What follows belongs to an exercise in optimizing a design on an open flow for small area, a short achievable clock period and few clock cycles per item; a production flow would make more cautious choices.
RTL that was checked went through simulation tests only; none was proved equivalent to the original.
The series may have gaps, and a smaller design here may also do less where the tests do not look.
No functional check of the RTL was part of runs 2 to 8.

`flow/constraint.sdc`:
```
create_clock -name core_clock -period 8.0 [get_ports {clk}]
set_input_delay 1.6000 -clock core_clock [delete_from_list [all_inputs] [get_ports {clk}]]
set_output_delay 1.6000 -clock core_clock [all_outputs]
set_load 0.01 [all_outputs]
```
`flow/design.v`:
```
`timescale 1ns/10ps
module SVD (
    clk,
    rst,
    we,
    oe,
    data_i,
    element_sel,
    ready,
    data_o_UV,
    data_o_S
);
input                clk;
input                rst;
input                we;
input                oe;
input         [1:0]  element_sel;
input         [4:0]  data_i;
output reg           ready;
output        [7:0]  data_o_UV;
output        [6:0]  data_o_S;
parameter STAND_BY   = 3'd0;
parameter DATA_IN    = 3'd1;
parameter CACULATION = 3'd2;
parameter READY      = 3'd3;
parameter DATA_OUT   = 3'd4;
parameter INPUT_0    = 2'd0;
parameter INPUT_1    = 2'd1;
parameter INPUT_2    = 2'd2;
parameter INPUT_3    = 2'd3;
parameter OUTPUT_0   = 2'd0;
parameter OUTPUT_1   = 2'd1;
parameter OUTPUT_2   = 2'd2;
parameter OUTPUT_3   = 2'd3;
wire                 next_start;
wire                 next_output_bit_sel;
wire                 finish;
wire                 ready_next;
reg           [2:0]  state;
reg           [2:0]  next_state;
reg                  start;
reg                  output_bit_sel;
reg           [2:0]  element_cnt;
reg           [2:0]  next_element_cnt;
reg    signed [9:0]  a0_i;
reg    signed [9:0]  a1_i;
reg    signed [9:0]  a2_i;
reg    signed [9:0]  a3_i;
reg    signed [9:0]  next_a0_i;
reg    signed [9:0]  next_a1_i;
reg    signed [9:0]  next_a2_i;
reg    signed [9:0]  next_a3_i;
reg           [7:0]  data_o_UV_r;
reg           [6:0]  data_o_S_r;
wire   signed [13:0] S0, S1, S2, S3;         
wire   signed [7:0]  U0, U1, U2, U3;
wire   signed [7:0]  V0, V1, V2, V3;
reg    signed [10:0] U[0:1][0:1],            
                     U_next[0:1][0:1],
                     V[0:1][0:1],
                     V_next[0:1][0:1];
reg    signed [17:0] S[0:1][0:1],            
                     S_next[0:1][0:1];
reg                  uv_count;
wire                 uv_count_next;
reg           [3:0]  i_count;
wire          [3:0]  i_count_next;
reg                  ref_count;
wire                 ref_count_next;
reg           [1:0]  state_c, 
                     state_c_next;
reg    signed [26:0] temp_S[0:1][0:1];
reg    signed [19:0] temp_U[0:1][0:1],
                     temp_V[0:1][0:1];
parameter UV_COUNT  = 1'd1;
parameter I_COUNT   = 4'd9;
parameter REF_COUNT = 1'd1;
parameter WAIT      = 2'd0;
parameter ROTATE    = 2'd1;
parameter MULTIPLY  = 2'd2;
parameter REFLECT   = 2'd3;
wire signed [17:0] KS  = 18'b0_0000_0000_010_111_100;
wire signed [10:0] KUV = 11'b0_0_100_110_101;
integer i, j;
assign next_start  = (element_cnt == 3'd3 && next_element_cnt == 3'd4)? 1'd1 : 1'd0;
assign next_output_bit_sel = (state == DATA_OUT || state == DATA_IN)? ~output_bit_sel : 1'd0; 
assign finish = (state == DATA_OUT && element_sel == OUTPUT_3 && output_bit_sel == 1'd1)? 1'd1 : 1'd0;
assign data_o_UV   = data_o_UV_r;
assign data_o_S   = data_o_S_r;
always@(*) begin
    case(state)
        STAND_BY:begin
            if(we == 1'd1) next_state = DATA_IN;
            else next_state = STAND_BY;
        end
        DATA_IN:begin
            if(start == 1'd1) next_state = CACULATION;
            else next_state = DATA_IN;
        end
        CACULATION:begin
            if(ready == 1'd1) next_state = READY;
            else next_state = CACULATION;
        end
        READY:begin
            if(oe == 1'd1) next_state = DATA_OUT;
            else next_state = READY;
        end
        DATA_OUT:begin
            if(finish == 1'd1) next_state = STAND_BY;
            else next_state = DATA_OUT;
        end
        default:next_state = state;
    endcase
end
always@(*) begin
    next_a0_i        = a0_i;
    next_a1_i        = a1_i;
    next_a2_i        = a2_i;
    next_a3_i        = a3_i;
    next_element_cnt = 3'd0;
    data_o_UV_r      = 8'd0;
    data_o_S_r       = 7'd0;
    case(state)
        DATA_IN:begin
            case(element_sel)
                INPUT_0: begin
                    if(output_bit_sel == 1'd0) begin
                        next_a0_i[4:0] = data_i;
                        next_element_cnt = element_cnt;
                    end
                    else begin
                        next_a0_i[9:5] = data_i;
                        next_element_cnt = element_cnt + 3'd1;
                    end
                end
                INPUT_1:begin
                    if(output_bit_sel == 1'd0) begin
                        next_a1_i[4:0] = data_i;
                        next_element_cnt = element_cnt;
                    end
                    else begin
                        next_a1_i[9:5] = data_i;
                        next_element_cnt = element_cnt + 3'd1;
                    end
                end
                INPUT_2:begin
                    if(output_bit_sel == 1'd0) begin
                        next_a2_i[4:0] = data_i;
                        next_element_cnt = element_cnt;
                    end
                    else begin
                        next_a2_i[9:5] = data_i;
                        next_element_cnt = element_cnt + 3'd1;
                    end
                end
                INPUT_3:begin 
                    if(output_bit_sel == 1'd0) begin
                        next_a3_i[4:0] = data_i;
                        next_element_cnt = element_cnt;
                    end
                    else begin
                        next_a3_i[9:5] = data_i;
                        next_element_cnt = element_cnt + 3'd1;
                    end
                end
            endcase
        end
        DATA_OUT:begin
            case(element_sel)
                OUTPUT_0: begin
                    if(output_bit_sel == 1'd0) begin
                        data_o_UV_r = U0[7:0];
                        data_o_S_r  = S0[6:0];
                    end
                    else begin
                        data_o_UV_r = V0[7:0];
                        data_o_S_r  = S0[13:7];
                    end
                end
                OUTPUT_1: begin
                    if(output_bit_sel == 1'd0) begin
                        data_o_UV_r = U1[7:0];
                        data_o_S_r  = S1[6:0];
                    end
                    else begin
                        data_o_UV_r = V1[7:0];
                        data_o_S_r  = S1[13:7];
                    end
                end
                OUTPUT_2: begin
                    if(output_bit_sel == 1'd0) begin
                        data_o_UV_r = U2[7:0];
                        data_o_S_r  = S2[6:0];
                    end
                    else begin
                        data_o_UV_r = V2[7:0];
                        data_o_S_r  = S2[13:7];
                    end
                end
                OUTPUT_3: begin
                    if(output_bit_sel == 1'd0) begin
                        data_o_UV_r = U3[7:0];
                        data_o_S_r  = S3[6:0];
                    end
                    else begin
                        data_o_UV_r = V3[7:0];
                        data_o_S_r  = S3[13:7];
                    end
                end
            endcase
        end
        default:begin
            next_a0_i        = a0_i;
            next_a1_i        = a1_i;
            next_a2_i        = a2_i;
            next_a3_i        = a3_i;
            next_element_cnt = 3'd0;
            data_o_UV_r      = 8'd0;
            data_o_S_r       = 7'd0;
        end
    endcase
end
assign uv_count_next  = (state_c == WAIT)? 1'd0: uv_count + 1'b1;
assign i_count_next   = (start == 1'd1 || (uv_count == UV_COUNT && i_count == I_COUNT))? 
                            4'd0: (uv_count == UV_COUNT)? i_count + 4'd1: i_count;
assign ref_count_next = (state_c == MULTIPLY && state_c_next == REFLECT)? 1'd0: ~ref_count;
assign ready_next = (start == 1'd1)? 1'd0: (state_c == REFLECT && ref_count == REF_COUNT)? 1'd1: ready;
assign S0 = S[0][0] >>> 4;
assign S1 = S[0][1] >>> 4;
assign S2 = S[1][0] >>> 4;
assign S3 = S[1][1] >>> 4;
assign U0 = U[0][0] >>> 3;
assign U1 = U[0][1] >>> 3;
assign U2 = U[1][0] >>> 3;
assign U3 = U[1][1] >>> 3;
assign V0 = V[0][0] >>> 3;
assign V1 = V[0][1] >>> 3;
assign V2 = V[1][0] >>> 3;
assign V3 = V[1][1] >>> 3;
always@(*) begin
    state_c_next = state_c;
    case(state_c)
        WAIT:     if(start == 1'd1) state_c_next = ROTATE;
        ROTATE:   if(uv_count == UV_COUNT && i_count == I_COUNT) state_c_next = MULTIPLY;
        MULTIPLY: state_c_next = REFLECT;
        REFLECT:  if(ref_count == REF_COUNT) state_c_next = WAIT;
    endcase
end
always@(*) begin
    temp_S[0][0] = 27'd0;
    temp_S[0][1] = 27'd0;
    temp_S[1][0] = 27'd0;
    temp_S[1][1] = 27'd0;
    temp_U[0][0] = 20'd0;
    temp_U[0][1] = 20'd0;
    temp_U[1][0] = 20'd0;
    temp_U[1][1] = 20'd0;
    temp_V[0][0] = 20'd0;
    temp_V[0][1] = 20'd0;
    temp_V[1][0] = 20'd0;
    temp_V[1][1] = 20'd0;
    S_next[0][0] = S[0][0];
    S_next[0][1] = S[0][1];
    S_next[1][0] = S[1][0];
    S_next[1][1] = S[1][1];
    U_next[0][0] = U[0][0];
    U_next[0][1] = U[0][1];
    U_next[1][0] = U[1][0];
    U_next[1][1] = U[1][1];
    V_next[0][0] = V[0][0];
    V_next[0][1] = V[0][1];
    V_next[1][0] = V[1][0];
    V_next[1][1] = V[1][1];
    case(state_c)
        WAIT: begin
            if(start == 1'd1) begin
                S_next[0][0] = $signed({ {2{a0_i[9]}}, a0_i[8:0], 7'b0 });
                S_next[0][1] = $signed({ {2{a1_i[9]}}, a1_i[8:0], 7'b0 });
                S_next[1][0] = $signed({ {2{a2_i[9]}}, a2_i[8:0], 7'b0 });
                S_next[1][1] = $signed({ {2{a3_i[9]}}, a3_i[8:0], 7'b0 });
                U_next[0][0] = 11'd512;
                U_next[0][1] = 11'd0;
                U_next[1][0] = 11'd0;
                U_next[1][1] = 11'd512;
                V_next[0][0] = 11'd512;
                V_next[0][1] = 11'd0;
                V_next[1][0] = 11'd0;
                V_next[1][1] = 11'd512;
            end
        end
        ROTATE: begin
            if(uv_count == 1'd0 && S[1][0] != $signed(18'd0)) begin  
                if(S[0][0][17] ^ S[1][0][17]) begin
                    S_next[0][0] = S[0][0] - (S[1][0] >>> i_count);
                    S_next[1][0] = S[1][0] + (S[0][0] >>> i_count);
                    S_next[0][1] = S[0][1] - (S[1][1] >>> i_count);
                    S_next[1][1] = S[1][1] + (S[0][1] >>> i_count);
                    U_next[0][0] = U[0][0] - (U[0][1] >>> i_count);
                    U_next[0][1] = U[0][1] + (U[0][0] >>> i_count);
                    U_next[1][0] = U[1][0] - (U[1][1] >>> i_count);
                    U_next[1][1] = U[1][1] + (U[1][0] >>> i_count);
                end
                else begin
                    S_next[0][0] = S[0][0] + (S[1][0] >>> i_count);
                    S_next[1][0] = S[1][0] - (S[0][0] >>> i_count);
                    S_next[0][1] = S[0][1] + (S[1][1] >>> i_count);
                    S_next[1][1] = S[1][1] - (S[0][1] >>> i_count);
                    U_next[0][0] = U[0][0] + (U[0][1] >>> i_count);
                    U_next[0][1] = U[0][1] - (U[0][0] >>> i_count);
                    U_next[1][0] = U[1][0] + (U[1][1] >>> i_count);
                    U_next[1][1] = U[1][1] - (U[1][0] >>> i_count);
                end
            end
            else if(uv_count == 1'd1 && S[0][1] != $signed(18'd0))begin
                if(S[0][0][17] ^ S[0][1][17]) begin  
                    S_next[0][0] = S[0][0] - (S[0][1] >>> i_count);
                    S_next[0][1] = S[0][1] + (S[0][0] >>> i_count);
                    S_next[1][0] = S[1][0] - (S[1][1] >>> i_count);
                    S_next[1][1] = S[1][1] + (S[1][0] >>> i_count);
                    V_next[0][0] = V[0][0] - (V[0][1] >>> i_count);
                    V_next[0][1] = V[0][1] + (V[0][0] >>> i_count);
                    V_next[1][0] = V[1][0] - (V[1][1] >>> i_count);
                    V_next[1][1] = V[1][1] + (V[1][0] >>> i_count);
                end
                else begin
                    S_next[0][0] = S[0][0] + (S[0][1] >>> i_count);
                    S_next[0][1] = S[0][1] - (S[0][0] >>> i_count);
                    S_next[1][0] = S[1][0] + (S[1][1] >>> i_count);
                    S_next[1][1] = S[1][1] - (S[1][0] >>> i_count);
                    V_next[0][0] = V[0][0] + (V[0][1] >>> i_count);
                    V_next[0][1] = V[0][1] - (V[0][0] >>> i_count);
                    V_next[1][0] = V[1][0] + (V[1][1] >>> i_count);
                    V_next[1][1] = V[1][1] - (V[1][0] >>> i_count);
                end
            end
        end
        MULTIPLY: begin
            temp_S[0][0] = KS * S[0][0];
            temp_S[0][1] = KS * S[0][1];
            temp_S[1][0] = KS * S[1][0];
            temp_S[1][1] = KS * S[1][1];
            temp_U[0][0] = KUV * U[0][0];
            temp_U[0][1] = KUV * U[0][1];
            temp_U[1][0] = KUV * U[1][0];
            temp_U[1][1] = KUV * U[1][1];
            temp_V[0][0] = KUV * V[0][0];
            temp_V[0][1] = KUV * V[0][1];
            temp_V[1][0] = KUV * V[1][0];
            temp_V[1][1] = KUV * V[1][1];
            S_next[0][0] = temp_S[0][0] >>> 9; 
            S_next[0][1] = temp_S[0][1] >>> 9; 
            S_next[1][0] = temp_S[1][0] >>> 9; 
            S_next[1][1] = temp_S[1][1] >>> 9; 
            U_next[0][0] = temp_U[0][0] >>> 9; 
            U_next[0][1] = temp_U[0][1] >>> 9; 
            U_next[1][0] = temp_U[1][0] >>> 9; 
            U_next[1][1] = temp_U[1][1] >>> 9; 
            V_next[0][0] = temp_V[0][0] >>> 9; 
            V_next[0][1] = temp_V[0][1] >>> 9; 
            V_next[1][0] = temp_V[1][0] >>> 9; 
            V_next[1][1] = temp_V[1][1] >>> 9; 
        end
        REFLECT: begin
            if(S[ref_count][ref_count][17] == 1'd1) begin
                S_next[0][ref_count] = $signed(~S[0][ref_count] + 18'd1);
                S_next[1][ref_count] = $signed(~S[1][ref_count] + 18'd1);
                V_next[0][ref_count] = $signed(~V[0][ref_count] + 11'd1);
                V_next[1][ref_count] = $signed(~V[1][ref_count] + 11'd1);
            end
        end
    endcase
end
always@(posedge clk or negedge rst) begin
	if(!rst) begin
        state           <= STAND_BY;
        start           <= 1'd0;
        element_cnt     <= 3'd0;
        output_bit_sel  <= 1'd0;
        a0_i            <= 10'd0;
        a1_i            <= 10'd0;
        a2_i            <= 10'd0;
        a3_i            <= 10'd0;
        for(i = 0; i != 2; i = i + 1) begin
            for(j = 0; j != 2; j = j + 1) begin
                S[i][j] <= 18'd0;
                U[i][j] <= 11'd0;
                V[i][j] <= 11'd0;
            end
        end
        ready           <= 1'd1;
        uv_count        <= 1'd0;
        i_count         <= 4'd0;
        ref_count       <= 1'd0;
        state_c         <= WAIT;
	end
	else begin
        state           <= next_state;
        start           <= next_start;
        element_cnt     <= next_element_cnt;
        output_bit_sel  <= next_output_bit_sel;
        a0_i            <= next_a0_i;
        a1_i            <= next_a1_i;
        a2_i            <= next_a2_i;
        a3_i            <= next_a3_i;
        for(i = 0; i != 2; i = i + 1) begin
            for(j = 0; j != 2; j = j + 1) begin
                S[i][j] <= S_next[i][j];
                U[i][j] <= U_next[i][j];
                V[i][j] <= V_next[i][j];
            end
        end
        ready           <= ready_next;
        uv_count        <= uv_count_next;
        i_count         <= i_count_next;
        ref_count       <= ref_count_next;
        state_c         <= state_c_next;
	end
end
endmodule
```
`flow/run.sh`:
```
#!/bin/bash
# synth_recipe.tcl (not shown) runs the flow's synth.tcl, then flattens the netlist and writes it again
# the make line also repeats each setting of config.mk as NAME=value (left out here)
make -C /OpenROAD-flow-scripts/flow DESIGN_CONFIG=/design/flow/config.mk WORK_HOME=/design/flow/orfs CLKGATE_MAP_FILE= SYNTH_SCRIPT=/design/flow/synth_recipe.tcl finish
```
`flow/config.mk`:
```
export PLATFORM = sky130hd
export DESIGN_NAME = SVD
export DESIGN_NICKNAME = SVD
export VERILOG_FILES = /design/flow/design.v
export SDC_FILE = /design/flow/constraint.sdc
export NUM_CORES = 4
export LEC_CHECK = 0
export CAP_MARGIN = 20
export CORE_MARGIN = 2
export CORE_UTILIZATION = 40
export SLEW_MARGIN = 20
```
**Run 1: wiring by layer**

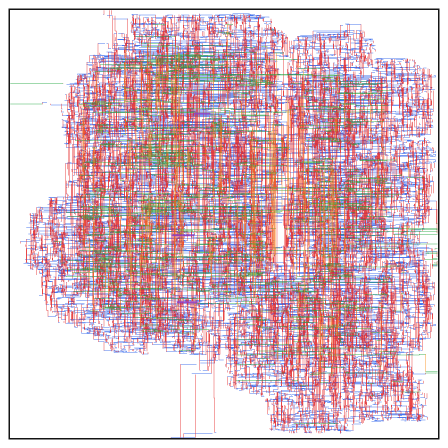
[orange] metal 4 | wire length: 9320 um
[green] metal 3 | wire length: 16000 um
[purple] metal 5 | wire length: 47.8 um
[red] metal 2 | wire length: 83.3 mm
[blue] metal 1 | wire length: 77.9 mm

**Run 1: pin placement**

Pins as bars across the die edge, other pins in grey.
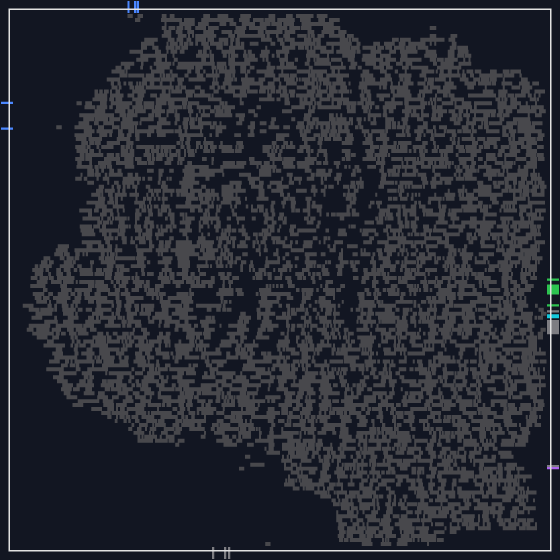
[purple] rst | pins: 1 | direction: input | edge: right
[green] data_o_S | pins: 7 | direction: output | edge: right
[cyan] element_sel | pins: 2 | direction: input | edge: right
[blue] data_i | pins: 5 | direction: input | edge: 3 top, 2 left
all pins by edge: 19 right, 3 top, 3 bottom, 2 left
Die Y: 370 um
Die X: 370 um
port bufs: 26

==> results.sh, run 1 <==
export IMPL_clockBufferCount=44
export IMPL_ys_flop_type="dfrtp_1"
export IMPL_wl_met3_mm=16.0
export IMPL_largest_register_ffs=72
export IMPL_worstMarginPinSlew_ps=1150
export IMPL_clock_sinks=217
export IMPL_max_cap_violations=0
export IMPL_finalCriticalPeriod_ps=7380
export IMPL_dp_slack_ps=790
export IMPL_cp_slowest_cell="dfrtp_4"
export IMPL_top_register="S"
export IMPL_timing_rr_start="i_count[0]"
export IMPL_synth_top_cells_by_area="ha_1, fa_1, dfrtp_1"
export IMPL_dr_pass1_iters=6
export IMPL_synth_edff_count=0
export IMPL_fp_row_count=134
export IMPL_dp_cells=7837
export IMPL_ant_nets=0
export IMPL_top_usage_layer="met2"
export IMPL_ctsResizeCount=0
export IMPL_core_um2=133000
export IMPL_postCtsSetupBuffers=0
export IMPL_slowest_delay_ps=790
export IMPL_cts_buffers=30
export IMPL_holdWs_ps=503
export IMPL_rr_worst_depth=27
export IMPL_grt_max_degree=103
export IMPL_grt_remaining_overflow=0
export IMPL_final_cell_mix="ha_1, inv_1, nand2_1"
export IMPL_reg2reg_slack_ps=620
export IMPL_avgSynthCellArea_um2=8.65
export IMPL_placed_cell_area_um2=56100
export IMPL_async_flop_share_pct=100
export IMPL_pin_count=27
export IMPL_slew_violations=0
export IMPL_wl_met1_mm=77.9
export IMPL_hold_buffers=0
export IMPL_via_per_inst=5.99
export IMPL_met2WireLength_mm=83.3
export IMPL_synthesis_nets=7416
export IMPL_htree_levels=1
export IMPL_nNetsFinal=7324
export IMPL_ys_warn_count=10
export IMPL_min_path_type="register to register"
export IMPL_clk_share_pct=1.79
export IMPL_hold_path_end="a0_i[3]"
export IMPL_drtIter0Drc=4393
export IMPL_synth_compound_area_share_pct=17.3
export IMPL_finalInstanceArea_um2=57100
export IMPL_multi_input_area_share_pct=78.0
export IMPL_final_util_pct=42.9
export IMPL_seq_area_frac_synth_pct=10.1
export IMPL_whs_path_depth=1
export IMPL_multi_input_cells=5007
export IMPL_cts_buffer_depth=3
export IMPL_stdcell_count=7892
export IMPL_slew_headroom_pct=22.9
export IMPL_gp_congestion=1.00
export IMPL_synthMuxAreaShare_pct=10.2
export IMPL_synthSimpleGateAreaFrac_pct=12.0
export IMPL_worst_slack_ps=620
export IMPL_synth_seq_cells=217
export IMPL_num_antenna_cells=1
export IMPL_grt_setup_unrepaired="false"
export IMPL_synth_common_cells="ha_1, inv_1, nand2_1"
export IMPL_top_layer="met5"
export IMPL_antenna_found_initial=5
export IMPL_buffers_excl_clock=161
export IMPL_grt_pass1_vias=46900
export IMPL_inv_count=684
export IMPL_seq_cell_count=217
export IMPL_fillers=13200
export IMPL_criticalPathCategory="register to register"
export IMPL_cts_tree="yes"
export IMPL_layout_drive_gt1_share_pct=8.38
export IMPL_final_common_cell="ha_1"
export IMPL_critPathTopFamily="compound AO/OA/AOI/OAI gates"
export IMPL_grt_total_usage_pct=27.2
export IMPL_status="timing/DRC/antenna clean"
export IMPL_synthXorXnorAreaFrac_pct=9.02
export IMPL_critPathMaxFanout=35
export IMPL_synth_fa_ha_area_share_pct=34.3
export IMPL_finalSetupViolCount=0
export IMPL_finClkSkew_ps=29.1
export IMPL_hold_viol=0
export IMPL_largest_class="multi-input combinational cells"
export IMPL_grt_use_met1_pct=36.6
export IMPL_critPathArrivalTime_ps=7900
export IMPL_synth_area_um2=53600
export IMPL_ys_types=98
export IMPL_register_area_um2=5460
export IMPL_cts_root_buf="clkbuf_16"
export IMPL_synth_most_common_cell="ha_1"
export IMPL_buf_share_pct=2.31
export IMPL_synth_top_cell_area_share_pct=18.3
export IMPL_drc=0
export IMPL_grt_use_met3_pct=4.24
export IMPL_rr_endpoint="S[2][17]"
export IMPL_dieArea_um2=137000
export IMPL_dpl_hpwl_mm=142
export IMPL_wl_per_cell_um=23.6
export IMPL_period_share_pct=92.2
Testbench counts for the RTL of run 1, summed over its fixed seeds: cycles 8,256, items 192.
**Run 1: signal wires on met2**

Bar = 100 um. Cells faint in the background.
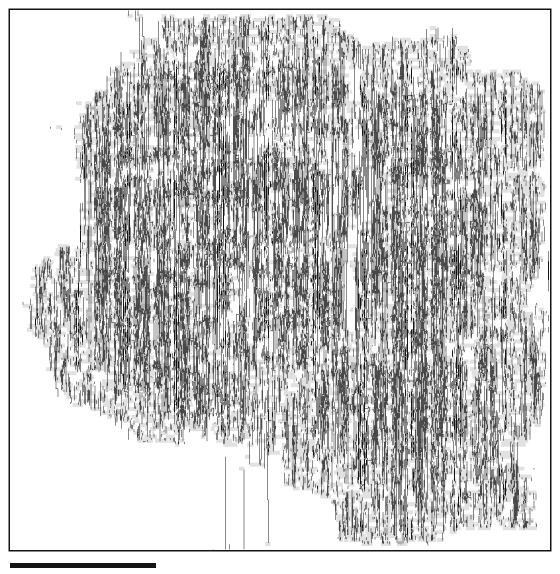
share of all routed wire: 45%
wire length on this layer: 83.3 mm
nets with wire on the layer: 6036
met2 Usage GRT: 43.0%
total routed wirelength: 187 mm
vias: 47300

==> run 2: a larger rewrite; changed files in full <==
==> flow/design.v <==
`timescale 1ns/10ps
module SVD (
    clk,
    rst,
    we,
    oe,
    data_i,
    element_sel,
    ready,
    data_o_UV,
    data_o_S
);
input                clk;
input                rst;
input                we;
input                oe;
input         [1:0]  element_sel;
input         [4:0]  data_i;
output reg           ready;
output        [7:0]  data_o_UV;
output        [6:0]  data_o_S;
localparam IDLE = 3'd0;
localparam LOAD = 3'd1;
localparam ROT  = 3'd2;
localparam GAIN = 3'd3;
localparam WAIT = 3'd4;
localparam OUT  = 3'd5;
reg  [2:0] st;
reg  [4:0] cnt;
reg        f;         
reg        kodd;      
reg  [4:0] lo;        
reg  signed [17:0] R0, R1, R2, R3;
reg  signed [10:0] A0, A1, A2, A3;
reg  signed [10:0] B0, B1, B2, B3;
wire rot  = (st == ROT);
wire gain = (st == GAIN);
wire [3:0] sh = cnt[4:1];
wire d  = R0[17] ^ R2[17];
wire en = rot & (|R2);
function [17:0] addsub18;
    input [17:0] x;
    input [17:0] y;
    input        sub;
    reg   [18:0] t;
    begin
        t = {x, 1'b1} + {y ^ {18{sub}}, sub};
        addsub18 = t[18:1];
    end
endfunction
function [10:0] addsub11;
    input [10:0] x;
    input [10:0] y;
    input        sub;
    reg   [11:0] t;
    begin
        t = {x, 1'b1} + {y ^ {11{sub}}, sub};
        addsub11 = t[11:1];
    end
endfunction
wire signed [17:0] y0_s = R2 >>> sh;
wire [17:0] y0 = y0_s & {18{en}};
wire signed [17:0] y2_s = R0 >>> sh;
wire [17:0] y2 = y2_s & {18{en}};
wire signed [17:0] y1_s = R3 >>> sh;
wire [17:0] y1 = y1_s & {18{en}};
wire signed [17:0] y3_s = R1 >>> sh;
wire [17:0] y3 = y3_s & {18{en}};
wire [17:0] s0 = addsub18(R0, y0, d);
wire [17:0] s2 = addsub18(R2, y2, ~d);
wire [17:0] s1 = addsub18(R1, y1, d);
wire [17:0] s3 = addsub18(R3, y3, ~d);
wire signed [10:0] z0_s = A1 >>> sh;
wire [10:0] z0 = z0_s & {11{en}};
wire signed [10:0] z1_s = A0 >>> sh;
wire [10:0] z1 = z1_s & {11{en}};
wire signed [10:0] z2_s = A3 >>> sh;
wire [10:0] z2 = z2_s & {11{en}};
wire signed [10:0] z3_s = A2 >>> sh;
wire [10:0] z3 = z3_s & {11{en}};
wire [10:0] u0 = addsub11(A0, z0, d);
wire [10:0] u1 = addsub11(A1, z1, ~d);
wire [10:0] u2 = addsub11(A2, z2, d);
wire [10:0] u3 = addsub11(A3, z3, ~d);
function [17:0] gainS;
    input [17:0] x;
    input        neg;
    reg   [26:0] xs;
    reg   [26:0] t;
    begin
        xs = {{9{x[17]}}, x};
        t = (xs << 8) - (xs << 6) - (xs << 2) - {17'd0, neg, 9'd0};
        gainS = t[26:9] ^ {18{neg}};
    end
endfunction
function [10:0] gainUV;
    input [10:0] x;
    input        neg;
    reg   [19:0] xs;
    reg   [19:0] t;
    begin
        xs = {{9{x[10]}}, x};
        t = (xs << 8) + (xs << 6) - (xs << 4) + (xs << 2) + xs - {10'd0, neg, 9'd0};
        gainUV = t[19:9] ^ {11{neg}};
    end
endfunction
wire neg0 = gain & R0[17];
wire neg1 = gain & R3[17];
wire uvgain = gain | (rot & (cnt == 5'd19));
always @(posedge clk or negedge rst) begin
    if (!rst) begin
        st    <= IDLE;
        cnt   <= 5'd0;
        ready <= 1'b1;
        f     <= 1'b0;
        kodd  <= 1'b0;
    end else begin
        f <= gain ? 1'b0 : ~f;
        case (st)
            IDLE: begin
                cnt <= 5'd0;
                if (we) st <= LOAD;
            end
            LOAD: begin
                ready <= 1'b0;
                cnt <= (cnt == 5'd7) ? 5'd0 : cnt + 5'd1;
                if (cnt == 5'd7) st <= ROT;
            end
            ROT: begin
                cnt <= cnt + 5'd1;
                if (cnt == 5'd18) ready <= 1'b1;
                if (cnt == 5'd19) st <= GAIN;
            end
            GAIN: begin
                kodd <= 1'b1;
                if (oe) st <= OUT;
                else    st <= WAIT;
            end
            WAIT: begin
                kodd <= 1'b1;
                if (oe) st <= OUT;
            end
            OUT: begin
                kodd <= ~kodd;
                if (!kodd && element_sel == 2'd3) st <= IDLE;
            end
            default: st <= IDLE;
        endcase
    end
end
wire load     = (st == LOAD);
wire ld_hi    = load & cnt[0];
wire [17:0] ldv = {{2{data_i[4]}}, data_i[3:0], lo, 7'd0};
always @(posedge clk) begin
    if (load & ~cnt[0]) lo <= data_i;
    if (gain) begin
        R0 <= gainS(R0, neg0);
        R1 <= gainS(R1, neg1);
        R2 <= gainS(R2, neg0);
        R3 <= gainS(R3, neg1);
    end else begin
        R0 <= (ld_hi && cnt[2:1] == 2'd0) ? ldv : s0;
        R1 <= (ld_hi && cnt[2:1] == 2'd1) ? ldv : s2;
        R2 <= (ld_hi && cnt[2:1] == 2'd2) ? ldv : s1;
        R3 <= (ld_hi && cnt[2:1] == 2'd3) ? ldv : s3;
    end
    if (load) begin
        A0 <= 11'd512; A1 <= 11'd0; A2 <= 11'd0; A3 <= 11'd512;
        B0 <= 11'd512; B1 <= 11'd0; B2 <= 11'd0; B3 <= 11'd512;
    end else begin
        if (uvgain) begin
            A0 <= gainUV(B0, neg0);
            A1 <= gainUV(B1, neg1);
            A2 <= gainUV(B2, neg0);
            A3 <= gainUV(B3, neg1);
        end else begin
            A0 <= B0; A1 <= B1; A2 <= B2; A3 <= B3;
        end
        B0 <= u0; B1 <= u1; B2 <= u2; B3 <= u3;
    end
end
wire [17:0] Q1 = f ? R2 : R1;
wire [17:0] Q2 = f ? R1 : R2;
reg  [17:0] se;
reg  [10:0] ua, ub;
always @(*) begin
    case (element_sel)
        2'd0: begin se = R0; ua = A0; ub = B0; end
        2'd1: begin se = Q1; ua = A1; ub = B1; end
        2'd2: begin se = Q2; ua = A2; ub = B2; end
        default: begin se = R3; ua = A3; ub = B3; end
    endcase
end
wire outen = (st == OUT);
wire [10:0] uvsel = (kodd ^ f) ? ub : ua;
assign data_o_UV = outen ? uvsel[10:3] : 8'd0;
assign data_o_S  = outen ? (kodd ? se[10:4] : se[17:11]) : 7'd0;
endmodule
**Run 2: signal wires on met2**

Bar = 100 um. Cells faint in the background.
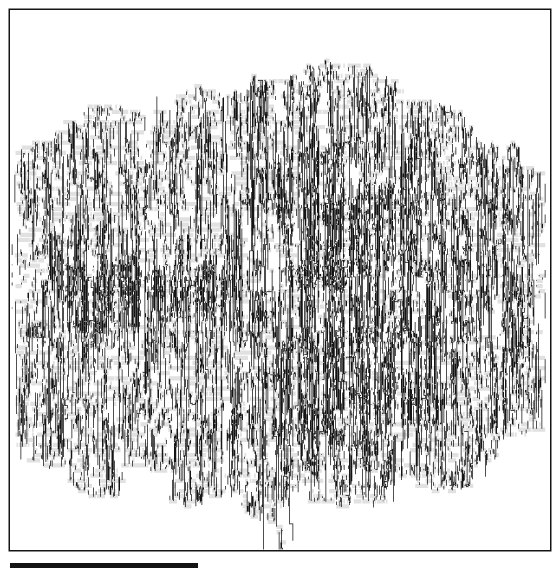
nets with wire on the layer: 3570
wire length on this layer: 45.1 mm
longest straight run: 85.5 um
share of all routed wire: 46%

**Run 2: wiring by layer**

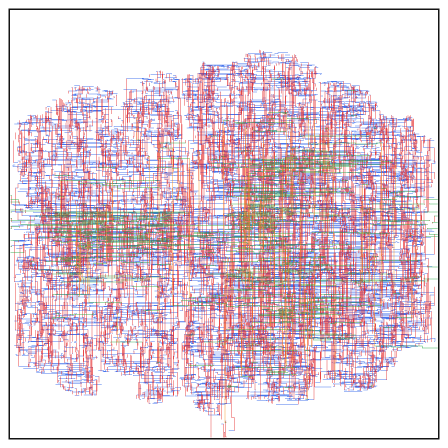
[blue] metal 1 | wire length: 42.6 mm
[green] metal 3 | wire length: 7760 um
[orange] metal 4 | wire length: 3490 um
[red] metal 2 | wire length: 45.1 mm

==> run 2 against run 1 <==
  * Synthesized area decreased by 40%
  * Sequential share of layout area increased by 1.2 points
  * Sequential cell count decreased by 41
  * Count of clock-buffer cells in the layout down 25
  * Cell count shrank 38%
  * Still clean on timing, DRC and antenna
  * Via count down 41%
  * Final area shrank 41%
  * Non-clock buffer count down 94
  * Critical path type is now input port to output port
==> results.sh, run 2 <==
export IMPL_stdcell_count=4896
export IMPL_criticalPathCategory="input port to output port"
export IMPL_synth_most_common_cell="inv_1"
export IMPL_synthMuxAreaShare_pct=8.69
export IMPL_vias=28100
export IMPL_synth_compound_area_share_pct=19.9
export IMPL_slew_headroom_pct=20.7
export IMPL_use_met2_pct=39.5
export IMPL_min_path_type="register to register"
export IMPL_multi_input_area_um2=25900
export IMPL_worstMarginPinSlew_ps=1180
export IMPL_cp_end_kind="output port"
export IMPL_finalSetupViolCount=0
export IMPL_synth_top_family_by_area="adder cells"
export IMPL_rr_worst_depth=20
export IMPL_cts_reportedPaths_clkPinSlew_ps=70
export IMPL_yosysTopAreaCell="ha_1"
export IMPL_multi_input_area_share_pct=76.5
export IMPL_layout_drive_gt1_share_pct=5.59
export IMPL_clockBufferCount=19
export IMPL_seq_area_frac_synth_pct=11.4
export IMPL_synthSimpleGateAreaFrac_pct=11.6
export IMPL_synth_top_cell_area_share_pct=18.1
export IMPL_fp_row_count=103
export IMPL_die_width_um=287
export IMPL_core_um2=79000
export IMPL_wl_per_cell_um=20.2
export IMPL_avgSynthCellArea_um2=8.14
export IMPL_num_antenna_cells=1
export IMPL_crit_top_cell="clkdlybuf4s50_1"
export IMPL_critPathLaunchType="input port"
export IMPL_top_usage_layer="met2"
export IMPL_buffers_excl_clock=67
export IMPL_crit_cells=7
export IMPL_cts_buffers=17
export IMPL_critPathArrivalTime_ps=5340
export IMPL_startpoint="element_sel[1]"
export IMPL_grt_max_degree=78
export IMPL_finalInstanceArea_um2=33800
export IMPL_synth_common_cells="inv_1, ha_1, xnor2_1"
export IMPL_path_cells="clkdlybuf4s50_1 -> nand2_1 -> nand2b_1 -> a221o_1 -> a21oi_1 -> nor4_1 -> clkdlybuf4s50_1"
export IMPL_hp_start="B2[1]"
export IMPL_worst_slack_ps=1060
export IMPL_finClkSkew_ps=24.7
export IMPL_drtIter0Drc=2627
export IMPL_final_cell_mix="inv_1, ha_1, xnor2_1"
export IMPL_holdWs_ps=542
export IMPL_timing_rr_start="R2[16]"
export IMPL_period_share_pct=86.7
export IMPL_drt_total_wl_mm=99.0
export IMPL_ys_warn_count=1
export IMPL_grt_use_met1_pct=31.4
export IMPL_synth_edff_count=5
export IMPL_wl_met1_mm=42.6
export IMPL_fmaxAchievable_mhz=144
export IMPL_crit_required_ps=6400
export IMPL_top_layer="met4"
export IMPL_hold_path_end="A2[1]"
export IMPL_wl_met3_mm=7.76
export IMPL_cts_tree="yes"
export IMPL_fillers=8024
export IMPL_grt_use_met3_pct=5.12
export IMPL_pin_count=27
export IMPL_ant_nets=0
export IMPL_dr_pass1_iters=8
export IMPL_critPathTopFamily="simple AND/OR/NAND/NOR gates"
export IMPL_syn_inst=3922
export IMPL_reg2reg_slack_ps=2400
export IMPL_grt_remaining_overflow=0
export IMPL_clock_sinks=176
export IMPL_clk_share_pct=1.77
export IMPL_multi_input_cells=3093
export IMPL_seq_share_pct=10.8
export IMPL_synth_seq_cells=176
export IMPL_async_flop_share_pct=6.25
export IMPL_grt_setup_unrepaired="false"
export IMPL_die_h_um=287
export IMPL_final_common_cell="inv_1"
export IMPL_dieArea_um2=82100
export IMPL_seq_cell_count=176
export IMPL_initial_core_util_pct=40.4
export IMPL_taps=1050
export IMPL_largest_class="multi-input combinational cells"
export IMPL_finalCriticalPeriod_ps=6940
export IMPL_path_buf_inv=2
export IMPL_port_buffers=26
export IMPL_finalSetupTns_ps=0
export IMPL_buf_share_pct=1.72
export IMPL_ys_flop_type="dfxtp_1"
export IMPL_slew_violations=0
export IMPL_register_area_um2=3650
export IMPL_grt_pass1_vias=27100
export IMPL_cts_buffer_depth=2
export IMPL_dp_slack_ps=1290
export IMPL_synth_fa_ha_area_share_pct=28.4
export IMPL_clk_latency_ps=520
export IMPL_dpl_hpwl_mm=75.8
export IMPL_via_per_inst=5.73
export IMPL_syn2layout_area_growth_pct=5.84
export IMPL_max_cap_violations=0
export IMPL_htree_levels=4
export IMPL_ys_types=84
export IMPL_dp_cells=4863
export IMPL_cts_root_buf="clkbuf_16"
export IMPL_hold_buffers=0
export IMPL_whs_path_depth=2
export IMPL_gp_congestion=0.953
export IMPL_nNetsFinal=4469
export IMPL_setup_worst_path_end="data_o_S[0]"
export IMPL_final_util_pct=42.8
export IMPL_postCtsSetupBuffers=0
export IMPL_rr_endpoint="R3[16]"
export IMPL_ctsResizeCount=0
export IMPL_critPathMaxFanout=11
export IMPL_grt_pass1_wl_mm=156
export IMPL_status="timing/DRC/antenna clean"
export IMPL_hold_viol=0
export IMPL_placed_cell_area_um2=33200
export IMPL_inv_count=477
export IMPL_met2WireLength_mm=45.1
export IMPL_synthesis_nets=4559
export IMPL_antenna_found_initial=1
export IMPL_grt_total_usage_pct=24.2
export IMPL_drc=0
export IMPL_slowest_delay_ps=1000
export IMPL_cp_slowest_cell="nor4_1"
export IMPL_synth_top_cells_by_area="ha_1, xnor2_1, fa_1"
export IMPL_synth_area_um2=31900
export IMPL_synthXorXnorAreaFrac_pct=12.3
==> run 3: a larger rewrite; changed files in full <==
==> flow/design.v <==
`timescale 1ns/10ps
module SVD (
    clk,
    rst,
    we,
    oe,
    data_i,
    element_sel,
    ready,
    data_o_UV,
    data_o_S
);
input                clk;
input                rst;
input                we;
input                oe;
input         [1:0]  element_sel;
input         [4:0]  data_i;
output reg           ready;
output        [7:0]  data_o_UV;
output        [6:0]  data_o_S;
localparam IDLE = 2'd0;
localparam BUSY = 2'd1;
localparam OUT  = 2'd2;
reg  [1:0] st;
reg  [4:0] cnt;       
reg  [1:0] q;         
reg        kodd;      
reg        nf0, nf1;  
reg  [4:0] lo;        
reg  signed [17:0] R0, R1, R2, R3;
reg  signed [10:0] A0, A1, A2, A3;
reg  signed [10:0] B0, B1, B2, B3;
wire rot = (cnt >= 5'd8) & (cnt <= 5'd27);
wire [4:0] j = cnt - 5'd8;
wire [3:0] sh = j[4:1];
wire dsel = q[0] ^ q[1];
wire d    = dsel ? (R1[17] ^ R3[17]) : (R0[17] ^ R2[17]);
reg  nz;
always @(*) begin
    case (q)
        2'd0: nz = |R2;
        2'd1: nz = |R3;
        2'd2: nz = |R1;
        default: nz = |R0;
    endcase
end
wire en   = rot & nz;
wire sa   = d ^ q[1];         
function [17:0] addsub18;
    input [17:0] x;
    input [17:0] y;
    input        sub;
    reg   [18:0] t;
    begin
        t = {x, 1'b1} + {y ^ {18{sub}}, sub};
        addsub18 = t[18:1];
    end
endfunction
function [10:0] addsub11;
    input [10:0] x;
    input [10:0] y;
    input        sub;
    reg   [11:0] t;
    begin
        t = {x, 1'b1} + {y ^ {11{sub}}, sub};
        addsub11 = t[11:1];
    end
endfunction
wire signed [17:0] y0_s = R2 >>> sh;
wire signed [17:0] y2_s = R0 >>> sh;
wire signed [17:0] y1_s = R3 >>> sh;
wire signed [17:0] y3_s = R1 >>> sh;
wire [17:0] y0 = y0_s & {18{en}};
wire [17:0] y2 = y2_s & {18{en}};
wire [17:0] y1 = y1_s & {18{en}};
wire [17:0] y3 = y3_s & {18{en}};
wire [17:0] s0 = addsub18(R0, y0, sa);
wire [17:0] s2 = addsub18(R2, y2, ~sa);
wire [17:0] s1 = addsub18(R1, y1, sa);
wire [17:0] s3 = addsub18(R3, y3, ~sa);
wire signed [10:0] z0_s = A1 >>> sh;
wire signed [10:0] z1_s = A0 >>> sh;
wire signed [10:0] z2_s = A3 >>> sh;
wire signed [10:0] z3_s = A2 >>> sh;
wire [10:0] z0 = z0_s & {11{en}};
wire [10:0] z1 = z1_s & {11{en}};
wire [10:0] z2 = z2_s & {11{en}};
wire [10:0] z3 = z3_s & {11{en}};
wire [10:0] u0 = addsub11(A0, z0, sa);
wire [10:0] u1 = addsub11(A1, z1, ~sa);
wire [10:0] u2 = addsub11(A2, z2, sa);
wire [10:0] u3 = addsub11(A3, z3, ~sa);
function [17:0] gainS;
    input [17:0] x;
    input        neg;
    reg   [26:0] xs;
    reg   [26:0] t;
    begin
        xs = {{9{x[17]}}, x};
        t = (xs << 8) - (xs << 6) - (xs << 2) - {17'd0, neg, 9'd0};
        gainS = t[26:9] ^ {18{neg}};
    end
endfunction
function [10:0] gainUV;
    input [10:0] x;
    input        neg;
    reg   [19:0] xs;
    reg   [19:0] t;
    begin
        xs = {{9{x[10]}}, x};
        t = (xs << 8) + (xs << 6) - (xs << 4) + (xs << 2) + xs - {10'd0, neg, 9'd0};
        gainUV = t[19:9] ^ {11{neg}};
    end
endfunction
wire c27 = (cnt == 5'd27);
wire c28 = (cnt == 5'd28);
wire c29 = (cnt == 5'd29);
wire c30 = (cnt == 5'd30);
wire sgain  = c28 | c29;
wire uvgain = c27 | c28 | c29 | c30;
wire uvneg  = c28 | c30;
wire uvn0   = uvneg & (c28 ? nf0 : nf1);
always @(posedge clk or negedge rst) begin
    if (!rst) begin
        st    <= IDLE;
        cnt   <= 5'd0;
        q     <= 2'd0;
        ready <= 1'b1;
        kodd  <= 1'b0;
    end else begin
        q <= (st == IDLE) ? 2'd0 : q + 2'd1;
        case (st)
            IDLE: begin
                cnt <= 5'd0;
                if (we) st <= BUSY;
            end
            BUSY: begin
                if (cnt != 5'd31) cnt <= cnt + 5'd1;
                if (cnt == 5'd0) ready <= 1'b0;
                if (cnt == 5'd27) ready <= 1'b1;
                kodd <= 1'b1;
                if (oe && (cnt[4:2] == 3'b111 && cnt[1:0] != 2'b00)) st <= OUT;
            end
            OUT: begin
                if (cnt != 5'd31) cnt <= cnt + 5'd1;
                kodd <= ~kodd;
                if (!kodd && element_sel == 2'd3) st <= IDLE;
            end
            default: st <= IDLE;
        endcase
    end
end
wire load = (st == BUSY) & ~cnt[4] & ~cnt[3];
wire [17:0] ldv = {{2{data_i[4]}}, data_i[3:0], lo, 7'd0};
wire ld1 = load & cnt[0] & ~cnt[1];    
wire ld3 = load & cnt[0] & cnt[1];     
wire ldR1 = (ld1 & cnt[2]) | (ld3 & ~cnt[2]);
wire ldR3 = (ld1 & ~cnt[2]) | (ld3 & cnt[2]);
wire ldI  = load & (cnt[2:0] == 3'd7);
always @(posedge clk) begin
    if (load & ~cnt[0]) lo <= data_i;
    if (c27) begin
        nf0 <= s2[17];
        nf1 <= s1[17];
    end
    R0 <= s2;
    R1 <= sgain ? gainS(R0, nf0) : (ldR1 ? ldv : s0);
    R2 <= sgain ? gainS(R3, nf1) : s3;
    R3 <= ldR3 ? ldv : s1;
    if (ldI) begin
        A0 <= 11'd512; A1 <= 11'd0; A2 <= 11'd0; A3 <= 11'd512;
        B0 <= 11'd512; B1 <= 11'd0; B2 <= 11'd0; B3 <= 11'd512;
    end else begin
        A0 <= uvgain ? gainUV(B0, uvn0) : B0;
        A1 <= B1;
        A2 <= uvgain ? gainUV(B2, uvn0) : B2;
        A3 <= B3;
        B0 <= u1; B1 <= u0; B2 <= u3; B3 <= u2;
    end
end
reg [1:0] sp;
always @(*) begin
    case ({q, element_sel})
        4'h0: sp = 2'd0; 4'h1: sp = 2'd1; 4'h2: sp = 2'd2; 4'h3: sp = 2'd3;
        4'h4: sp = 2'd1; 4'h5: sp = 2'd3; 4'h6: sp = 2'd0; 4'h7: sp = 2'd2;
        4'h8: sp = 2'd3; 4'h9: sp = 2'd2; 4'ha: sp = 2'd1; 4'hb: sp = 2'd0;
        4'hc: sp = 2'd2; 4'hd: sp = 2'd0; 4'he: sp = 2'd3; default: sp = 2'd1;
    endcase
end
reg [17:0] se;
always @(*) begin
    case (sp)
        2'd0: se = R0;
        2'd1: se = R1;
        2'd2: se = R2;
        default: se = R3;
    endcase
end
wire bankB = kodd ? q[0] : ~q[0];
wire swp   = kodd ? (q[0] ^ q[1]) : q[1];
wire [1:0] ue = {element_sel[1], element_sel[0] ^ swp};
reg  [10:0] uvsel;
always @(*) begin
    case ({bankB, ue})
        3'd0: uvsel = A0; 3'd1: uvsel = A1; 3'd2: uvsel = A2; 3'd3: uvsel = A3;
        3'd4: uvsel = B0; 3'd5: uvsel = B1; 3'd6: uvsel = B2; default: uvsel = B3;
    endcase
end
wire outen = (st == OUT);
assign data_o_UV = outen ? uvsel[10:3] : 8'd0;
assign data_o_S  = outen ? (kodd ? se[10:4] : se[17:11]) : 7'd0;
endmodule
==> flow/config.mk <==
export PLATFORM = sky130hd
export DESIGN_NAME = SVD
export DESIGN_NICKNAME = SVD
export VERILOG_FILES = /design/flow/design.v
export SDC_FILE = /design/flow/constraint.sdc
export NUM_CORES = 4
export LEC_CHECK = 0
export CAP_MARGIN = 20
export CORE_MARGIN = 2
export CORE_UTILIZATION = 55
export SETUP_SLACK_MARGIN = 2.0
export SLEW_MARGIN = 20
**Run 3: pin placement**

Pins as bars across the die edge, other pins in grey.
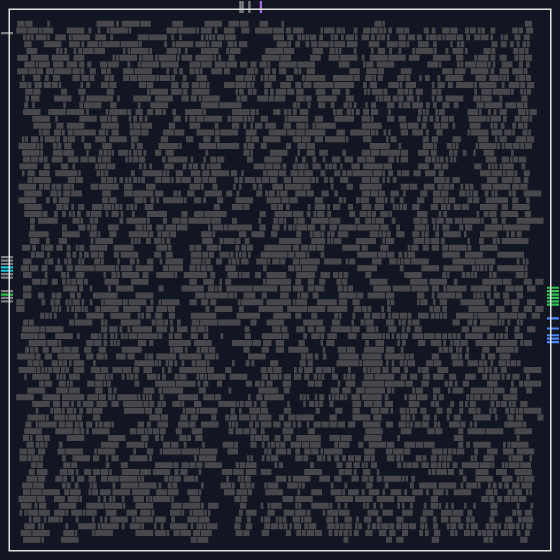
[green] data_o_S | pins: 7 | direction: output | edge: 6 right, 1 left
[blue] data_i | pins: 5 | direction: input | edge: right
[cyan] element_sel | pins: 2 | direction: input | edge: left
[purple] rst | pins: 1 | direction: input | edge: top
all pins by edge: 12 left, 11 right, 4 top
Die X: 216 um
Die Y: 216 um

**Run 3: PDN straps and rails**

Pins as bars on the die edge. Tap cells in grey.
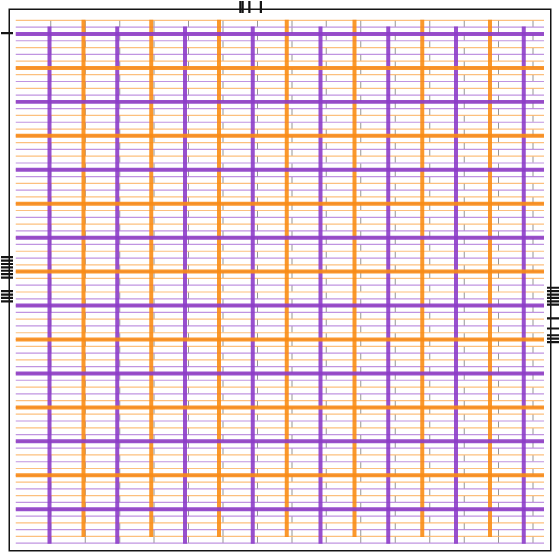
[orange] VDD
[purple] VSS
signal pins: 27
met5 straps: 15
rows: 77
tap cells: 592
met4 straps: 15

==> run 3 against run 2 <==
  * Sequential cell count is 2 higher
  * Cell count is 28% lower
  * Worst setup slack better by 950 ps
  * Clock skew is 14 ps lower
==> results.sh, run 3 <==
export IMPL_critPathArrivalTime_ps=4380
export IMPL_startpoint="element_sel[1]"
export IMPL_top_usage_layer="met2"
export IMPL_holdWs_ps=426
export IMPL_grt_use_met1_pct=43.4
export IMPL_rr_worst_depth=19
export IMPL_grt_use_met3_pct=5.46
export IMPL_port_buffers=26
export IMPL_syn2layout_area_growth_pct=6.47
export IMPL_drc=0
export IMPL_register_area_um2=3700
export IMPL_finalCriticalPeriod_ps=5980
export IMPL_core_um2=44300
export IMPL_grt_pass1_wl_mm=121
export IMPL_slew_headroom_pct=24.8
export IMPL_cts_buffers=17
export IMPL_wl_met3_mm=5.21
export IMPL_clk_latency_ps=480
export IMPL_finClkSkew_ps=10.9
export IMPL_period_share_pct=74.8
export IMPL_ant_nets=0
export IMPL_buffers_excl_clock=71
export IMPL_vias=21900
export IMPL_grt_total_usage_pct=32.9
export IMPL_synthMuxAreaShare_pct=12.2
export IMPL_wl_per_cell_um=21.9
export IMPL_largest_class="multi-input combinational cells"
export IMPL_hold_buffers=0
export IMPL_critPathTopFamily="buffers and inverters"
export IMPL_syn_inst=2971
export IMPL_finalInstanceArea_um2=26400
export IMPL_drtIter0Drc=1983
export IMPL_critPathMaxFanout=24
export IMPL_final_util_pct=59.6
export IMPL_critPathLaunchType="input port"
export IMPL_worstMarginPinSlew_ps=1100
export IMPL_ys_types=86
export IMPL_reg2reg_slack_ps=2390
export IMPL_hold_viol=0
export IMPL_stdcell_count=3528
export IMPL_finalSetupTns_ps=0
export IMPL_seq_share_pct=14.0
export IMPL_antenna_found_initial=0
export IMPL_cts_reportedPaths_clkPinSlew_ps=70
export IMPL_setup_worst_path_end="data_o_S[2]"
export IMPL_synth_top_family_by_area="adder cells"
export IMPL_inv_count=254
export IMPL_crit_required_ps=6400
export IMPL_nNetsFinal=3321
export IMPL_ys_warn_count=1
export IMPL_synth_seq_cells=178
export IMPL_dr_pass1_iters=5
export IMPL_use_met2_pct=54.3
export IMPL_yosysTopAreaCell="ha_1"
export IMPL_drt_total_wl_mm=77.2
export IMPL_dpl_hpwl_mm=57.2
export IMPL_synthesis_nets=3370
export IMPL_clockBufferCount=18
export IMPL_synth_fa_ha_area_share_pct=22.1
export IMPL_dieArea_um2=46800
export IMPL_path_buf_inv=5
export IMPL_whs_path_depth=1
export IMPL_cts_tree="yes"
export IMPL_cp_end_kind="output port"
export IMPL_dp_slack_ps=1570
export IMPL_path_cells="clkdlybuf4s50_1 -> buf_4 -> nand2_1 -> o21ai_4 -> buf_12 -> xnor2_4 -> buf_4 -> mux4_2 -> mux2i_1 -> nor2b_1 -> clkdlybuf4s50_1"
export IMPL_synth_top_cells_by_area="ha_1, dfxtp_1, xnor2_1"
export IMPL_criticalPathCategory="input port to output port"
export IMPL_final_cell_mix="ha_1, xnor2_1, nand2_1"
export IMPL_clk_share_pct=2.30
export IMPL_ys_flop_type="dfxtp_1"
export IMPL_async_flop_share_pct=6.18
export IMPL_fp_row_count=77
export IMPL_hp_start="B1[1]"
export IMPL_pin_count=27
export IMPL_ctsResizeCount=5
export IMPL_grt_pass1_vias=21100
export IMPL_synth_compound_area_share_pct=18.6
export IMPL_avgSynthCellArea_um2=8.35
export IMPL_dp_cells=3481
export IMPL_min_path_type="register to register"
export IMPL_timing_rr_start="cnt[1]"
export IMPL_slowest_delay_ps=620
export IMPL_final_common_cell="ha_1"
export IMPL_crit_cells=11
export IMPL_synth_most_common_cell="ha_1"
export IMPL_cts_buffer_depth=2
export IMPL_wl_met1_mm=33.5
export IMPL_synthXorXnorAreaFrac_pct=12.1
export IMPL_status="timing/DRC/antenna clean"
export IMPL_hold_path_end="A1[1]"
export IMPL_synth_area_um2=24800
export IMPL_synth_edff_count=7
export IMPL_grt_setup_unrepaired="false"
export IMPL_top_layer="met4"
export IMPL_worst_slack_ps=2020
export IMPL_taps=592
export IMPL_max_cap_violations=0
==> inputs of run 4 (changes only) <==
--- a/flow/config.mk
+++ b/flow/config.mk
@@ -8,5 +8,5 @@
 export CAP_MARGIN = 20
 export CORE_MARGIN = 2
-export CORE_UTILIZATION = 55
-export SETUP_SLACK_MARGIN = 2.0
+export CORE_UTILIZATION = 40
+export SETUP_SLACK_MARGIN = 3.0
 export SLEW_MARGIN = 20
**Run 4: pin placement**

Pins as bars across the die edge, other pins in grey.
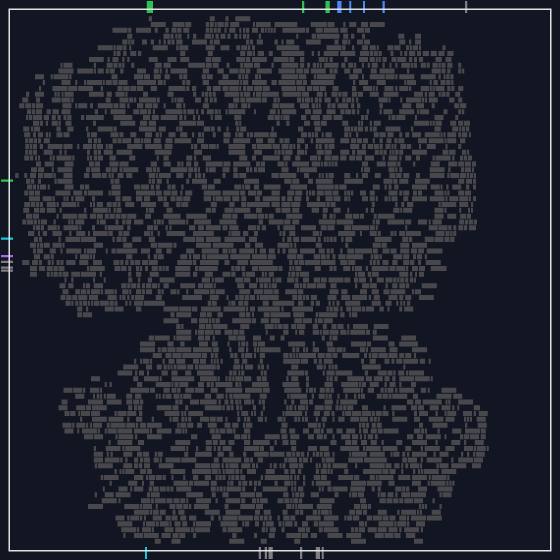
[blue] data_i | pins: 5 | direction: input | edge: top
[green] data_o_S | pins: 7 | direction: output | edge: 6 top, 1 left
[cyan] element_sel | pins: 2 | direction: input | edge: 1 left, 1 bottom
[purple] rst | pins: 1 | direction: input | edge: left
all pins by edge: 12 top, 9 bottom, 6 left
Die X: 253 um
Die Y: 253 um

**Run 4: PDN straps and rails**

Pins as bars on the die edge. Tap cells in grey.
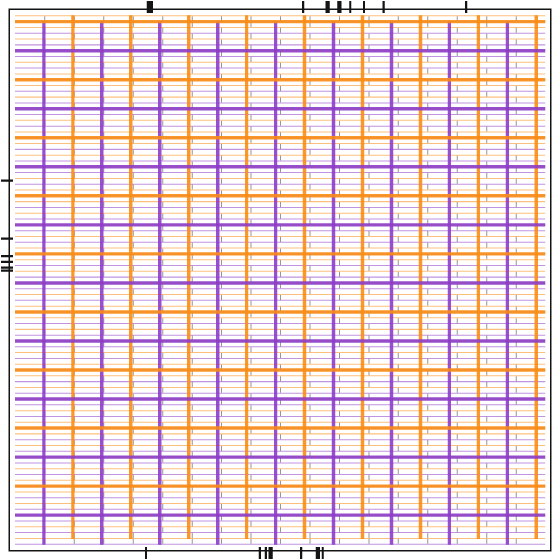
[orange] VDD
[purple] VSS
tap cells: 790
met4 straps: 18

==> run 4 against run 3 <==
  * Worst setup slack improved by 910 ps
  * Register-to-register slack better by 750 ps
  * Still clean on timing, DRC and antenna
  * Non-clock buffer count is 46 higher
  * Core utilization decreased by 15 points
==> results.sh, run 4 <==
export IMPL_status="timing/DRC/antenna clean"
export IMPL_port_buffers=26
export IMPL_synth_edff_count=7
export IMPL_critPathArrivalTime_ps=3470
export IMPL_synth_seq_cells=178
export IMPL_synth_top_cell_area_share_pct=15.4
export IMPL_seq_cell_count=178
export IMPL_final_util_pct=44.8
export IMPL_clockBufferCount=21
export IMPL_antenna_found_initial=1
export IMPL_dp_slack_ps=1530
export IMPL_cts_root_buf="clkbuf_16"
export IMPL_period_share_pct=63.4
export IMPL_grt_pass1_wl_mm=124
export IMPL_holdWs_ps=429
export IMPL_htree_levels=4
export IMPL_ant_nets=0
export IMPL_final_common_cell="ha_1"
export IMPL_dpl_hpwl_mm=57.7
export IMPL_multi_input_cells=2401
export IMPL_stdcell_count=3771
export IMPL_finClkSkew_ps=15.4
export IMPL_wl_per_cell_um=21.1
export IMPL_criticalPathCategory="input port to output port"
export IMPL_max_cap_violations=0
export IMPL_timing_rr_start="nf1"
export IMPL_dr_pass1_iters=6
export IMPL_postCtsSetupBuffers=30
export IMPL_synth_common_cells="ha_1, xnor2_1, nand2_1"
export IMPL_multi_input_area_share_pct=72.8
export IMPL_inv_count=253
export IMPL_finalCriticalPeriod_ps=5070
export IMPL_buf_share_pct=4.32
export IMPL_grt_max_degree=64
export IMPL_ctsResizeCount=106
export IMPL_fmaxAchievable_mhz=197
export IMPL_rr_endpoint="R2[16]"
export IMPL_reg2reg_slack_ps=3140
export IMPL_final_cell_mix="ha_1, xnor2_1, nand2_1"
export IMPL_worst_slack_ps=2930
export IMPL_multi_input_area_um2=20000
export IMPL_vias=22300
export IMPL_synthesis_nets=3370
export IMPL_yosysTopAreaCell="ha_1"
export IMPL_setup_worst_path_end="data_o_S[6]"
export IMPL_min_path_type="register to register"
export IMPL_crit_required_ps=6400
export IMPL_drtIter0Drc=2166
export IMPL_finalInstanceArea_um2=27500
export IMPL_rr_worst_depth=15
export IMPL_syn2layout_area_growth_pct=11.0
export IMPL_clk_latency_ps=490
export IMPL_register_area_um2=3720
export IMPL_crit_cells=13
export IMPL_clock_sinks=178
export IMPL_ys_warn_count=1
export IMPL_buffers_excl_clock=117
export IMPL_hold_buffers=0
export IMPL_placed_cell_area_um2=25900
export IMPL_ys_flop_type="dfxtp_1"
export IMPL_path_buf_inv=6
export IMPL_seq_area_frac_synth_pct=14.9
export IMPL_path_cells="buf_8 -> buf_12 -> nand2_4 -> o21ai_4 -> buf_12 -> xnor2_4 -> buf_6 -> buf_6 -> nand2_2 -> o21ai_2 -> mux4_2 -> o211a_1 -> buf_6"
export IMPL_hold_path_end="A3[2]"
export IMPL_via_per_inst=5.91
export IMPL_cts_reportedPaths_clkPinSlew_ps=70
export IMPL_avgSynthCellArea_um2=8.35
export IMPL_layout_drive_gt1_share_pct=11.6
export IMPL_pin_count=27
export IMPL_grt_use_met3_pct=3.92
export IMPL_dieArea_um2=64000
export IMPL_synth_area_um2=24800
export IMPL_initial_core_util_pct=40.3
export IMPL_crit_top_cell="buf_6"
export IMPL_critPathLaunchType="input port"
export IMPL_slew_headroom_pct=30.6
export IMPL_gp_congestion=0.941
export IMPL_whs_path_depth=1
export IMPL_seq_share_pct=13.5
export IMPL_taps=790
export IMPL_synthSimpleGateAreaFrac_pct=13.9
export IMPL_largest_class="multi-input combinational cells"
export IMPL_num_antenna_cells=1
export IMPL_synth_fa_ha_area_share_pct=22.1
==> inputs of run 5 (changes only) <==
--- a/flow/design.v
+++ b/flow/design.v
@@ -32,9 +32,22 @@
 reg  signed [10:0] A0, A1, A2, A3;
 reg  signed [10:0] B0, B1, B2, B3;
-wire rot = (cnt >= 5'd8) & (cnt <= 5'd27);
-wire [4:0] j = cnt - 5'd8;
-wire [3:0] sh = j[4:1];
-wire dsel = q[0] ^ q[1];
-wire d    = dsel ? (R1[17] ^ R3[17]) : (R0[17] ^ R2[17]);
+wire [4:0] cn = (st == IDLE) ? 5'd0 : (cnt == 5'd31) ? 5'd31 : cnt + 5'd1;
+wire [4:0] jn = cn - 5'd7;
+reg        rot, c7, sg, uvg, u27, u29;
+reg  [3:0] sh;
+always @(posedge clk or negedge rst) begin
+    if (!rst) begin
+        rot <= 1'b0; c7 <= 1'b0; sg <= 1'b0; uvg <= 1'b0; u27 <= 1'b0; u29 <= 1'b0;
+        sh <= 4'd0;
+    end else begin
+        rot <= (cn >= 5'd7) & (cn <= 5'd26);
+        c7  <= (st != OUT) & (cn == 5'd7);
+        sh  <= jn[4:1];
+        sg  <= (cn == 5'd27) | (cn == 5'd28);
+        uvg <= (cn >= 5'd26) & (cn <= 5'd29);
+        u27 <= (cn == 5'd27);
+        u29 <= (cn == 5'd29);
+    end
+end
 reg  nz;
 always @(*) begin
@@ -47,5 +60,5 @@
 end
 wire en   = rot & nz;
-wire sa   = d ^ q[1];         
+reg  sa;
 function [17:0] addsub18;
     input [17:0] x;
@@ -74,10 +87,12 @@
 wire [17:0] y0 = y0_s & {18{en}};
 wire [17:0] y2 = y2_s & {18{en}};
-wire [17:0] y1 = y1_s & {18{en}};
+wire [17:0] a3v = {{2{data_i[4]}}, data_i[3:0], lo, 7'd0};
+wire [17:0] y1 = (c7 ? a3v : y1_s) & {18{en}};
+wire [17:0] x3 = c7 ? a3v : R3;
 wire [17:0] y3 = y3_s & {18{en}};
 wire [17:0] s0 = addsub18(R0, y0, sa);
 wire [17:0] s2 = addsub18(R2, y2, ~sa);
 wire [17:0] s1 = addsub18(R1, y1, sa);
-wire [17:0] s3 = addsub18(R3, y3, ~sa);
+wire [17:0] s3 = addsub18(x3, y3, ~sa);
 wire signed [10:0] z0_s = A1 >>> sh;
 wire signed [10:0] z1_s = A0 >>> sh;
@@ -88,4 +103,7 @@
 wire [10:0] z2 = z2_s & {11{en}};
 wire [10:0] z3 = z3_s & {11{en}};
+wire [1:0] qn = q + 2'd1;
+wire dn = (qn[0] ^ qn[1]) ? (s0[17] ^ s1[17]) : (s2[17] ^ s3[17]);
+always @(posedge clk) sa <= dn ^ qn[1];
 wire [10:0] u0 = addsub11(A0, z0, sa);
 wire [10:0] u1 = addsub11(A1, z1, ~sa);
@@ -114,12 +132,7 @@
     end
 endfunction
-wire c27 = (cnt == 5'd27);
-wire c28 = (cnt == 5'd28);
-wire c29 = (cnt == 5'd29);
-wire c30 = (cnt == 5'd30);
-wire sgain  = c28 | c29;
-wire uvgain = c27 | c28 | c29 | c30;
-wire uvneg  = c28 | c30;
-wire uvn0   = uvneg & (c28 ? nf0 : nf1);
+wire sgain  = sg;
+wire uvgain = uvg;
+wire uvn0   = (u27 & nf0) | (u29 & nf1);
 always @(posedge clk or negedge rst) begin
     if (!rst) begin
@@ -130,5 +143,5 @@
         kodd  <= 1'b0;
     end else begin
-        q <= (st == IDLE) ? 2'd0 : q + 2'd1;
+        q <= (st == IDLE) ? 2'd1 : q + 2'd1;
         case (st)
             IDLE: begin
@@ -139,7 +152,7 @@
                 if (cnt != 5'd31) cnt <= cnt + 5'd1;
                 if (cnt == 5'd0) ready <= 1'b0;
-                if (cnt == 5'd27) ready <= 1'b1;
+                if (cnt == 5'd26) ready <= 1'b1;
                 kodd <= 1'b1;
-                if (oe && (cnt[4:2] == 3'b111 && cnt[1:0] != 2'b00)) st <= OUT;
+                if (oe && cnt >= 5'd28) st <= OUT;
             end
             OUT: begin
@@ -154,18 +167,16 @@
 wire load = (st == BUSY) & ~cnt[4] & ~cnt[3];
 wire [17:0] ldv = {{2{data_i[4]}}, data_i[3:0], lo, 7'd0};
-wire ld1 = load & cnt[0] & ~cnt[1];    
-wire ld3 = load & cnt[0] & cnt[1];     
-wire ldR1 = (ld1 & cnt[2]) | (ld3 & ~cnt[2]);
-wire ldR3 = (ld1 & ~cnt[2]) | (ld3 & cnt[2]);
-wire ldI  = load & (cnt[2:0] == 3'd7);
+wire ldR2 = load & (cnt[2:0] == 3'd1);
+wire ldR3 = load & cnt[0] & (cnt[2] ^ cnt[1]);
+wire ldI  = load & (cnt[2:0] == 3'd6);
 always @(posedge clk) begin
     if (load & ~cnt[0]) lo <= data_i;
-    if (c27) begin
+    if (uvg & ~u27 & ~u29 & ~sg) begin
         nf0 <= s2[17];
         nf1 <= s1[17];
     end
     R0 <= s2;
-    R1 <= sgain ? gainS(R0, nf0) : (ldR1 ? ldv : s0);
-    R2 <= sgain ? gainS(R3, nf1) : s3;
+    R1 <= sgain ? gainS(R0, nf0) : s0;
+    R2 <= sgain ? gainS(R3, nf1) : (ldR2 ? ldv : s3);
     R3 <= ldR3 ? ldv : s1;
     if (ldI) begin
--- a/flow/config.mk
+++ b/flow/config.mk
@@ -9,4 +9,4 @@
 export CORE_MARGIN = 2
 export CORE_UTILIZATION = 40
-export SETUP_SLACK_MARGIN = 3.0
+export SETUP_SLACK_MARGIN = 3.5
 export SLEW_MARGIN = 20
**Run 5: pin placement**

Pins as bars across the die edge, other pins in grey.
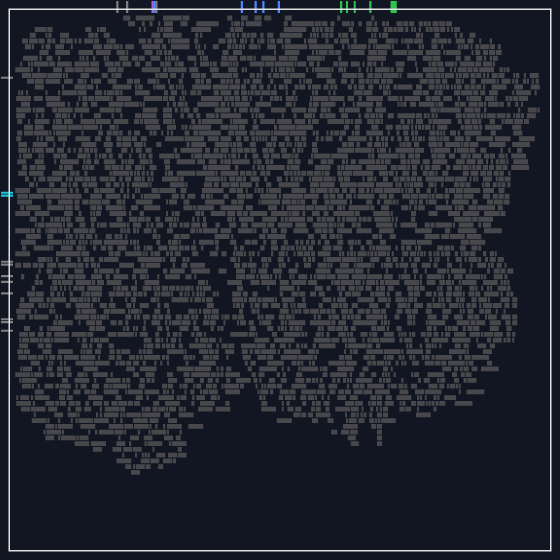
[cyan] element_sel | pins: 2 | direction: input | edge: left
[purple] rst | pins: 1 | direction: input | edge: top
[green] data_o_S | pins: 7 | direction: output | edge: top
[blue] data_i | pins: 5 | direction: input | edge: top
all pins by edge: 16 top, 11 left

**Run 5: wiring by layer**

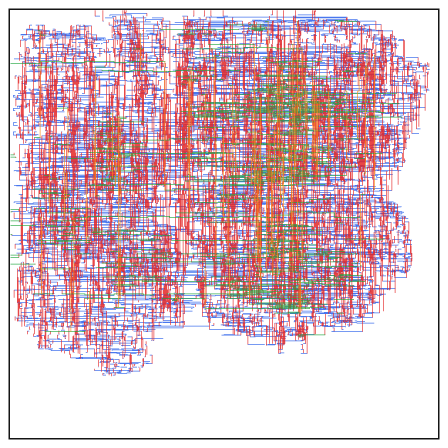
[blue] metal 1 | wire length: 36.4 mm
[red] metal 2 | wire length: 37.5 mm
[orange] metal 4 | wire length: 3780 um
[green] metal 3 | wire length: 7240 um
WL/cell: 20.8 um
total routed wirelength: 84.9 mm
GR Util All Layers: 25.5%
vias: 23400

==> run 5 against run 4 <==
  * Synthesized area increased by 2.0%
  * Sequential cell count increased by 11
  * Clock skew increased by 2.3 ps
  * Count of clock-buffer cells in the layout decreased by 2
  * Non-clock buffer count increased by 161
  * Synthesized cell count increased by 3.5%
  * Cell count increased by 8.2%
  * Maximum frequency decreased by 0.34%
  * Critical path type unchanged
  * Highest routed layer is now met4
==> results.sh, run 5 <==
export IMPL_status="timing/DRC/antenna clean"
export IMPL_clk_share_pct=1.87
export IMPL_buf_share_pct=9.49
export IMPL_max_cap_violations=0
export IMPL_synth_top_cell_area_share_pct=15.2
export IMPL_grt_setup_unrepaired="true"
export IMPL_cts_tree="yes"
export IMPL_syn2layout_area_growth_pct=19.9
export IMPL_critPathArrivalTime_ps=3490
export IMPL_multi_input_area_share_pct=68.0
export IMPL_top_layer="met4"
export IMPL_die_h_um=255
export IMPL_placed_cell_area_um2=26400
export IMPL_finalSetupTns_ps=0
export IMPL_fillers=6004
export IMPL_final_common_cell="ha_1"
export IMPL_final_cell_mix="ha_1, inv_1, nor2_1"
export IMPL_register_area_um2=4050
export IMPL_worstMarginPinSlew_ps=1050
export IMPL_slowest_delay_ps=470
export IMPL_synth_seq_cells=189
export IMPL_dr_pass1_iters=6
export IMPL_final_util_pct=48.3
export IMPL_clockBufferCount=19
export IMPL_postCtsSetupBuffers=178
export IMPL_hold_path_end="A3[2]"
export IMPL_finalInstanceArea_um2=30300
export IMPL_critPathTopFamily="buffers and inverters"
export IMPL_drtIter0Drc=2200
export IMPL_setup_worst_path_end="data_o_S[0]"
export IMPL_crit_top_cell="buf_12"
export IMPL_seq_share_pct=13.4
export IMPL_rr_worst_depth=22
export IMPL_drc=0
export IMPL_seq_area_frac_synth_pct=15.7
export IMPL_largest_class="multi-input combinational cells"
export IMPL_timing_rr_start="R2[12]"
export IMPL_cts_buffer_depth=2
export IMPL_synth_top_cells_by_area="ha_1, dfxtp_1, xnor2_1"
export IMPL_holdWs_ps=432
export IMPL_layout_drive_gt1_share_pct=20.4
export IMPL_multi_input_cells=2440
export IMPL_ys_warn_count=1
export IMPL_initial_core_util_pct=40.3
export IMPL_finClkSkew_ps=17.8
export IMPL_gp_congestion=0.957
export IMPL_synthSimpleGateAreaFrac_pct=14.2
export IMPL_wl_met3_mm=7.24
export IMPL_crit_required_ps=6400
export IMPL_synth_compound_area_share_pct=18.7
export IMPL_ys_types=88
export IMPL_synth_most_common_cell="ha_1"
export IMPL_hp_start="B3[2]"
export IMPL_yosysTopAreaCell="ha_1"
export IMPL_hold_buffers=0
export IMPL_syn_inst=3074
export IMPL_path_cells="buf_8 -> buf_12 -> nand2_4 -> o21ai_4 -> buf_12 -> xnor2_4 -> clkbuf_16 -> o21ai_1 -> mux4_2 -> o211a_1 -> buf_2"
export IMPL_finalSetupViolCount=0
export IMPL_synth_fa_ha_area_share_pct=21.7
export IMPL_clock_sinks=189
export IMPL_synthXorXnorAreaFrac_pct=11.5
export IMPL_cp_slowest_cell="mux4_2"
export IMPL_startpoint="element_sel[1]"
export IMPL_dpl_hpwl_mm=56.0
export IMPL_wl_met1_mm=36.4
export IMPL_num_antenna_cells=0
export IMPL_ant_nets=0
export IMPL_period_share_pct=63.6
export IMPL_grt_use_met1_pct=34.0
export IMPL_top_usage_layer="met2"
export IMPL_cp_end_kind="output port"
export IMPL_slew_violations=0
export IMPL_rr_endpoint="R1[16]"
export IMPL_whs_path_depth=1
export IMPL_crit_cells=11
export IMPL_buffers_excl_clock=278
export IMPL_grt_pass1_vias=22400
export IMPL_slew_headroom_pct=30.1
export IMPL_synthMuxAreaShare_pct=11.4
export IMPL_finalCriticalPeriod_ps=5090
export IMPL_path_buf_inv=5
export IMPL_cts_root_buf="clkbuf_16"
export IMPL_multi_input_area_um2=20600
export IMPL_fp_row_count=92
export IMPL_synth_top_family_by_area="adder cells"
export IMPL_met2WireLength_mm=37.5
export IMPL_critPathLaunchType="input port"
export IMPL_clk_latency_ps=520
export IMPL_grt_remaining_overflow=0
export IMPL_hold_viol=0
export IMPL_criticalPathCategory="input port to output port"
export IMPL_avgSynthCellArea_um2=8.23
export IMPL_async_flop_share_pct=11.1
export IMPL_synthesis_nets=3475
export IMPL_dp_slack_ps=1760
export IMPL_grt_pass1_wl_mm=131
export IMPL_min_path_type="register to register"
export IMPL_via_per_inst=5.74
export IMPL_dieArea_um2=65200
export IMPL_ys_flop_type="dfxtp_1"
export IMPL_grt_max_degree=83
==> inputs of run 6 (changes only) <==
--- a/flow/design.v
+++ b/flow/design.v
@@ -34,9 +34,9 @@
 wire [4:0] cn = (st == IDLE) ? 5'd0 : (cnt == 5'd31) ? 5'd31 : cnt + 5'd1;
 wire [4:0] jn = cn - 5'd7;
-reg        rot, c7, sg, uvg, u27, u29;
+reg        rot, c7, sg, sn1, uvg, u27, u29;
 reg  [3:0] sh;
 always @(posedge clk or negedge rst) begin
     if (!rst) begin
-        rot <= 1'b0; c7 <= 1'b0; sg <= 1'b0; uvg <= 1'b0; u27 <= 1'b0; u29 <= 1'b0;
+        rot <= 1'b0; c7 <= 1'b0; sg <= 1'b0; sn1 <= 1'b0; uvg <= 1'b0; u27 <= 1'b0; u29 <= 1'b0;
         sh <= 4'd0;
     end else begin
@@ -44,5 +44,6 @@
         c7  <= (st != OUT) & (cn == 5'd7);
         sh  <= jn[4:1];
-        sg  <= (cn == 5'd27) | (cn == 5'd28);
+        sg  <= (cn >= 5'd27) & (cn <= 5'd30);
+        sn1 <= (cn == 5'd29) | (cn == 5'd30);
         uvg <= (cn >= 5'd26) & (cn <= 5'd29);
         u27 <= (cn == 5'd27);
@@ -152,7 +153,7 @@
                 if (cnt != 5'd31) cnt <= cnt + 5'd1;
                 if (cnt == 5'd0) ready <= 1'b0;
-                if (cnt == 5'd26) ready <= 1'b1;
+                if (cnt == 5'd28) ready <= 1'b1;
                 kodd <= 1'b1;
-                if (oe && cnt >= 5'd28) st <= OUT;
+                if (oe && cnt >= 5'd30) st <= OUT;
             end
             OUT: begin
@@ -177,6 +178,6 @@
     end
     R0 <= s2;
-    R1 <= sgain ? gainS(R0, nf0) : s0;
-    R2 <= sgain ? gainS(R3, nf1) : (ldR2 ? ldv : s3);
+    R1 <= sgain ? gainS(R0, sn1 ? nf1 : nf0) : s0;
+    R2 <= ldR2 ? ldv : s3;
     R3 <= ldR3 ? ldv : s1;
     if (ldI) begin
**Run 6: pin placement**

Pins as bars across the die edge, other pins in grey.
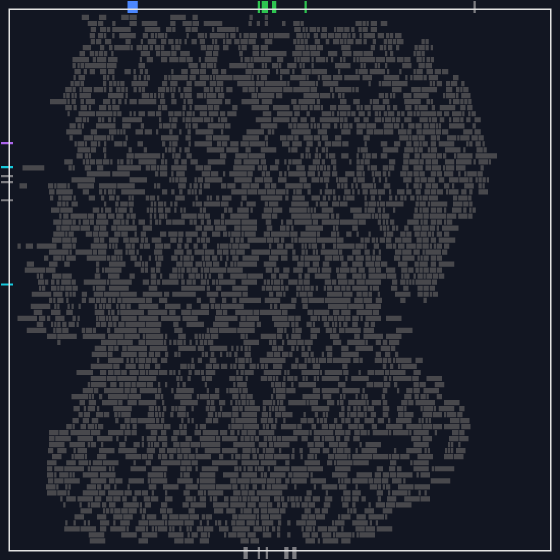
[cyan] element_sel | pins: 2 | direction: input | edge: left
[green] data_o_S | pins: 7 | direction: output | edge: top
[blue] data_i | pins: 5 | direction: input | edge: top
[purple] rst | pins: 1 | direction: input | edge: left
Die Y: 244 um
Die X: 244 um

**Run 6: PDN straps and rails**

Pins as bars on the die edge. Tap cells in grey.
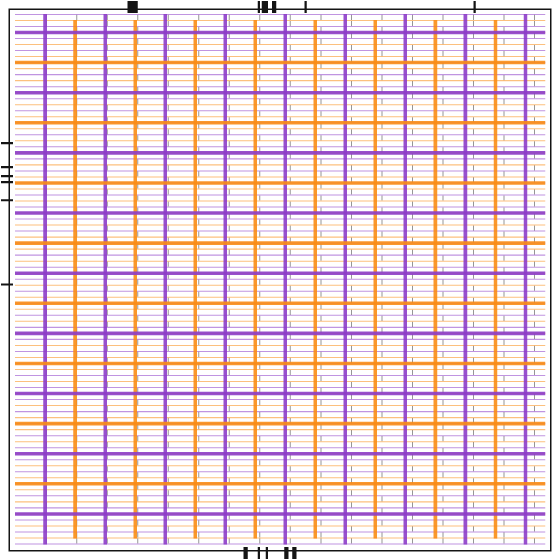
[orange] VDD
[purple] VSS
met1 rails: 89
tap cells: 765
met4 straps: 17
met5 straps: 17
Core Box Area: 57400 um2

==> run 6 against run 5 <==
  * Still clean
  * Sequential share of layout area rose by 1.2 points
  * Hold slack got worse by 2.7 ps
  * Maximum frequency fell by 4.3%
  * Register-to-register slack got worse by 460 ps
  * Worst setup slack got worse by 230 ps
  * Final area fell by 7.4%
  * Via count fell by 6.6%
  * Critical endpoint is now sa
==> results.sh, run 6 <==
export IMPL_hold_path_end="A1[0]"
export IMPL_slowest_delay_ps=450
export IMPL_buffers_excl_clock=284
export IMPL_startpoint="R3[5]"
export IMPL_crit_cells=21
export IMPL_hold_viol=0
export IMPL_multi_input_cells=2253
export IMPL_cts_reportedPaths_clkPinSlew_ps=80
export IMPL_top_usage_layer="met2"
export IMPL_register_area_um2=4100
export IMPL_multi_input_area_share_pct=67.0
export IMPL_pin_count=27
export IMPL_slew_headroom_pct=26.0
export IMPL_fp_row_count=88
export IMPL_initial_core_util_pct=40.2
export IMPL_synth_fa_ha_area_share_pct=19.8
export IMPL_reg2reg_slack_ps=2680
export IMPL_synth_top_cells_by_area="ha_1, dfxtp_1, xnor2_1"
export IMPL_critPathTopFamily="compound AO/OA/AOI/OAI gates"
export IMPL_synth_common_cells="nor2_1, ha_1, nand2_1"
export IMPL_finalSetupViolCount=0
export IMPL_nNetsFinal=3296
export IMPL_gp_congestion=0.931
export IMPL_syn_inst=2802
export IMPL_period_share_pct=66.4
export IMPL_synth_edff_count=7
export IMPL_status="timing/DRC/antenna clean"
export IMPL_finClkSkew_ps=13.5
export IMPL_wl_met3_mm=5.23
export IMPL_final_common_cell="nor2_1"
export IMPL_via_per_inst=5.85
export IMPL_wl_met1_mm=32.8
export IMPL_placed_cell_area_um2=24100
export IMPL_crit_top_cell="buf_6"
export IMPL_synth_seq_cells=190
export IMPL_criticalPathCategory="register to register"
export IMPL_finalSetupTns_ps=0
export IMPL_synthesis_nets=3138
export IMPL_crit_required_ps=8380
export IMPL_critPathArrivalTime_ps=5690
export IMPL_drc=0
export IMPL_final_cell_mix="nor2_1, ha_1, nand2_1"
export IMPL_avgSynthCellArea_um2=8.23
export IMPL_async_flop_share_pct=11.6
export IMPL_clockBufferCount=20
export IMPL_layout_drive_gt1_share_pct=22.8
export IMPL_hp_start="B1[0]"
export IMPL_clk_latency_ps=490
export IMPL_use_met2_pct=42.6
export IMPL_antenna_found_initial=0
export IMPL_seq_share_pct=14.6
export IMPL_timing_rr_start="R3[5]"
export IMPL_ant_nets=0
export IMPL_cts_buffers=17
export IMPL_fmaxAchievable_mhz=188
export IMPL_largest_class="multi-input combinational cells"
export IMPL_inv_count=214
export IMPL_ys_types=81
export IMPL_dp_cells=3469
export IMPL_setup_worst_path_end="sa"
export IMPL_max_cap_violations=0
export IMPL_path_buf_inv=4
export IMPL_grt_use_met1_pct=33.1
export IMPL_grt_total_usage_pct=25.8
export IMPL_met2WireLength_mm=36.8
export IMPL_critPathMaxFanout=7
export IMPL_critPathLaunchType="register"
export IMPL_ctsResizeCount=313
export IMPL_cts_root_buf="clkbuf_16"
export IMPL_drt_total_wl_mm=78.7
export IMPL_dieArea_um2=59600
export IMPL_path_cells="nor4_4 -> nand3_2 -> o41a_1 -> buf_6 -> o41ai_4 -> buf_6 -> a211oi_4 -> xor2_1 -> ha_1 -> buf_6 -> buf_6 -> nand4_1 -> o211ai_1 -> o311a_1 -> a41oi_2 -> o211ai_1 -> a2111oi_2 -> a211oi_2 -> xor2_1 -> or3_1 -> and4b_1"
export IMPL_cts_buffer_depth=2
export IMPL_grt_remaining_overflow=0
export IMPL_synth_most_common_cell="nor2_1"
export IMPL_cts_tree="yes"
export IMPL_dpl_hpwl_mm=52.5
export IMPL_synth_compound_area_share_pct=18.6
export IMPL_rr_worst_depth=21
export IMPL_ys_warn_count=1
export IMPL_seq_cell_count=190
export IMPL_whs_path_depth=1
export IMPL_port_buffers=26
export IMPL_cp_end_kind="register"
export IMPL_wl_per_cell_um=21.1
export IMPL_multi_input_area_um2=18800
export IMPL_stdcell_count=3738
export IMPL_num_antenna_cells=0
export IMPL_grt_use_met3_pct=3.72
export IMPL_worst_slack_ps=2680
export IMPL_seq_area_frac_synth_pct=17.3
export IMPL_synth_top_family_by_area="adder cells"
export IMPL_cp_slowest_cell="a2111oi_2"
export IMPL_slew_violations=0
export IMPL_postCtsSetupBuffers=180
export IMPL_grt_setup_unrepaired="true"
export IMPL_dr_pass1_iters=6
export IMPL_dp_slack_ps=1840
export IMPL_taps=765
==> inputs of run 7 (changes only) <==
--- a/flow/design.v
+++ b/flow/design.v
@@ -82,8 +82,26 @@
     end
 endfunction
-wire signed [17:0] y0_s = R2 >>> sh;
-wire signed [17:0] y2_s = R0 >>> sh;
-wire signed [17:0] y1_s = R3 >>> sh;
-wire signed [17:0] y3_s = R1 >>> sh;
+function [17:0] shr18;
+    input [17:0] x;
+    input [3:0]  n;
+    reg   [17:0] f;
+    begin
+        f = $signed(x) >>> n[1:0];
+        shr18 = n[3] ? {{8{f[17]}}, f[17:8]} : n[2] ? {{4{f[17]}}, f[17:4]} : f;
+    end
+endfunction
+function [10:0] shr11;
+    input [10:0] x;
+    input [3:0]  n;
+    reg   [10:0] f;
+    begin
+        f = $signed(x) >>> n[1:0];
+        shr11 = n[3] ? {{8{f[10]}}, f[10:8]} : n[2] ? {{4{f[10]}}, f[10:4]} : f;
+    end
+endfunction
+wire [17:0] y0_s = shr18(R2, sh);
+wire [17:0] y2_s = shr18(R0, sh);
+wire [17:0] y1_s = shr18(R3, sh);
+wire [17:0] y3_s = shr18(R1, sh);
 wire [17:0] y0 = y0_s & {18{en}};
 wire [17:0] y2 = y2_s & {18{en}};
@@ -96,8 +114,8 @@
 wire [17:0] s1 = addsub18(R1, y1, sa);
 wire [17:0] s3 = addsub18(x3, y3, ~sa);
-wire signed [10:0] z0_s = A1 >>> sh;
-wire signed [10:0] z1_s = A0 >>> sh;
-wire signed [10:0] z2_s = A3 >>> sh;
-wire signed [10:0] z3_s = A2 >>> sh;
+wire [10:0] z0_s = shr11(A1, sh);
+wire [10:0] z1_s = shr11(A0, sh);
+wire [10:0] z2_s = shr11(A3, sh);
+wire [10:0] z3_s = shr11(A2, sh);
 wire [10:0] z0 = z0_s & {11{en}};
 wire [10:0] z1 = z1_s & {11{en}};
--- a/flow/config.mk
+++ b/flow/config.mk
@@ -9,4 +9,4 @@
 export CORE_MARGIN = 2
 export CORE_UTILIZATION = 40
-export SETUP_SLACK_MARGIN = 3.5
+export SETUP_SLACK_MARGIN = 3.0
 export SLEW_MARGIN = 20
**Run 7: PDN straps and rails**

Pins as bars on the die edge. Tap cells in grey.
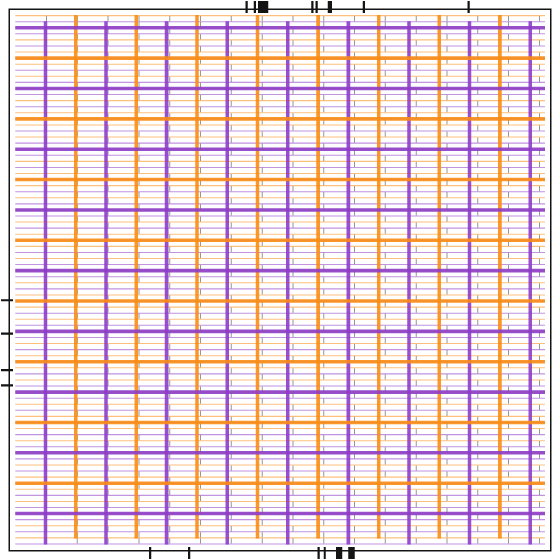
[orange] VDD
[purple] VSS
met5 straps: 17
rows: 87
tap cells: 756

**Run 7: signal wires on met2**

Bar = 50 um. Cells faint in the background.
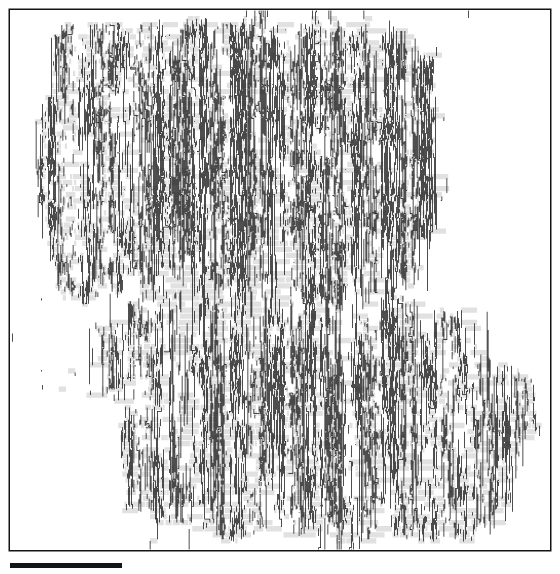
nets with wire on the layer: 2537
longest straight run: 71.7 um
wire length on this layer: 33.9 mm
main direction: vertical
share of all routed wire: 47%

==> run 7 against run 6 <==
  * Still clean
  * Hold slack worse by 5.3 ps
  * Sequential share of layout area is 1.1 points higher
  * Largest cell class unchanged
  * Critical endpoint is now R0[16]
  * Register-to-register slack better by 190 ps
  * Maximum frequency is 3.8% higher
  * Worst setup slack better by 190 ps
  * Non-clock buffer count is 130 lower
  * Via count is 7.1% lower
==> results.sh, run 7 <==
export IMPL_synth_most_common_cell="ha_1"
export IMPL_path_cells="or4_4 -> o41a_1 -> buf_4 -> o41a_4 -> and2_4 -> xnor2_1 -> ha_1 -> nor2b_1 -> o21ai_1 -> a21boi_1 -> o21ai_1 -> a21boi_2 -> o21ai_2 -> a21boi_2 -> o21ai_2 -> a21boi_2 -> o211a_1 -> o21a_1 -> o21a_1 -> o41ai_2 -> xnor2_1"
export IMPL_hold_viol=0
export IMPL_period_share_pct=64.0
export IMPL_synth_compound_area_share_pct=19.0
export IMPL_slew_headroom_pct=30.0
export IMPL_ys_flop_type="dfxtp_1"
export IMPL_multi_input_area_um2=17900
export IMPL_cp_slowest_cell="or4_4"
export IMPL_buf_share_pct=5.91
export IMPL_setup_worst_path_end="R0[16]"
export IMPL_seq_share_pct=15.7
export IMPL_port_buffers=26
export IMPL_status="timing/DRC/antenna clean"
export IMPL_inv_count=208
export IMPL_finalSetupTns_ps=0
export IMPL_dr_pass1_iters=5
export IMPL_clockBufferCount=18
export IMPL_yosysTopAreaCell="ha_1"
export IMPL_ys_warn_count=1
export IMPL_max_cap_violations=0
export IMPL_wl_met1_mm=31.2
export IMPL_grt_use_met3_pct=2.90
export IMPL_slowest_delay_ps=560
export IMPL_clk_share_pct=2.23
export IMPL_whs_path_depth=1
export IMPL_finClkSkew_ps=17.4
export IMPL_critPathLaunchType="register"
export IMPL_hp_start="B1[2]"
export IMPL_grt_pass1_vias=19900
export IMPL_fmaxAchievable_mhz=195
export IMPL_grt_pass1_wl_mm=112
export IMPL_worst_slack_ps=2880
export IMPL_rr_worst_depth=21
export IMPL_multi_input_cells=2184
export IMPL_postCtsSetupBuffers=49
export IMPL_cts_buffer_depth=2
export IMPL_num_antenna_cells=0
export IMPL_top_layer="met4"
export IMPL_drt_total_wl_mm=72.1
export IMPL_rr_endpoint="R0[16]"
export IMPL_syn2layout_area_growth_pct=13.8
export IMPL_grt_setup_unrepaired="true"
export IMPL_synth_common_cells="ha_1, xnor2_1, nor2_1"
export IMPL_cp_end_kind="register"
export IMPL_pin_count=27
export IMPL_async_flop_share_pct=11.6
export IMPL_die_width_um=242
export IMPL_met2WireLength_mm=33.9
export IMPL_synthSimpleGateAreaFrac_pct=13.5
export IMPL_multi_input_area_share_pct=69.5
export IMPL_layout_drive_gt1_share_pct=15.2
export IMPL_synthXorXnorAreaFrac_pct=12.0
export IMPL_finalSetupViolCount=0
export IMPL_nNetsFinal=3091
export IMPL_die_h_um=242
export IMPL_ys_types=82
export IMPL_clk_latency_ps=490
export IMPL_hold_buffers=0
export IMPL_crit_required_ps=8370
export IMPL_criticalPathCategory="register to register"
export IMPL_holdWs_ps=424
export IMPL_wl_met3_mm=4.40
export IMPL_fillers=5403
export IMPL_crit_top_cell="a21boi_2"
export IMPL_seq_cell_count=190
export IMPL_ant_nets=0
export IMPL_synth_top_family_by_area="adder cells"
export IMPL_final_util_pct=45.9
export IMPL_clock_sinks=190
export IMPL_path_buf_inv=1
export IMPL_dpl_hpwl_mm=50.4
export IMPL_cts_reportedPaths_clkPinSlew_ps=90
export IMPL_syn_inst=2721
export IMPL_grt_use_met1_pct=31.7
export IMPL_taps=756
export IMPL_worstMarginPinSlew_ps=1050
export IMPL_avgSynthCellArea_um2=8.32
export IMPL_synthesis_nets=3057
export IMPL_register_area_um2=4040
export IMPL_fp_row_count=87
export IMPL_vias=20300
export IMPL_dp_slack_ps=1580
export IMPL_synth_edff_count=7
export IMPL_critPathArrivalTime_ps=5490
export IMPL_critPathMaxFanout=4
export IMPL_cts_root_buf="clkbuf_16"
export IMPL_antenna_found_initial=0
export IMPL_grt_max_degree=88
export IMPL_critPathTopFamily="compound AO/OA/AOI/OAI gates"
export IMPL_use_met2_pct=39.9
export IMPL_drc=0
export IMPL_placed_cell_area_um2=23600
export IMPL_grt_total_usage_pct=24.1
export IMPL_slew_violations=0
export IMPL_final_common_cell="ha_1"
export IMPL_synth_area_um2=22600
export IMPL_synth_seq_cells=190
export IMPL_cts_buffers=17
export IMPL_largest_class="multi-input combinational cells"
export IMPL_cts_tree="yes"
export IMPL_stdcell_count=3524
export IMPL_ctsResizeCount=110
export IMPL_dp_cells=3386
export IMPL_synth_top_cell_area_share_pct=14.3
export IMPL_finalInstanceArea_um2=25800
export IMPL_top_usage_layer="met2"
export IMPL_hold_path_end="A1[2]"
export IMPL_buffers_excl_clock=154
export IMPL_gp_congestion=0.952
export IMPL_finalCriticalPeriod_ps=5120
export IMPL_synth_fa_ha_area_share_pct=20.2
export IMPL_wl_per_cell_um=20.4
export IMPL_timing_rr_start="R3[1]"
export IMPL_core_um2=56200
export IMPL_synthMuxAreaShare_pct=11.8
export IMPL_crit_cells=21
export IMPL_synth_top_cells_by_area="ha_1, dfxtp_1, xnor2_1"
export IMPL_drtIter0Drc=1753
export IMPL_htree_levels=4
export IMPL_initial_core_util_pct=40.3
export IMPL_via_per_inst=5.76
==> inputs of run 8 (changes only) <==
--- a/flow/design.v
+++ b/flow/design.v
@@ -210,34 +210,68 @@
     end
 end
-reg [1:0] sp;
+wire [1:0] qx = (st == IDLE) ? 2'd1 : q + 2'd1;
+wire       kn = (st == BUSY) ? 1'b1 : (st == OUT) ? ~kodd : kodd;
+wire bkn = kn ? qx[0] : ~qx[0];
+wire swn = kn ? (qx[0] ^ qx[1]) : qx[1];
+reg [1:0] qs0, qs1, qs2, qs3, us0, us1, us2, us3;
+always @(posedge clk) begin
+    qs0 <= qx;
+    qs1 <= qx + 2'd1;
+    qs2 <= qx + 2'd3;
+    qs3 <= qx + 2'd2;
+    us0 <= {bkn, swn};
+    us1 <= {bkn, ~swn};
+    us2 <= {~bkn, swn};
+    us3 <= {~bkn, ~swn};
+end
+wire outen = (st == OUT);
+wire [6:0] H0 = {7{outen}} & (kodd ? R0[10:4] : R0[17:11]);
+wire [6:0] H1 = {7{outen}} & (kodd ? R1[10:4] : R1[17:11]);
+wire [6:0] H2 = {7{outen}} & (kodd ? R2[10:4] : R2[17:11]);
+wire [6:0] H3 = {7{outen}} & (kodd ? R3[10:4] : R3[17:11]);
+function [6:0] hp;
+    input [1:0] p;
+    input [6:0] h0, h1, h2, h3;
+    case (p)
+        2'd0: hp = h0;
+        2'd1: hp = h1;
+        2'd2: hp = h3;
+        default: hp = h2;
+    endcase
+endfunction
+wire [6:0] BS0 = hp(qs0, H0, H1, H2, H3);
+wire [6:0] BS1 = hp(qs1, H0, H1, H2, H3);
+wire [6:0] BS2 = hp(qs2, H0, H1, H2, H3);
+wire [6:0] BS3 = hp(qs3, H0, H1, H2, H3);
+function [7:0] uvb;
+    input [1:0]  sel;
+    input        en;
+    input [10:0] v0, v1, v2, v3;
+    reg   [10:0] v;
+    begin
+        case (sel)
+            2'd0: v = v0;
+            2'd1: v = v1;
+            2'd2: v = v2;
+            default: v = v3;
+        endcase
+        uvb = {8{en}} & v[10:3];
+    end
+endfunction
+wire [7:0] BU0 = uvb(us0, outen, A0, A1, B0, B1);
+wire [7:0] BU1 = uvb(us1, outen, A0, A1, B0, B1);
+wire [7:0] BU2 = uvb(us2, outen, B2, B3, A2, A3);
+wire [7:0] BU3 = uvb(us3, outen, B2, B3, A2, A3);
+reg [6:0] os;
+reg [7:0] ou;
 always @(*) begin
-    case ({q, element_sel})
-        4'h0: sp = 2'd0; 4'h1: sp = 2'd1; 4'h2: sp = 2'd2; 4'h3: sp = 2'd3;
-        4'h4: sp = 2'd1; 4'h5: sp = 2'd3; 4'h6: sp = 2'd0; 4'h7: sp = 2'd2;
-        4'h8: sp = 2'd3; 4'h9: sp = 2'd2; 4'ha: sp = 2'd1; 4'hb: sp = 2'd0;
-        4'hc: sp = 2'd2; 4'hd: sp = 2'd0; 4'he: sp = 2'd3; default: sp = 2'd1;
+    case (element_sel)
+        2'd0: begin os = BS0; ou = BU0; end
+        2'd1: begin os = BS1; ou = BU1; end
+        2'd2: begin os = BS2; ou = BU2; end
+        default: begin os = BS3; ou = BU3; end
     endcase
 end
-reg [17:0] se;
-always @(*) begin
-    case (sp)
-        2'd0: se = R0;
-        2'd1: se = R1;
-        2'd2: se = R2;
-        default: se = R3;
-    endcase
-end
-wire bankB = kodd ? q[0] : ~q[0];
-wire swp   = kodd ? (q[0] ^ q[1]) : q[1];
-wire [1:0] ue = {element_sel[1], element_sel[0] ^ swp};
-reg  [10:0] uvsel;
-always @(*) begin
-    case ({bankB, ue})
-        3'd0: uvsel = A0; 3'd1: uvsel = A1; 3'd2: uvsel = A2; 3'd3: uvsel = A3;
-        3'd4: uvsel = B0; 3'd5: uvsel = B1; 3'd6: uvsel = B2; default: uvsel = B3;
-    endcase
-end
-wire outen = (st == OUT);
-assign data_o_UV = outen ? uvsel[10:3] : 8'd0;
-assign data_o_S  = outen ? (kodd ? se[10:4] : se[17:11]) : 7'd0;
+assign data_o_S  = os;
+assign data_o_UV = ou;
 endmodule
--- a/flow/config.mk
+++ b/flow/config.mk
@@ -9,4 +9,4 @@
 export CORE_MARGIN = 2
 export CORE_UTILIZATION = 40
-export SETUP_SLACK_MARGIN = 3.0
+export SETUP_SLACK_MARGIN = 3.5
 export SLEW_MARGIN = 20
**Run 8: wiring by layer**

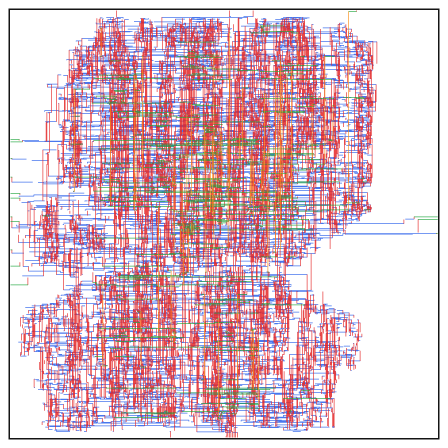
[green] metal 3 | wire length: 4680 um
[orange] metal 4 | wire length: 2620 um
[red] metal 2 | wire length: 36.7 mm
[blue] metal 1 | wire length: 32.5 mm
WL/cell: 20.8 um
vias: 21400
total routed wirelength: 76.6 mm
GR Util All Layers: 24.3%

**Run 8: signal wires on met2**

Bar = 50 um. Cells faint in the background.
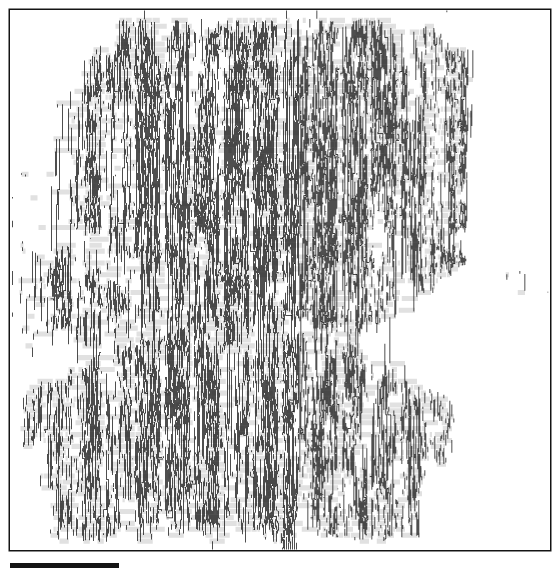
nets with wire on the layer: 2690
share of all routed wire: 48%
wire length on this layer: 36.7 mm
longest straight run: 78.2 um
main direction: vertical

==> run 8 against run 7 <==
  * Core utilization up 2.6 points
  * Hold slack gained 1.0 ps
  * Global-route usage increased by 0.29 points
  * Final area up 11%
==> results.sh, run 8 <==
export IMPL_path_buf_inv=5
export IMPL_synth_compound_area_share_pct=16.9
export IMPL_htree_levels=4
export IMPL_hp_start="B3[0]"
export IMPL_largest_class="multi-input combinational cells"
export IMPL_synth_edff_count=7
export IMPL_met2WireLength_mm=36.7
export IMPL_finClkSkew_ps=16.5
export IMPL_top_usage_layer="met2"
export IMPL_seq_area_frac_synth_pct=17.5
export IMPL_syn_inst=2783
export IMPL_multi_input_cells=2212
export IMPL_status="timing/DRC/antenna clean"
export IMPL_clk_share_pct=2.18
export IMPL_clockBufferCount=17
export IMPL_initial_core_util_pct=40.4
export IMPL_hold_viol=0
export IMPL_stdcell_count=3688
export IMPL_seq_share_pct=14.9
export IMPL_layout_drive_gt1_share_pct=23.1
export IMPL_inv_count=220
export IMPL_synth_seq_cells=200
export IMPL_min_path_type="register to register"
export IMPL_finalSetupViolCount=0
export IMPL_whs_path_depth=1
export IMPL_cts_tree="yes"
export IMPL_synthXorXnorAreaFrac_pct=10.9
export IMPL_synth_top_family_by_area="adder cells"
export IMPL_crit_required_ps=8380
export IMPL_die_h_um=248
export IMPL_cp_end_kind="register"
export IMPL_ys_types=78
export IMPL_max_cap_violations=0
export IMPL_dp_cells=3457
export IMPL_pin_count=27
export IMPL_avgSynthCellArea_um2=8.57
export IMPL_slew_headroom_pct=30.8
export IMPL_crit_cells=21
export IMPL_ctsResizeCount=272
export IMPL_dpl_hpwl_mm=51.8
export IMPL_hold_path_end="A3[0]"
export IMPL_worstMarginPinSlew_ps=1040
export IMPL_multi_input_area_um2=19500
export IMPL_cts_buffers=17
export IMPL_ys_warn_count=1
export IMPL_async_flop_share_pct=11.0
export IMPL_synth_common_cells="ha_1, nor2_1, o21ai_0"
export IMPL_slowest_delay_ps=530
export IMPL_critPathArrivalTime_ps=5420
export IMPL_synth_area_um2=23900
export IMPL_die_width_um=248
export IMPL_multi_input_area_share_pct=68.1
export IMPL_syn2layout_area_growth_pct=19.9
export IMPL_cts_root_buf="clkbuf_16"
export IMPL_synth_top_cell_area_share_pct=14.4
export IMPL_fillers=5517
export IMPL_via_per_inst=5.79
export IMPL_synthesis_nets=3120
export IMPL_grt_use_met1_pct=31.8
export IMPL_wl_met3_mm=4.68
export IMPL_wl_met1_mm=32.5
export IMPL_synthSimpleGateAreaFrac_pct=12.9
export IMPL_grt_setup_unrepaired="true"
export IMPL_synthMuxAreaShare_pct=16.6
export IMPL_grt_max_degree=80
export IMPL_dr_pass1_iters=5
export IMPL_final_common_cell="ha_1"
export IMPL_drtIter0Drc=1598
export IMPL_clock_sinks=200
export IMPL_finalInstanceArea_um2=28600
export IMPL_grt_pass1_vias=20900
export IMPL_clk_latency_ps=490
export IMPL_cp_slowest_cell="or4_1"
export IMPL_dp_slack_ps=1890
export IMPL_fmaxAchievable_mhz=198
export IMPL_synth_most_common_cell="ha_1"
export IMPL_yosysTopAreaCell="dfxtp_1"
export IMPL_port_buffers=26
export IMPL_nNetsFinal=3239
export IMPL_use_met2_pct=41.1
export IMPL_postCtsSetupBuffers=123
export IMPL_ys_flop_type="dfxtp_1"
export IMPL_grt_use_met3_pct=2.89
export IMPL_ant_nets=0
export IMPL_finalCriticalPeriod_ps=5050
export IMPL_holdWs_ps=425
export IMPL_top_layer="met4"
export IMPL_seq_cell_count=200
export IMPL_placed_cell_area_um2=24800
export IMPL_startpoint="R1[14]"
export IMPL_final_cell_mix="ha_1, nor2_1, nand2_1"
export IMPL_reg2reg_slack_ps=2950
export IMPL_register_area_um2=4270
export IMPL_antenna_found_initial=1
export IMPL_dieArea_um2=61600
export IMPL_taps=773
export IMPL_critPathLaunchType="register"
export IMPL_finalSetupTns_ps=0
export IMPL_gp_congestion=0.952
export IMPL_rr_endpoint="sa"
export IMPL_fp_row_count=89
export IMPL_synth_fa_ha_area_share_pct=19.2
export IMPL_buffers_excl_clock=251
export IMPL_core_um2=59000
export IMPL_num_antenna_cells=0
export IMPL_grt_pass1_wl_mm=117
export IMPL_rr_worst_depth=21
export IMPL_critPathMaxFanout=5
export IMPL_crit_top_cell="buf_4"
export IMPL_synth_top_cells_by_area="dfxtp_1, ha_1, mux4_2"
export IMPL_final_util_pct=48.4
export IMPL_buf_share_pct=8.42
export IMPL_period_share_pct=63.1
export IMPL_cts_reportedPaths_clkPinSlew_ps=90
export IMPL_slew_violations=0
export IMPL_critPathTopFamily="compound AO/OA/AOI/OAI gates"
export IMPL_setup_worst_path_end="sa"
export IMPL_worst_slack_ps=2950
export IMPL_path_cells="or4_1 -> o41a_1 -> o41ai_4 -> buf_4 -> buf_12 -> a211oi_1 -> xor2_1 -> ha_1 -> buf_4 -> buf_4 -> nand3_4 -> o21ai_1 -> a21o_1 -> o41a_1 -> a41oi_2 -> mux2i_2 -> nor2_4 -> xnor2_2 -> buf_4 -> mux2i_1 -> mux2i_1"
export IMPL_grt_remaining_overflow=0
export IMPL_timing_rr_start="R1[14]"
export IMPL_hold_buffers=0
export IMPL_criticalPathCategory="register to register"
export IMPL_drc=0
export IMPL_cts_buffer_depth=2
==> inputs of run 9 (changes only) <==
--- a/flow/design.v
+++ b/flow/design.v
@@ -35,13 +35,14 @@
 wire [4:0] jn = cn - 5'd7;
 reg        rot, c7, sg, sn1, uvg, u27, u29;
-reg  [3:0] sh;
+reg  [3:0] sh, shn;    
 always @(posedge clk or negedge rst) begin
     if (!rst) begin
         rot <= 1'b0; c7 <= 1'b0; sg <= 1'b0; sn1 <= 1'b0; uvg <= 1'b0; u27 <= 1'b0; u29 <= 1'b0;
-        sh <= 4'd0;
+        sh <= 4'd0; shn <= 4'hf;
     end else begin
         rot <= (cn >= 5'd7) & (cn <= 5'd26);
         c7  <= (st != OUT) & (cn == 5'd7);
         sh  <= jn[4:1];
+        shn <= ~jn[4:1];
         sg  <= (cn >= 5'd27) & (cn <= 5'd30);
         sn1 <= (cn == 5'd29) | (cn == 5'd30);
@@ -104,29 +105,23 @@
 wire [17:0] y1_s = shr18(R3, sh);
 wire [17:0] y3_s = shr18(R1, sh);
-wire [17:0] y0 = y0_s & {18{en}};
-wire [17:0] y2 = y2_s & {18{en}};
 wire [17:0] a3v = {{2{data_i[4]}}, data_i[3:0], lo, 7'd0};
-wire [17:0] y1 = (c7 ? a3v : y1_s) & {18{en}};
+wire [17:0] y1 = c7 ? a3v : y1_s;
 wire [17:0] x3 = c7 ? a3v : R3;
-wire [17:0] y3 = y3_s & {18{en}};
-wire [17:0] s0 = addsub18(R0, y0, sa);
-wire [17:0] s2 = addsub18(R2, y2, ~sa);
-wire [17:0] s1 = addsub18(R1, y1, sa);
-wire [17:0] s3 = addsub18(x3, y3, ~sa);
-wire [10:0] z0_s = shr11(A1, sh);
-wire [10:0] z1_s = shr11(A0, sh);
-wire [10:0] z2_s = shr11(A3, sh);
-wire [10:0] z3_s = shr11(A2, sh);
-wire [10:0] z0 = z0_s & {11{en}};
-wire [10:0] z1 = z1_s & {11{en}};
-wire [10:0] z2 = z2_s & {11{en}};
-wire [10:0] z3 = z3_s & {11{en}};
+wire [17:0] s0 = en ? addsub18(R0, y0_s, sa) : R0;
+wire [17:0] s2 = en ? addsub18(R2, y2_s, ~sa) : R2;
+wire [17:0] s1 = en ? addsub18(R1, y1, sa) : R1;
+wire [17:0] s3 = en ? addsub18(x3, y3_s, ~sa) : x3;
+wire [3:0]  shu = ~shn;
+wire [10:0] z0 = shr11(A1, shu);
+wire [10:0] z1 = shr11(A0, shu);
+wire [10:0] z2 = shr11(A3, shu);
+wire [10:0] z3 = shr11(A2, shu);
 wire [1:0] qn = q + 2'd1;
 wire dn = (qn[0] ^ qn[1]) ? (s0[17] ^ s1[17]) : (s2[17] ^ s3[17]);
 always @(posedge clk) sa <= dn ^ qn[1];
-wire [10:0] u0 = addsub11(A0, z0, sa);
-wire [10:0] u1 = addsub11(A1, z1, ~sa);
-wire [10:0] u2 = addsub11(A2, z2, sa);
-wire [10:0] u3 = addsub11(A3, z3, ~sa);
+wire [10:0] u0 = en ? addsub11(A0, z0, sa) : A0;
+wire [10:0] u1 = en ? addsub11(A1, z1, ~sa) : A1;
+wire [10:0] u2 = en ? addsub11(A2, z2, sa) : A2;
+wire [10:0] u3 = en ? addsub11(A3, z3, ~sa) : A3;
 function [17:0] gainS;
     input [17:0] x;
--- a/flow/config.mk
+++ b/flow/config.mk
@@ -9,4 +9,4 @@
 export CORE_MARGIN = 2
 export CORE_UTILIZATION = 40
-export SETUP_SLACK_MARGIN = 3.5
+export SETUP_SLACK_MARGIN = 3.6
 export SLEW_MARGIN = 20
**Run 9: pin placement**

Pins as bars across the die edge, other pins in grey.
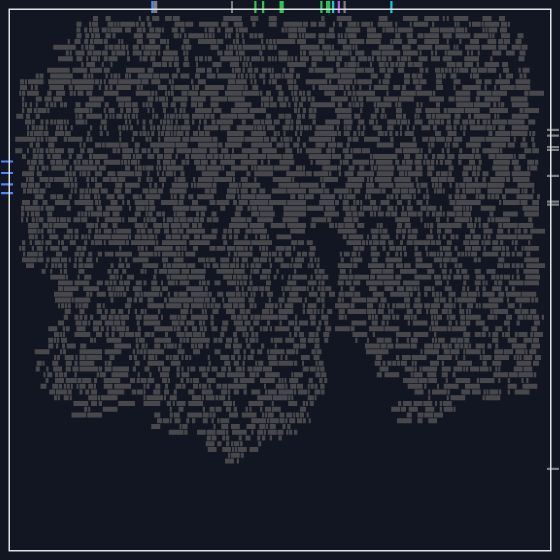
[cyan] element_sel | pins: 2 | direction: input | edge: top
[purple] rst | pins: 1 | direction: input | edge: top
[blue] data_i | pins: 5 | direction: input | edge: 4 left, 1 top
[green] data_o_S | pins: 7 | direction: output | edge: top
Die X: 256 um
Die Y: 256 um

**Run 9: wiring by layer**

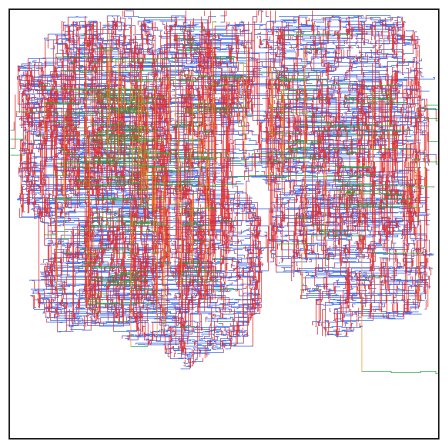
[orange] metal 4 | wire length: 3060 um
[red] metal 2 | wire length: 36.0 mm
[blue] metal 1 | wire length: 35.8 mm
[green] metal 3 | wire length: 5070 um

==> run 9 against run 8 <==
  * Sequential share of layout area shrank 0.11 points
  * Critical endpoint is now data_o_UV[0]
  * Synthesized area grew 6.2%
  * Final area grew 2.6%
  * Synthesized cell count grew 10%
  * Clock skew shrank 0.84 ps
  * Via count grew 6.3%
  * Hold slack lost 3.3 ps
  * Still clean on timing, DRC and antenna
  * Count of clock-buffer cells in the layout grew 15
  * Largest cell class unchanged
  * Non-clock buffer count shrank 94
==> results.sh, run 9 <==
export IMPL_hold_path_end="A1[0]"
export IMPL_worstMarginPinSlew_ps=1010
export IMPL_met2WireLength_mm=36.0
export IMPL_hold_buffers=0
export IMPL_timing_rr_start="sh[1]"
export IMPL_core_um2=62900
export IMPL_worst_slack_ps=3430
export IMPL_clock_sinks=204
export IMPL_drc=0
export IMPL_layout_drive_gt1_share_pct=17.2
export IMPL_synthMuxAreaShare_pct=15.8
export IMPL_top_layer="met4"
export IMPL_crit_required_ps=6400
export IMPL_critPathArrivalTime_ps=2970
export IMPL_htree_levels=1
export IMPL_initial_core_util_pct=40.3
export IMPL_synth_top_cells_by_area="dfxtp_1, ha_1, xnor2_1"
export IMPL_finalCriticalPeriod_ps=4570
export IMPL_criticalPathCategory="input port to output port"
export IMPL_gp_congestion=0.935
export IMPL_synthesis_nets=3412
export IMPL_multi_input_cells=2470
export IMPL_grt_pass1_vias=21500
export IMPL_top_usage_layer="met2"
export IMPL_rr_worst_depth=19
export IMPL_crit_top_cell="buf_12"
export IMPL_multi_input_area_share_pct=69.6
export IMPL_port_buffers=26
export IMPL_dp_cells=3804
export IMPL_period_share_pct=57.2
export IMPL_setup_worst_path_end="data_o_UV[0]"
export IMPL_use_met2_pct=37.7
export IMPL_grt_remaining_overflow=0
export IMPL_final_common_cell="nand2_1"
export IMPL_syn_inst=3074
export IMPL_antenna_found_initial=0
export IMPL_vias=22700
export IMPL_cts_reportedPaths_clkPinSlew_ps=50
export IMPL_cts_buffer_depth=3
export IMPL_synth_area_um2=25300
export IMPL_pin_count=27
export IMPL_synth_top_cell_area_share_pct=13.5
export IMPL_cts_root_buf="clkbuf_16"
export IMPL_async_flop_share_pct=12.7
export IMPL_clk_latency_ps=570
export IMPL_final_util_pct=46.7
export IMPL_yosysTopAreaCell="dfxtp_1"
export IMPL_drt_total_wl_mm=79.9
export IMPL_register_area_um2=4350
export IMPL_path_buf_inv=3
export IMPL_ys_warn_count=1
export IMPL_ys_flop_type="dfxtp_1"
export IMPL_postCtsSetupBuffers=52
export IMPL_status="timing/DRC/antenna clean"
export IMPL_grt_use_met3_pct=2.28
export IMPL_dr_pass1_iters=8
export IMPL_synth_most_common_cell="nand2_1"
export IMPL_max_cap_violations=0
export IMPL_buffers_excl_clock=157
export IMPL_clockBufferCount=32
export IMPL_fmaxAchievable_mhz=219
export IMPL_ctsResizeCount=221
export IMPL_wl_met3_mm=5.07
export IMPL_largest_class="multi-input combinational cells"
export IMPL_via_per_inst=5.74
export IMPL_grt_max_degree=78
export IMPL_taps=846
export IMPL_final_cell_mix="nand2_1, ha_1, xnor2_1"
export IMPL_seq_area_frac_synth_pct=16.9
export IMPL_hold_viol=0
export IMPL_grt_total_usage_pct=23.4
export IMPL_cts_buffers=25
export IMPL_synth_common_cells="nand2_1, a21oi_1, ha_1"
export IMPL_slowest_delay_ps=510
export IMPL_finalInstanceArea_um2=29300
export IMPL_avgSynthCellArea_um2=8.24
export IMPL_dieArea_um2=65400
export IMPL_cp_end_kind="output port"
export IMPL_critPathMaxFanout=7
export IMPL_critPathTopFamily="multiplexers"
export IMPL_reg2reg_slack_ps=3450
export IMPL_synth_top_family_by_area="adder cells"
export IMPL_finClkSkew_ps=15.7
export IMPL_clk_share_pct=2.94
export IMPL_grt_pass1_wl_mm=123
export IMPL_synthSimpleGateAreaFrac_pct=15.0
export IMPL_synth_seq_cells=204
export IMPL_seq_share_pct=14.8
export IMPL_syn2layout_area_growth_pct=15.8
export IMPL_synth_fa_ha_area_share_pct=18.0
export IMPL_path_cells="buf_12 -> mux2i_4 -> buf_12 -> mux4_2 -> o211a_1 -> buf_2"
export IMPL_synth_edff_count=7
export IMPL_holdWs_ps=422
export IMPL_finalSetupTns_ps=0
export IMPL_grt_use_met1_pct=32.7
export IMPL_ant_nets=0
Testbench counts for the RTL of run 9, summed over its fixed seeds: cycles 7,680, items 192.
==> inputs of run 10 (changes only) <==
--- a/flow/config.mk
+++ b/flow/config.mk
@@ -9,4 +9,4 @@
 export CORE_MARGIN = 2
 export CORE_UTILIZATION = 40
-export SETUP_SLACK_MARGIN = 3.6
+export SETUP_SLACK_MARGIN = 3.1
 export SLEW_MARGIN = 20
**Run 10: wiring by layer**

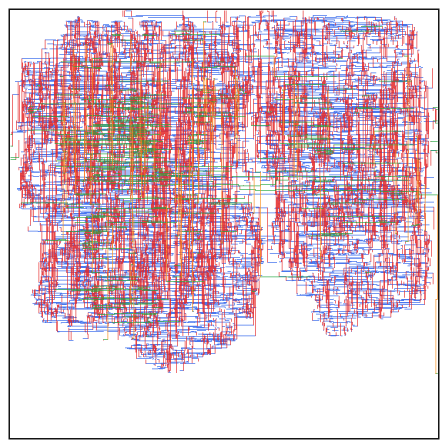
[green] metal 3 | wire length: 4810 um
[orange] metal 4 | wire length: 2910 um
[blue] metal 1 | wire length: 34.2 mm
[red] metal 2 | wire length: 34.7 mm

**Run 10: signal wires on met2**

Bar = 100 um. Cells faint in the background.
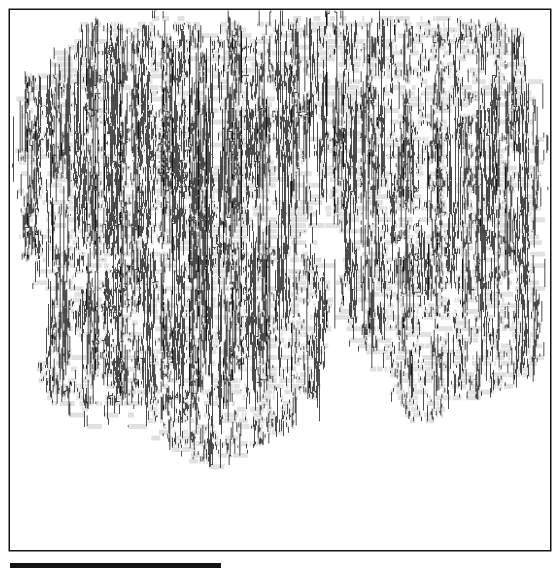
nets with wire on the layer: 2627
share of all routed wire: 45%
longest straight run: 97.9 um
wire length on this layer: 34.7 mm
main direction: vertical

==> run 10 against run 9 <==
  * Non-clock buffer count fell by 89
  * Worst setup slack got worse by 250 ps
  * Via count shrank 2.7%
  * Clock skew rose by 4.9 ps
  * Synthesized cell count did not move
  * Sequential share of layout area grew 0.90 points
  * Critical path depth stayed put
  * Global-route usage down 0.82 points
  * Synthesized area unchanged
  * Final area down 6.2%
==> results.sh, run 10 <==
export IMPL_dpl_hpwl_mm=55.9
export IMPL_status="timing/DRC/antenna clean"
export IMPL_multi_input_cells=2470
export IMPL_stdcell_count=3863
export IMPL_yosysTopAreaCell="dfxtp_1"
export IMPL_crit_top_cell="mux4_2"
export IMPL_cts_buffer_depth=3
export IMPL_top_layer="met4"
export IMPL_critPathLaunchType="register"
export IMPL_pin_count=27
export IMPL_finClkSkew_ps=20.6
export IMPL_port_buffers=26
export IMPL_final_common_cell="nand2_1"
export IMPL_critPathTopFamily="multiplexers"
export IMPL_rr_endpoint="sa"
export IMPL_slowest_delay_ps=520
export IMPL_synthSimpleGateAreaFrac_pct=15.0
export IMPL_avgSynthCellArea_um2=8.24
export IMPL_dp_slack_ps=2180
export IMPL_timing_rr_start="sh[1]"
export IMPL_multi_input_area_um2=19700
export IMPL_gp_congestion=0.939
export IMPL_grt_use_met3_pct=2.85
export IMPL_hold_path_end="A1[0]"
export IMPL_rr_worst_depth=21
export IMPL_die_width_um=256
export IMPL_clk_latency_ps=550
export IMPL_wl_met1_mm=34.2
export IMPL_synth_common_cells="nand2_1, a21oi_1, ha_1"
export IMPL_drtIter0Drc=1885
export IMPL_placed_cell_area_um2=26200
export IMPL_layout_drive_gt1_share_pct=9.61
export IMPL_max_cap_violations=0
export IMPL_hold_buffers=0
export IMPL_buffers_excl_clock=68
export IMPL_htree_levels=1
export IMPL_initial_core_util_pct=40.3
export IMPL_seq_share_pct=15.7
export IMPL_die_h_um=256
export IMPL_fillers=6344
export IMPL_grt_pass1_wl_mm=119
export IMPL_finalCriticalPeriod_ps=4820
export IMPL_synth_top_family_by_area="adder cells"
export IMPL_synthMuxAreaShare_pct=15.8
export IMPL_grt_max_degree=74
export IMPL_cts_reportedPaths_clkPinSlew_ps=60
export IMPL_syn_inst=3074
export IMPL_wl_met3_mm=4.81
export IMPL_clk_share_pct=3.04
export IMPL_seq_area_frac_synth_pct=16.9
export IMPL_use_met2_pct=36.8
export IMPL_synth_seq_cells=204
export IMPL_synthXorXnorAreaFrac_pct=10.3
export IMPL_core_um2=62900
export IMPL_synth_area_um2=25300
export IMPL_inv_count=231
export IMPL_holdWs_ps=426
export IMPL_synth_most_common_cell="nand2_1"
export IMPL_taps=846
export IMPL_worst_slack_ps=3180
export IMPL_worstMarginPinSlew_ps=1070
export IMPL_drt_total_wl_mm=76.6
export IMPL_via_per_inst=5.72
export IMPL_reg2reg_slack_ps=3300
export IMPL_drc=0
export IMPL_cts_buffers=24
export IMPL_cp_slowest_cell="mux4_2"
export IMPL_setup_worst_path_end="data_o_S[3]"
export IMPL_path_cells="buf_12 -> mux2i_1 -> nor2b_1 -> mux4_2 -> mux4_2 -> clkdlybuf4s50_1"
export IMPL_ys_flop_type="dfxtp_1"
export IMPL_crit_required_ps=6400
export IMPL_nNetsFinal=3337
export IMPL_wl_per_cell_um=19.8
export IMPL_final_util_pct=43.8
export IMPL_hp_start="B1[0]"
export IMPL_clock_sinks=204
export IMPL_num_antenna_cells=0
export IMPL_synth_top_cell_area_share_pct=13.5
export IMPL_synth_compound_area_share_pct=17.9
export IMPL_cp_end_kind="output port"
export IMPL_whs_path_depth=1
export IMPL_cts_root_buf="clkbuf_16"
export IMPL_dieArea_um2=65400
export IMPL_crit_cells=6
export IMPL_vias=22100
export IMPL_seq_cell_count=204
export IMPL_ctsResizeCount=33
export IMPL_synth_top_cells_by_area="dfxtp_1, ha_1, xnor2_1"
export IMPL_synth_fa_ha_area_share_pct=18.0
export IMPL_fp_row_count=92
export IMPL_synthesis_nets=3412
export IMPL_finalInstanceArea_um2=27500
export IMPL_met2WireLength_mm=34.7
export IMPL_finalSetupTns_ps=0
export IMPL_synth_edff_count=7
export IMPL_startpoint="kodd"
export IMPL_async_flop_share_pct=12.7
export IMPL_final_cell_mix="nand2_1, a21oi_1, ha_1"
export IMPL_cts_tree="yes"
export IMPL_hold_viol=0
export IMPL_largest_class="multi-input combinational cells"
export IMPL_min_path_type="register to register"
export IMPL_critPathMaxFanout=37
export IMPL_slew_headroom_pct=29.0

## Gallery

Signal wires on met2.
panel A
Bar = 100 um. Cells faint in the background.
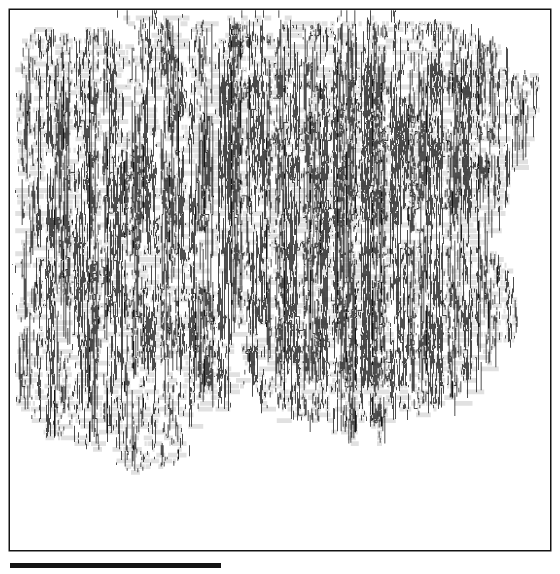
panel B
Bar = 100 um. Cells faint in the background.
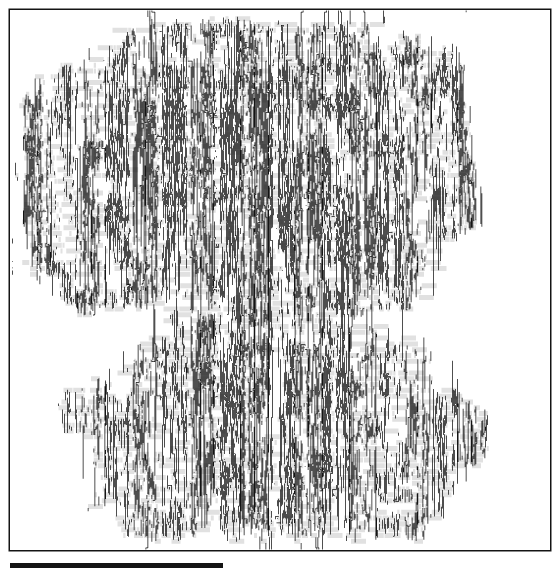
panel C
Bar = 100 um. Cells faint in the background.
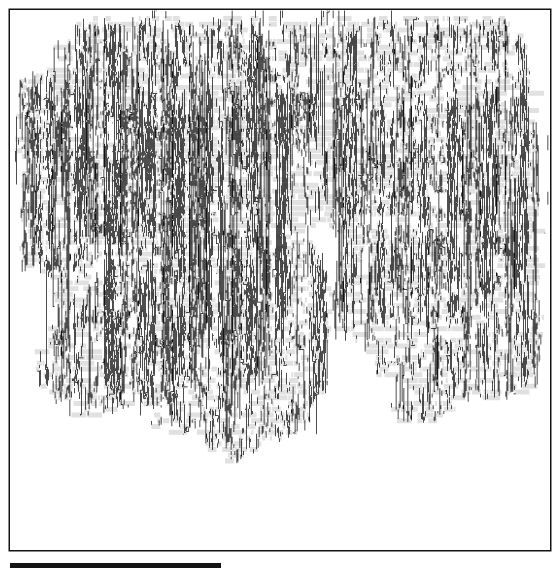
panel D
Bar = 50 um. Cells faint in the background.
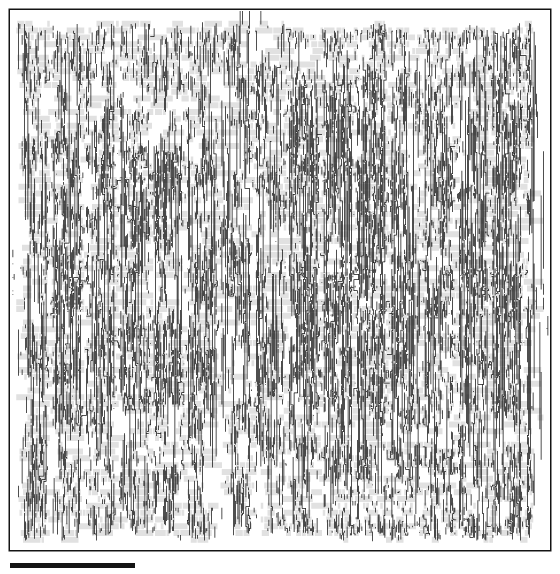
Of these, smallest die: panel D
- panel D = run 3
- panel C = run 9
- panel A = run 5
- panel B = run 4

Key to panel D:
wire length on this layer: 35.8 mm
main direction: vertical
longest straight run: 87.7 um


==> screenshots <==
Pin placement.
Pins as bars across the die edge, other pins in grey.
image #1
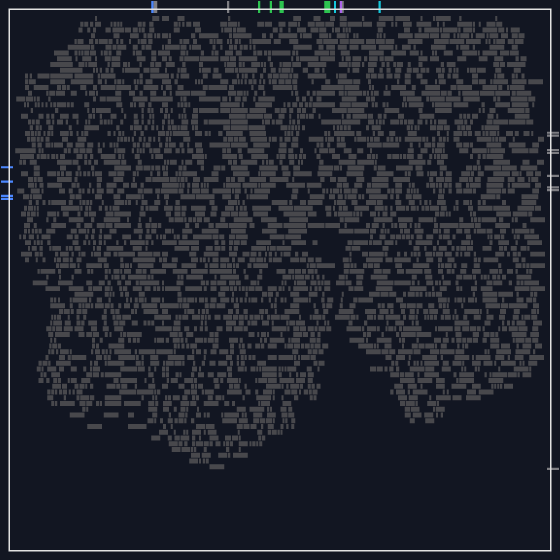
image #2
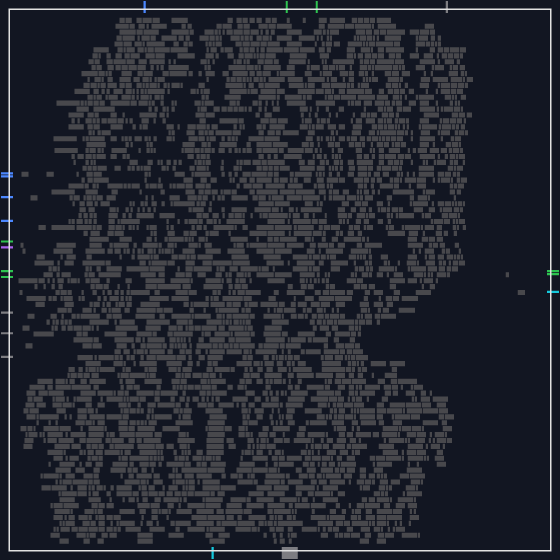
image #3
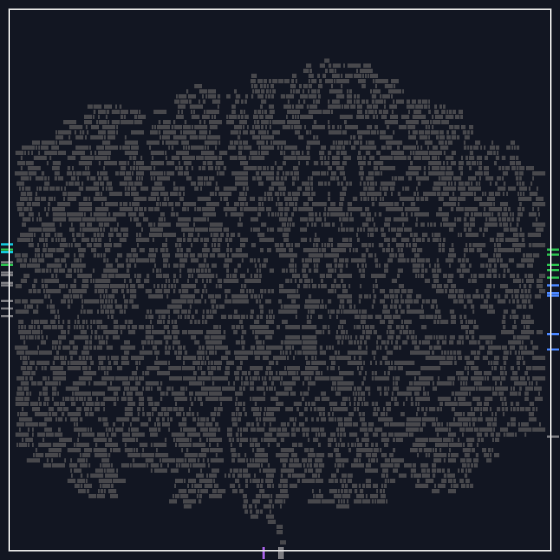
image #4
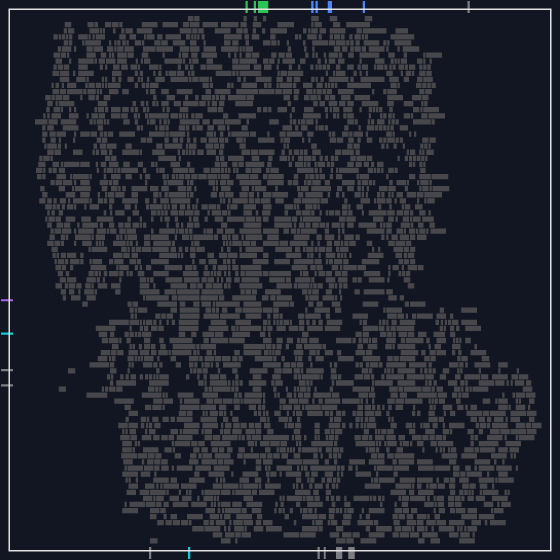
Image #3 is run 2.
Image #4 is run 7.
Image #2 is run 8.
Image #1 is run 10.

-- what the ideal ports hide --
Ports are ideal in the flow. The routed layouts listed here were re-timed in OpenROAD.
Step 1, drivers: a clkbuf_16 drives clk and a buf_2 each remaining input, both assumed.
Step 2 times the ports against the registers' clock, not the clock port: input delays grow and output delays shrink by t, the midpoint of the rising clock arrivals with the driver on.
a / b / c = no drivers / after step 1 / after step 2; a / b = the first two.
run | t (ns) | setup WS [ns] | hold slack, ns | clock arrival spread, ns | slew at the worst register clock pin (ns)
run 1 | 0.732 | 0.620 / 0.620 / 0.620 | 0.503 / 0.503 / 0.503 | 0.030 / 0.030 | 0.08 / 0.08
run 2 | 0.566 | 1.062 / 1.037 / 1.037 | 0.542 / 0.542 / 0.542 | 0.025 / 0.025 | 0.09 / 0.09
run 3 | 0.532 | 2.017 / 1.994 / 1.994 | 0.426 / 0.426 / 0.426 | 0.011 / 0.011 | 0.08 / 0.08
run 4 | 0.540 | 2.931 / 2.882 / 2.882 | 0.429 / 0.429 / 0.429 | 0.015 / 0.016 | 0.08 / 0.08
run 5 | 0.575 | 2.914 / 2.876 / 2.876 | 0.432 / 0.432 / 0.432 | 0.018 / 0.018 | 0.08 / 0.08
run 6 | 0.543 | 2.685 / 2.685 / 2.685 | 0.429 / 0.429 / 0.429 | 0.013 / 0.014 | 0.08 / 0.08
run 7 | 0.530 | 2.879 / 2.879 / 2.879 | 0.424 / 0.424 / 0.424 | 0.018 / 0.017 | 0.09 / 0.09
run 8 | 0.548 | 2.955 / 2.955 / 2.955 | 0.425 / 0.425 / 0.425 | 0.016 / 0.017 | 0.09 / 0.09
run 9 | 0.625 | 3.427 / 3.366 / 3.123 | 0.422 / 0.422 / 0.422 | 0.015 / 0.016 | 0.07 / 0.07
run 10 | 0.603 | 3.176 / 3.118 / 2.895 | 0.426 / 0.426 / 0.426 | 0.022 / 0.021 | 0.07 / 0.07
After both steps every run listed still meets setup and hold. For run 9, which loses most, drivers alone change the setup slack by -0.061 ns; drivers and shift together by -0.304 ns.
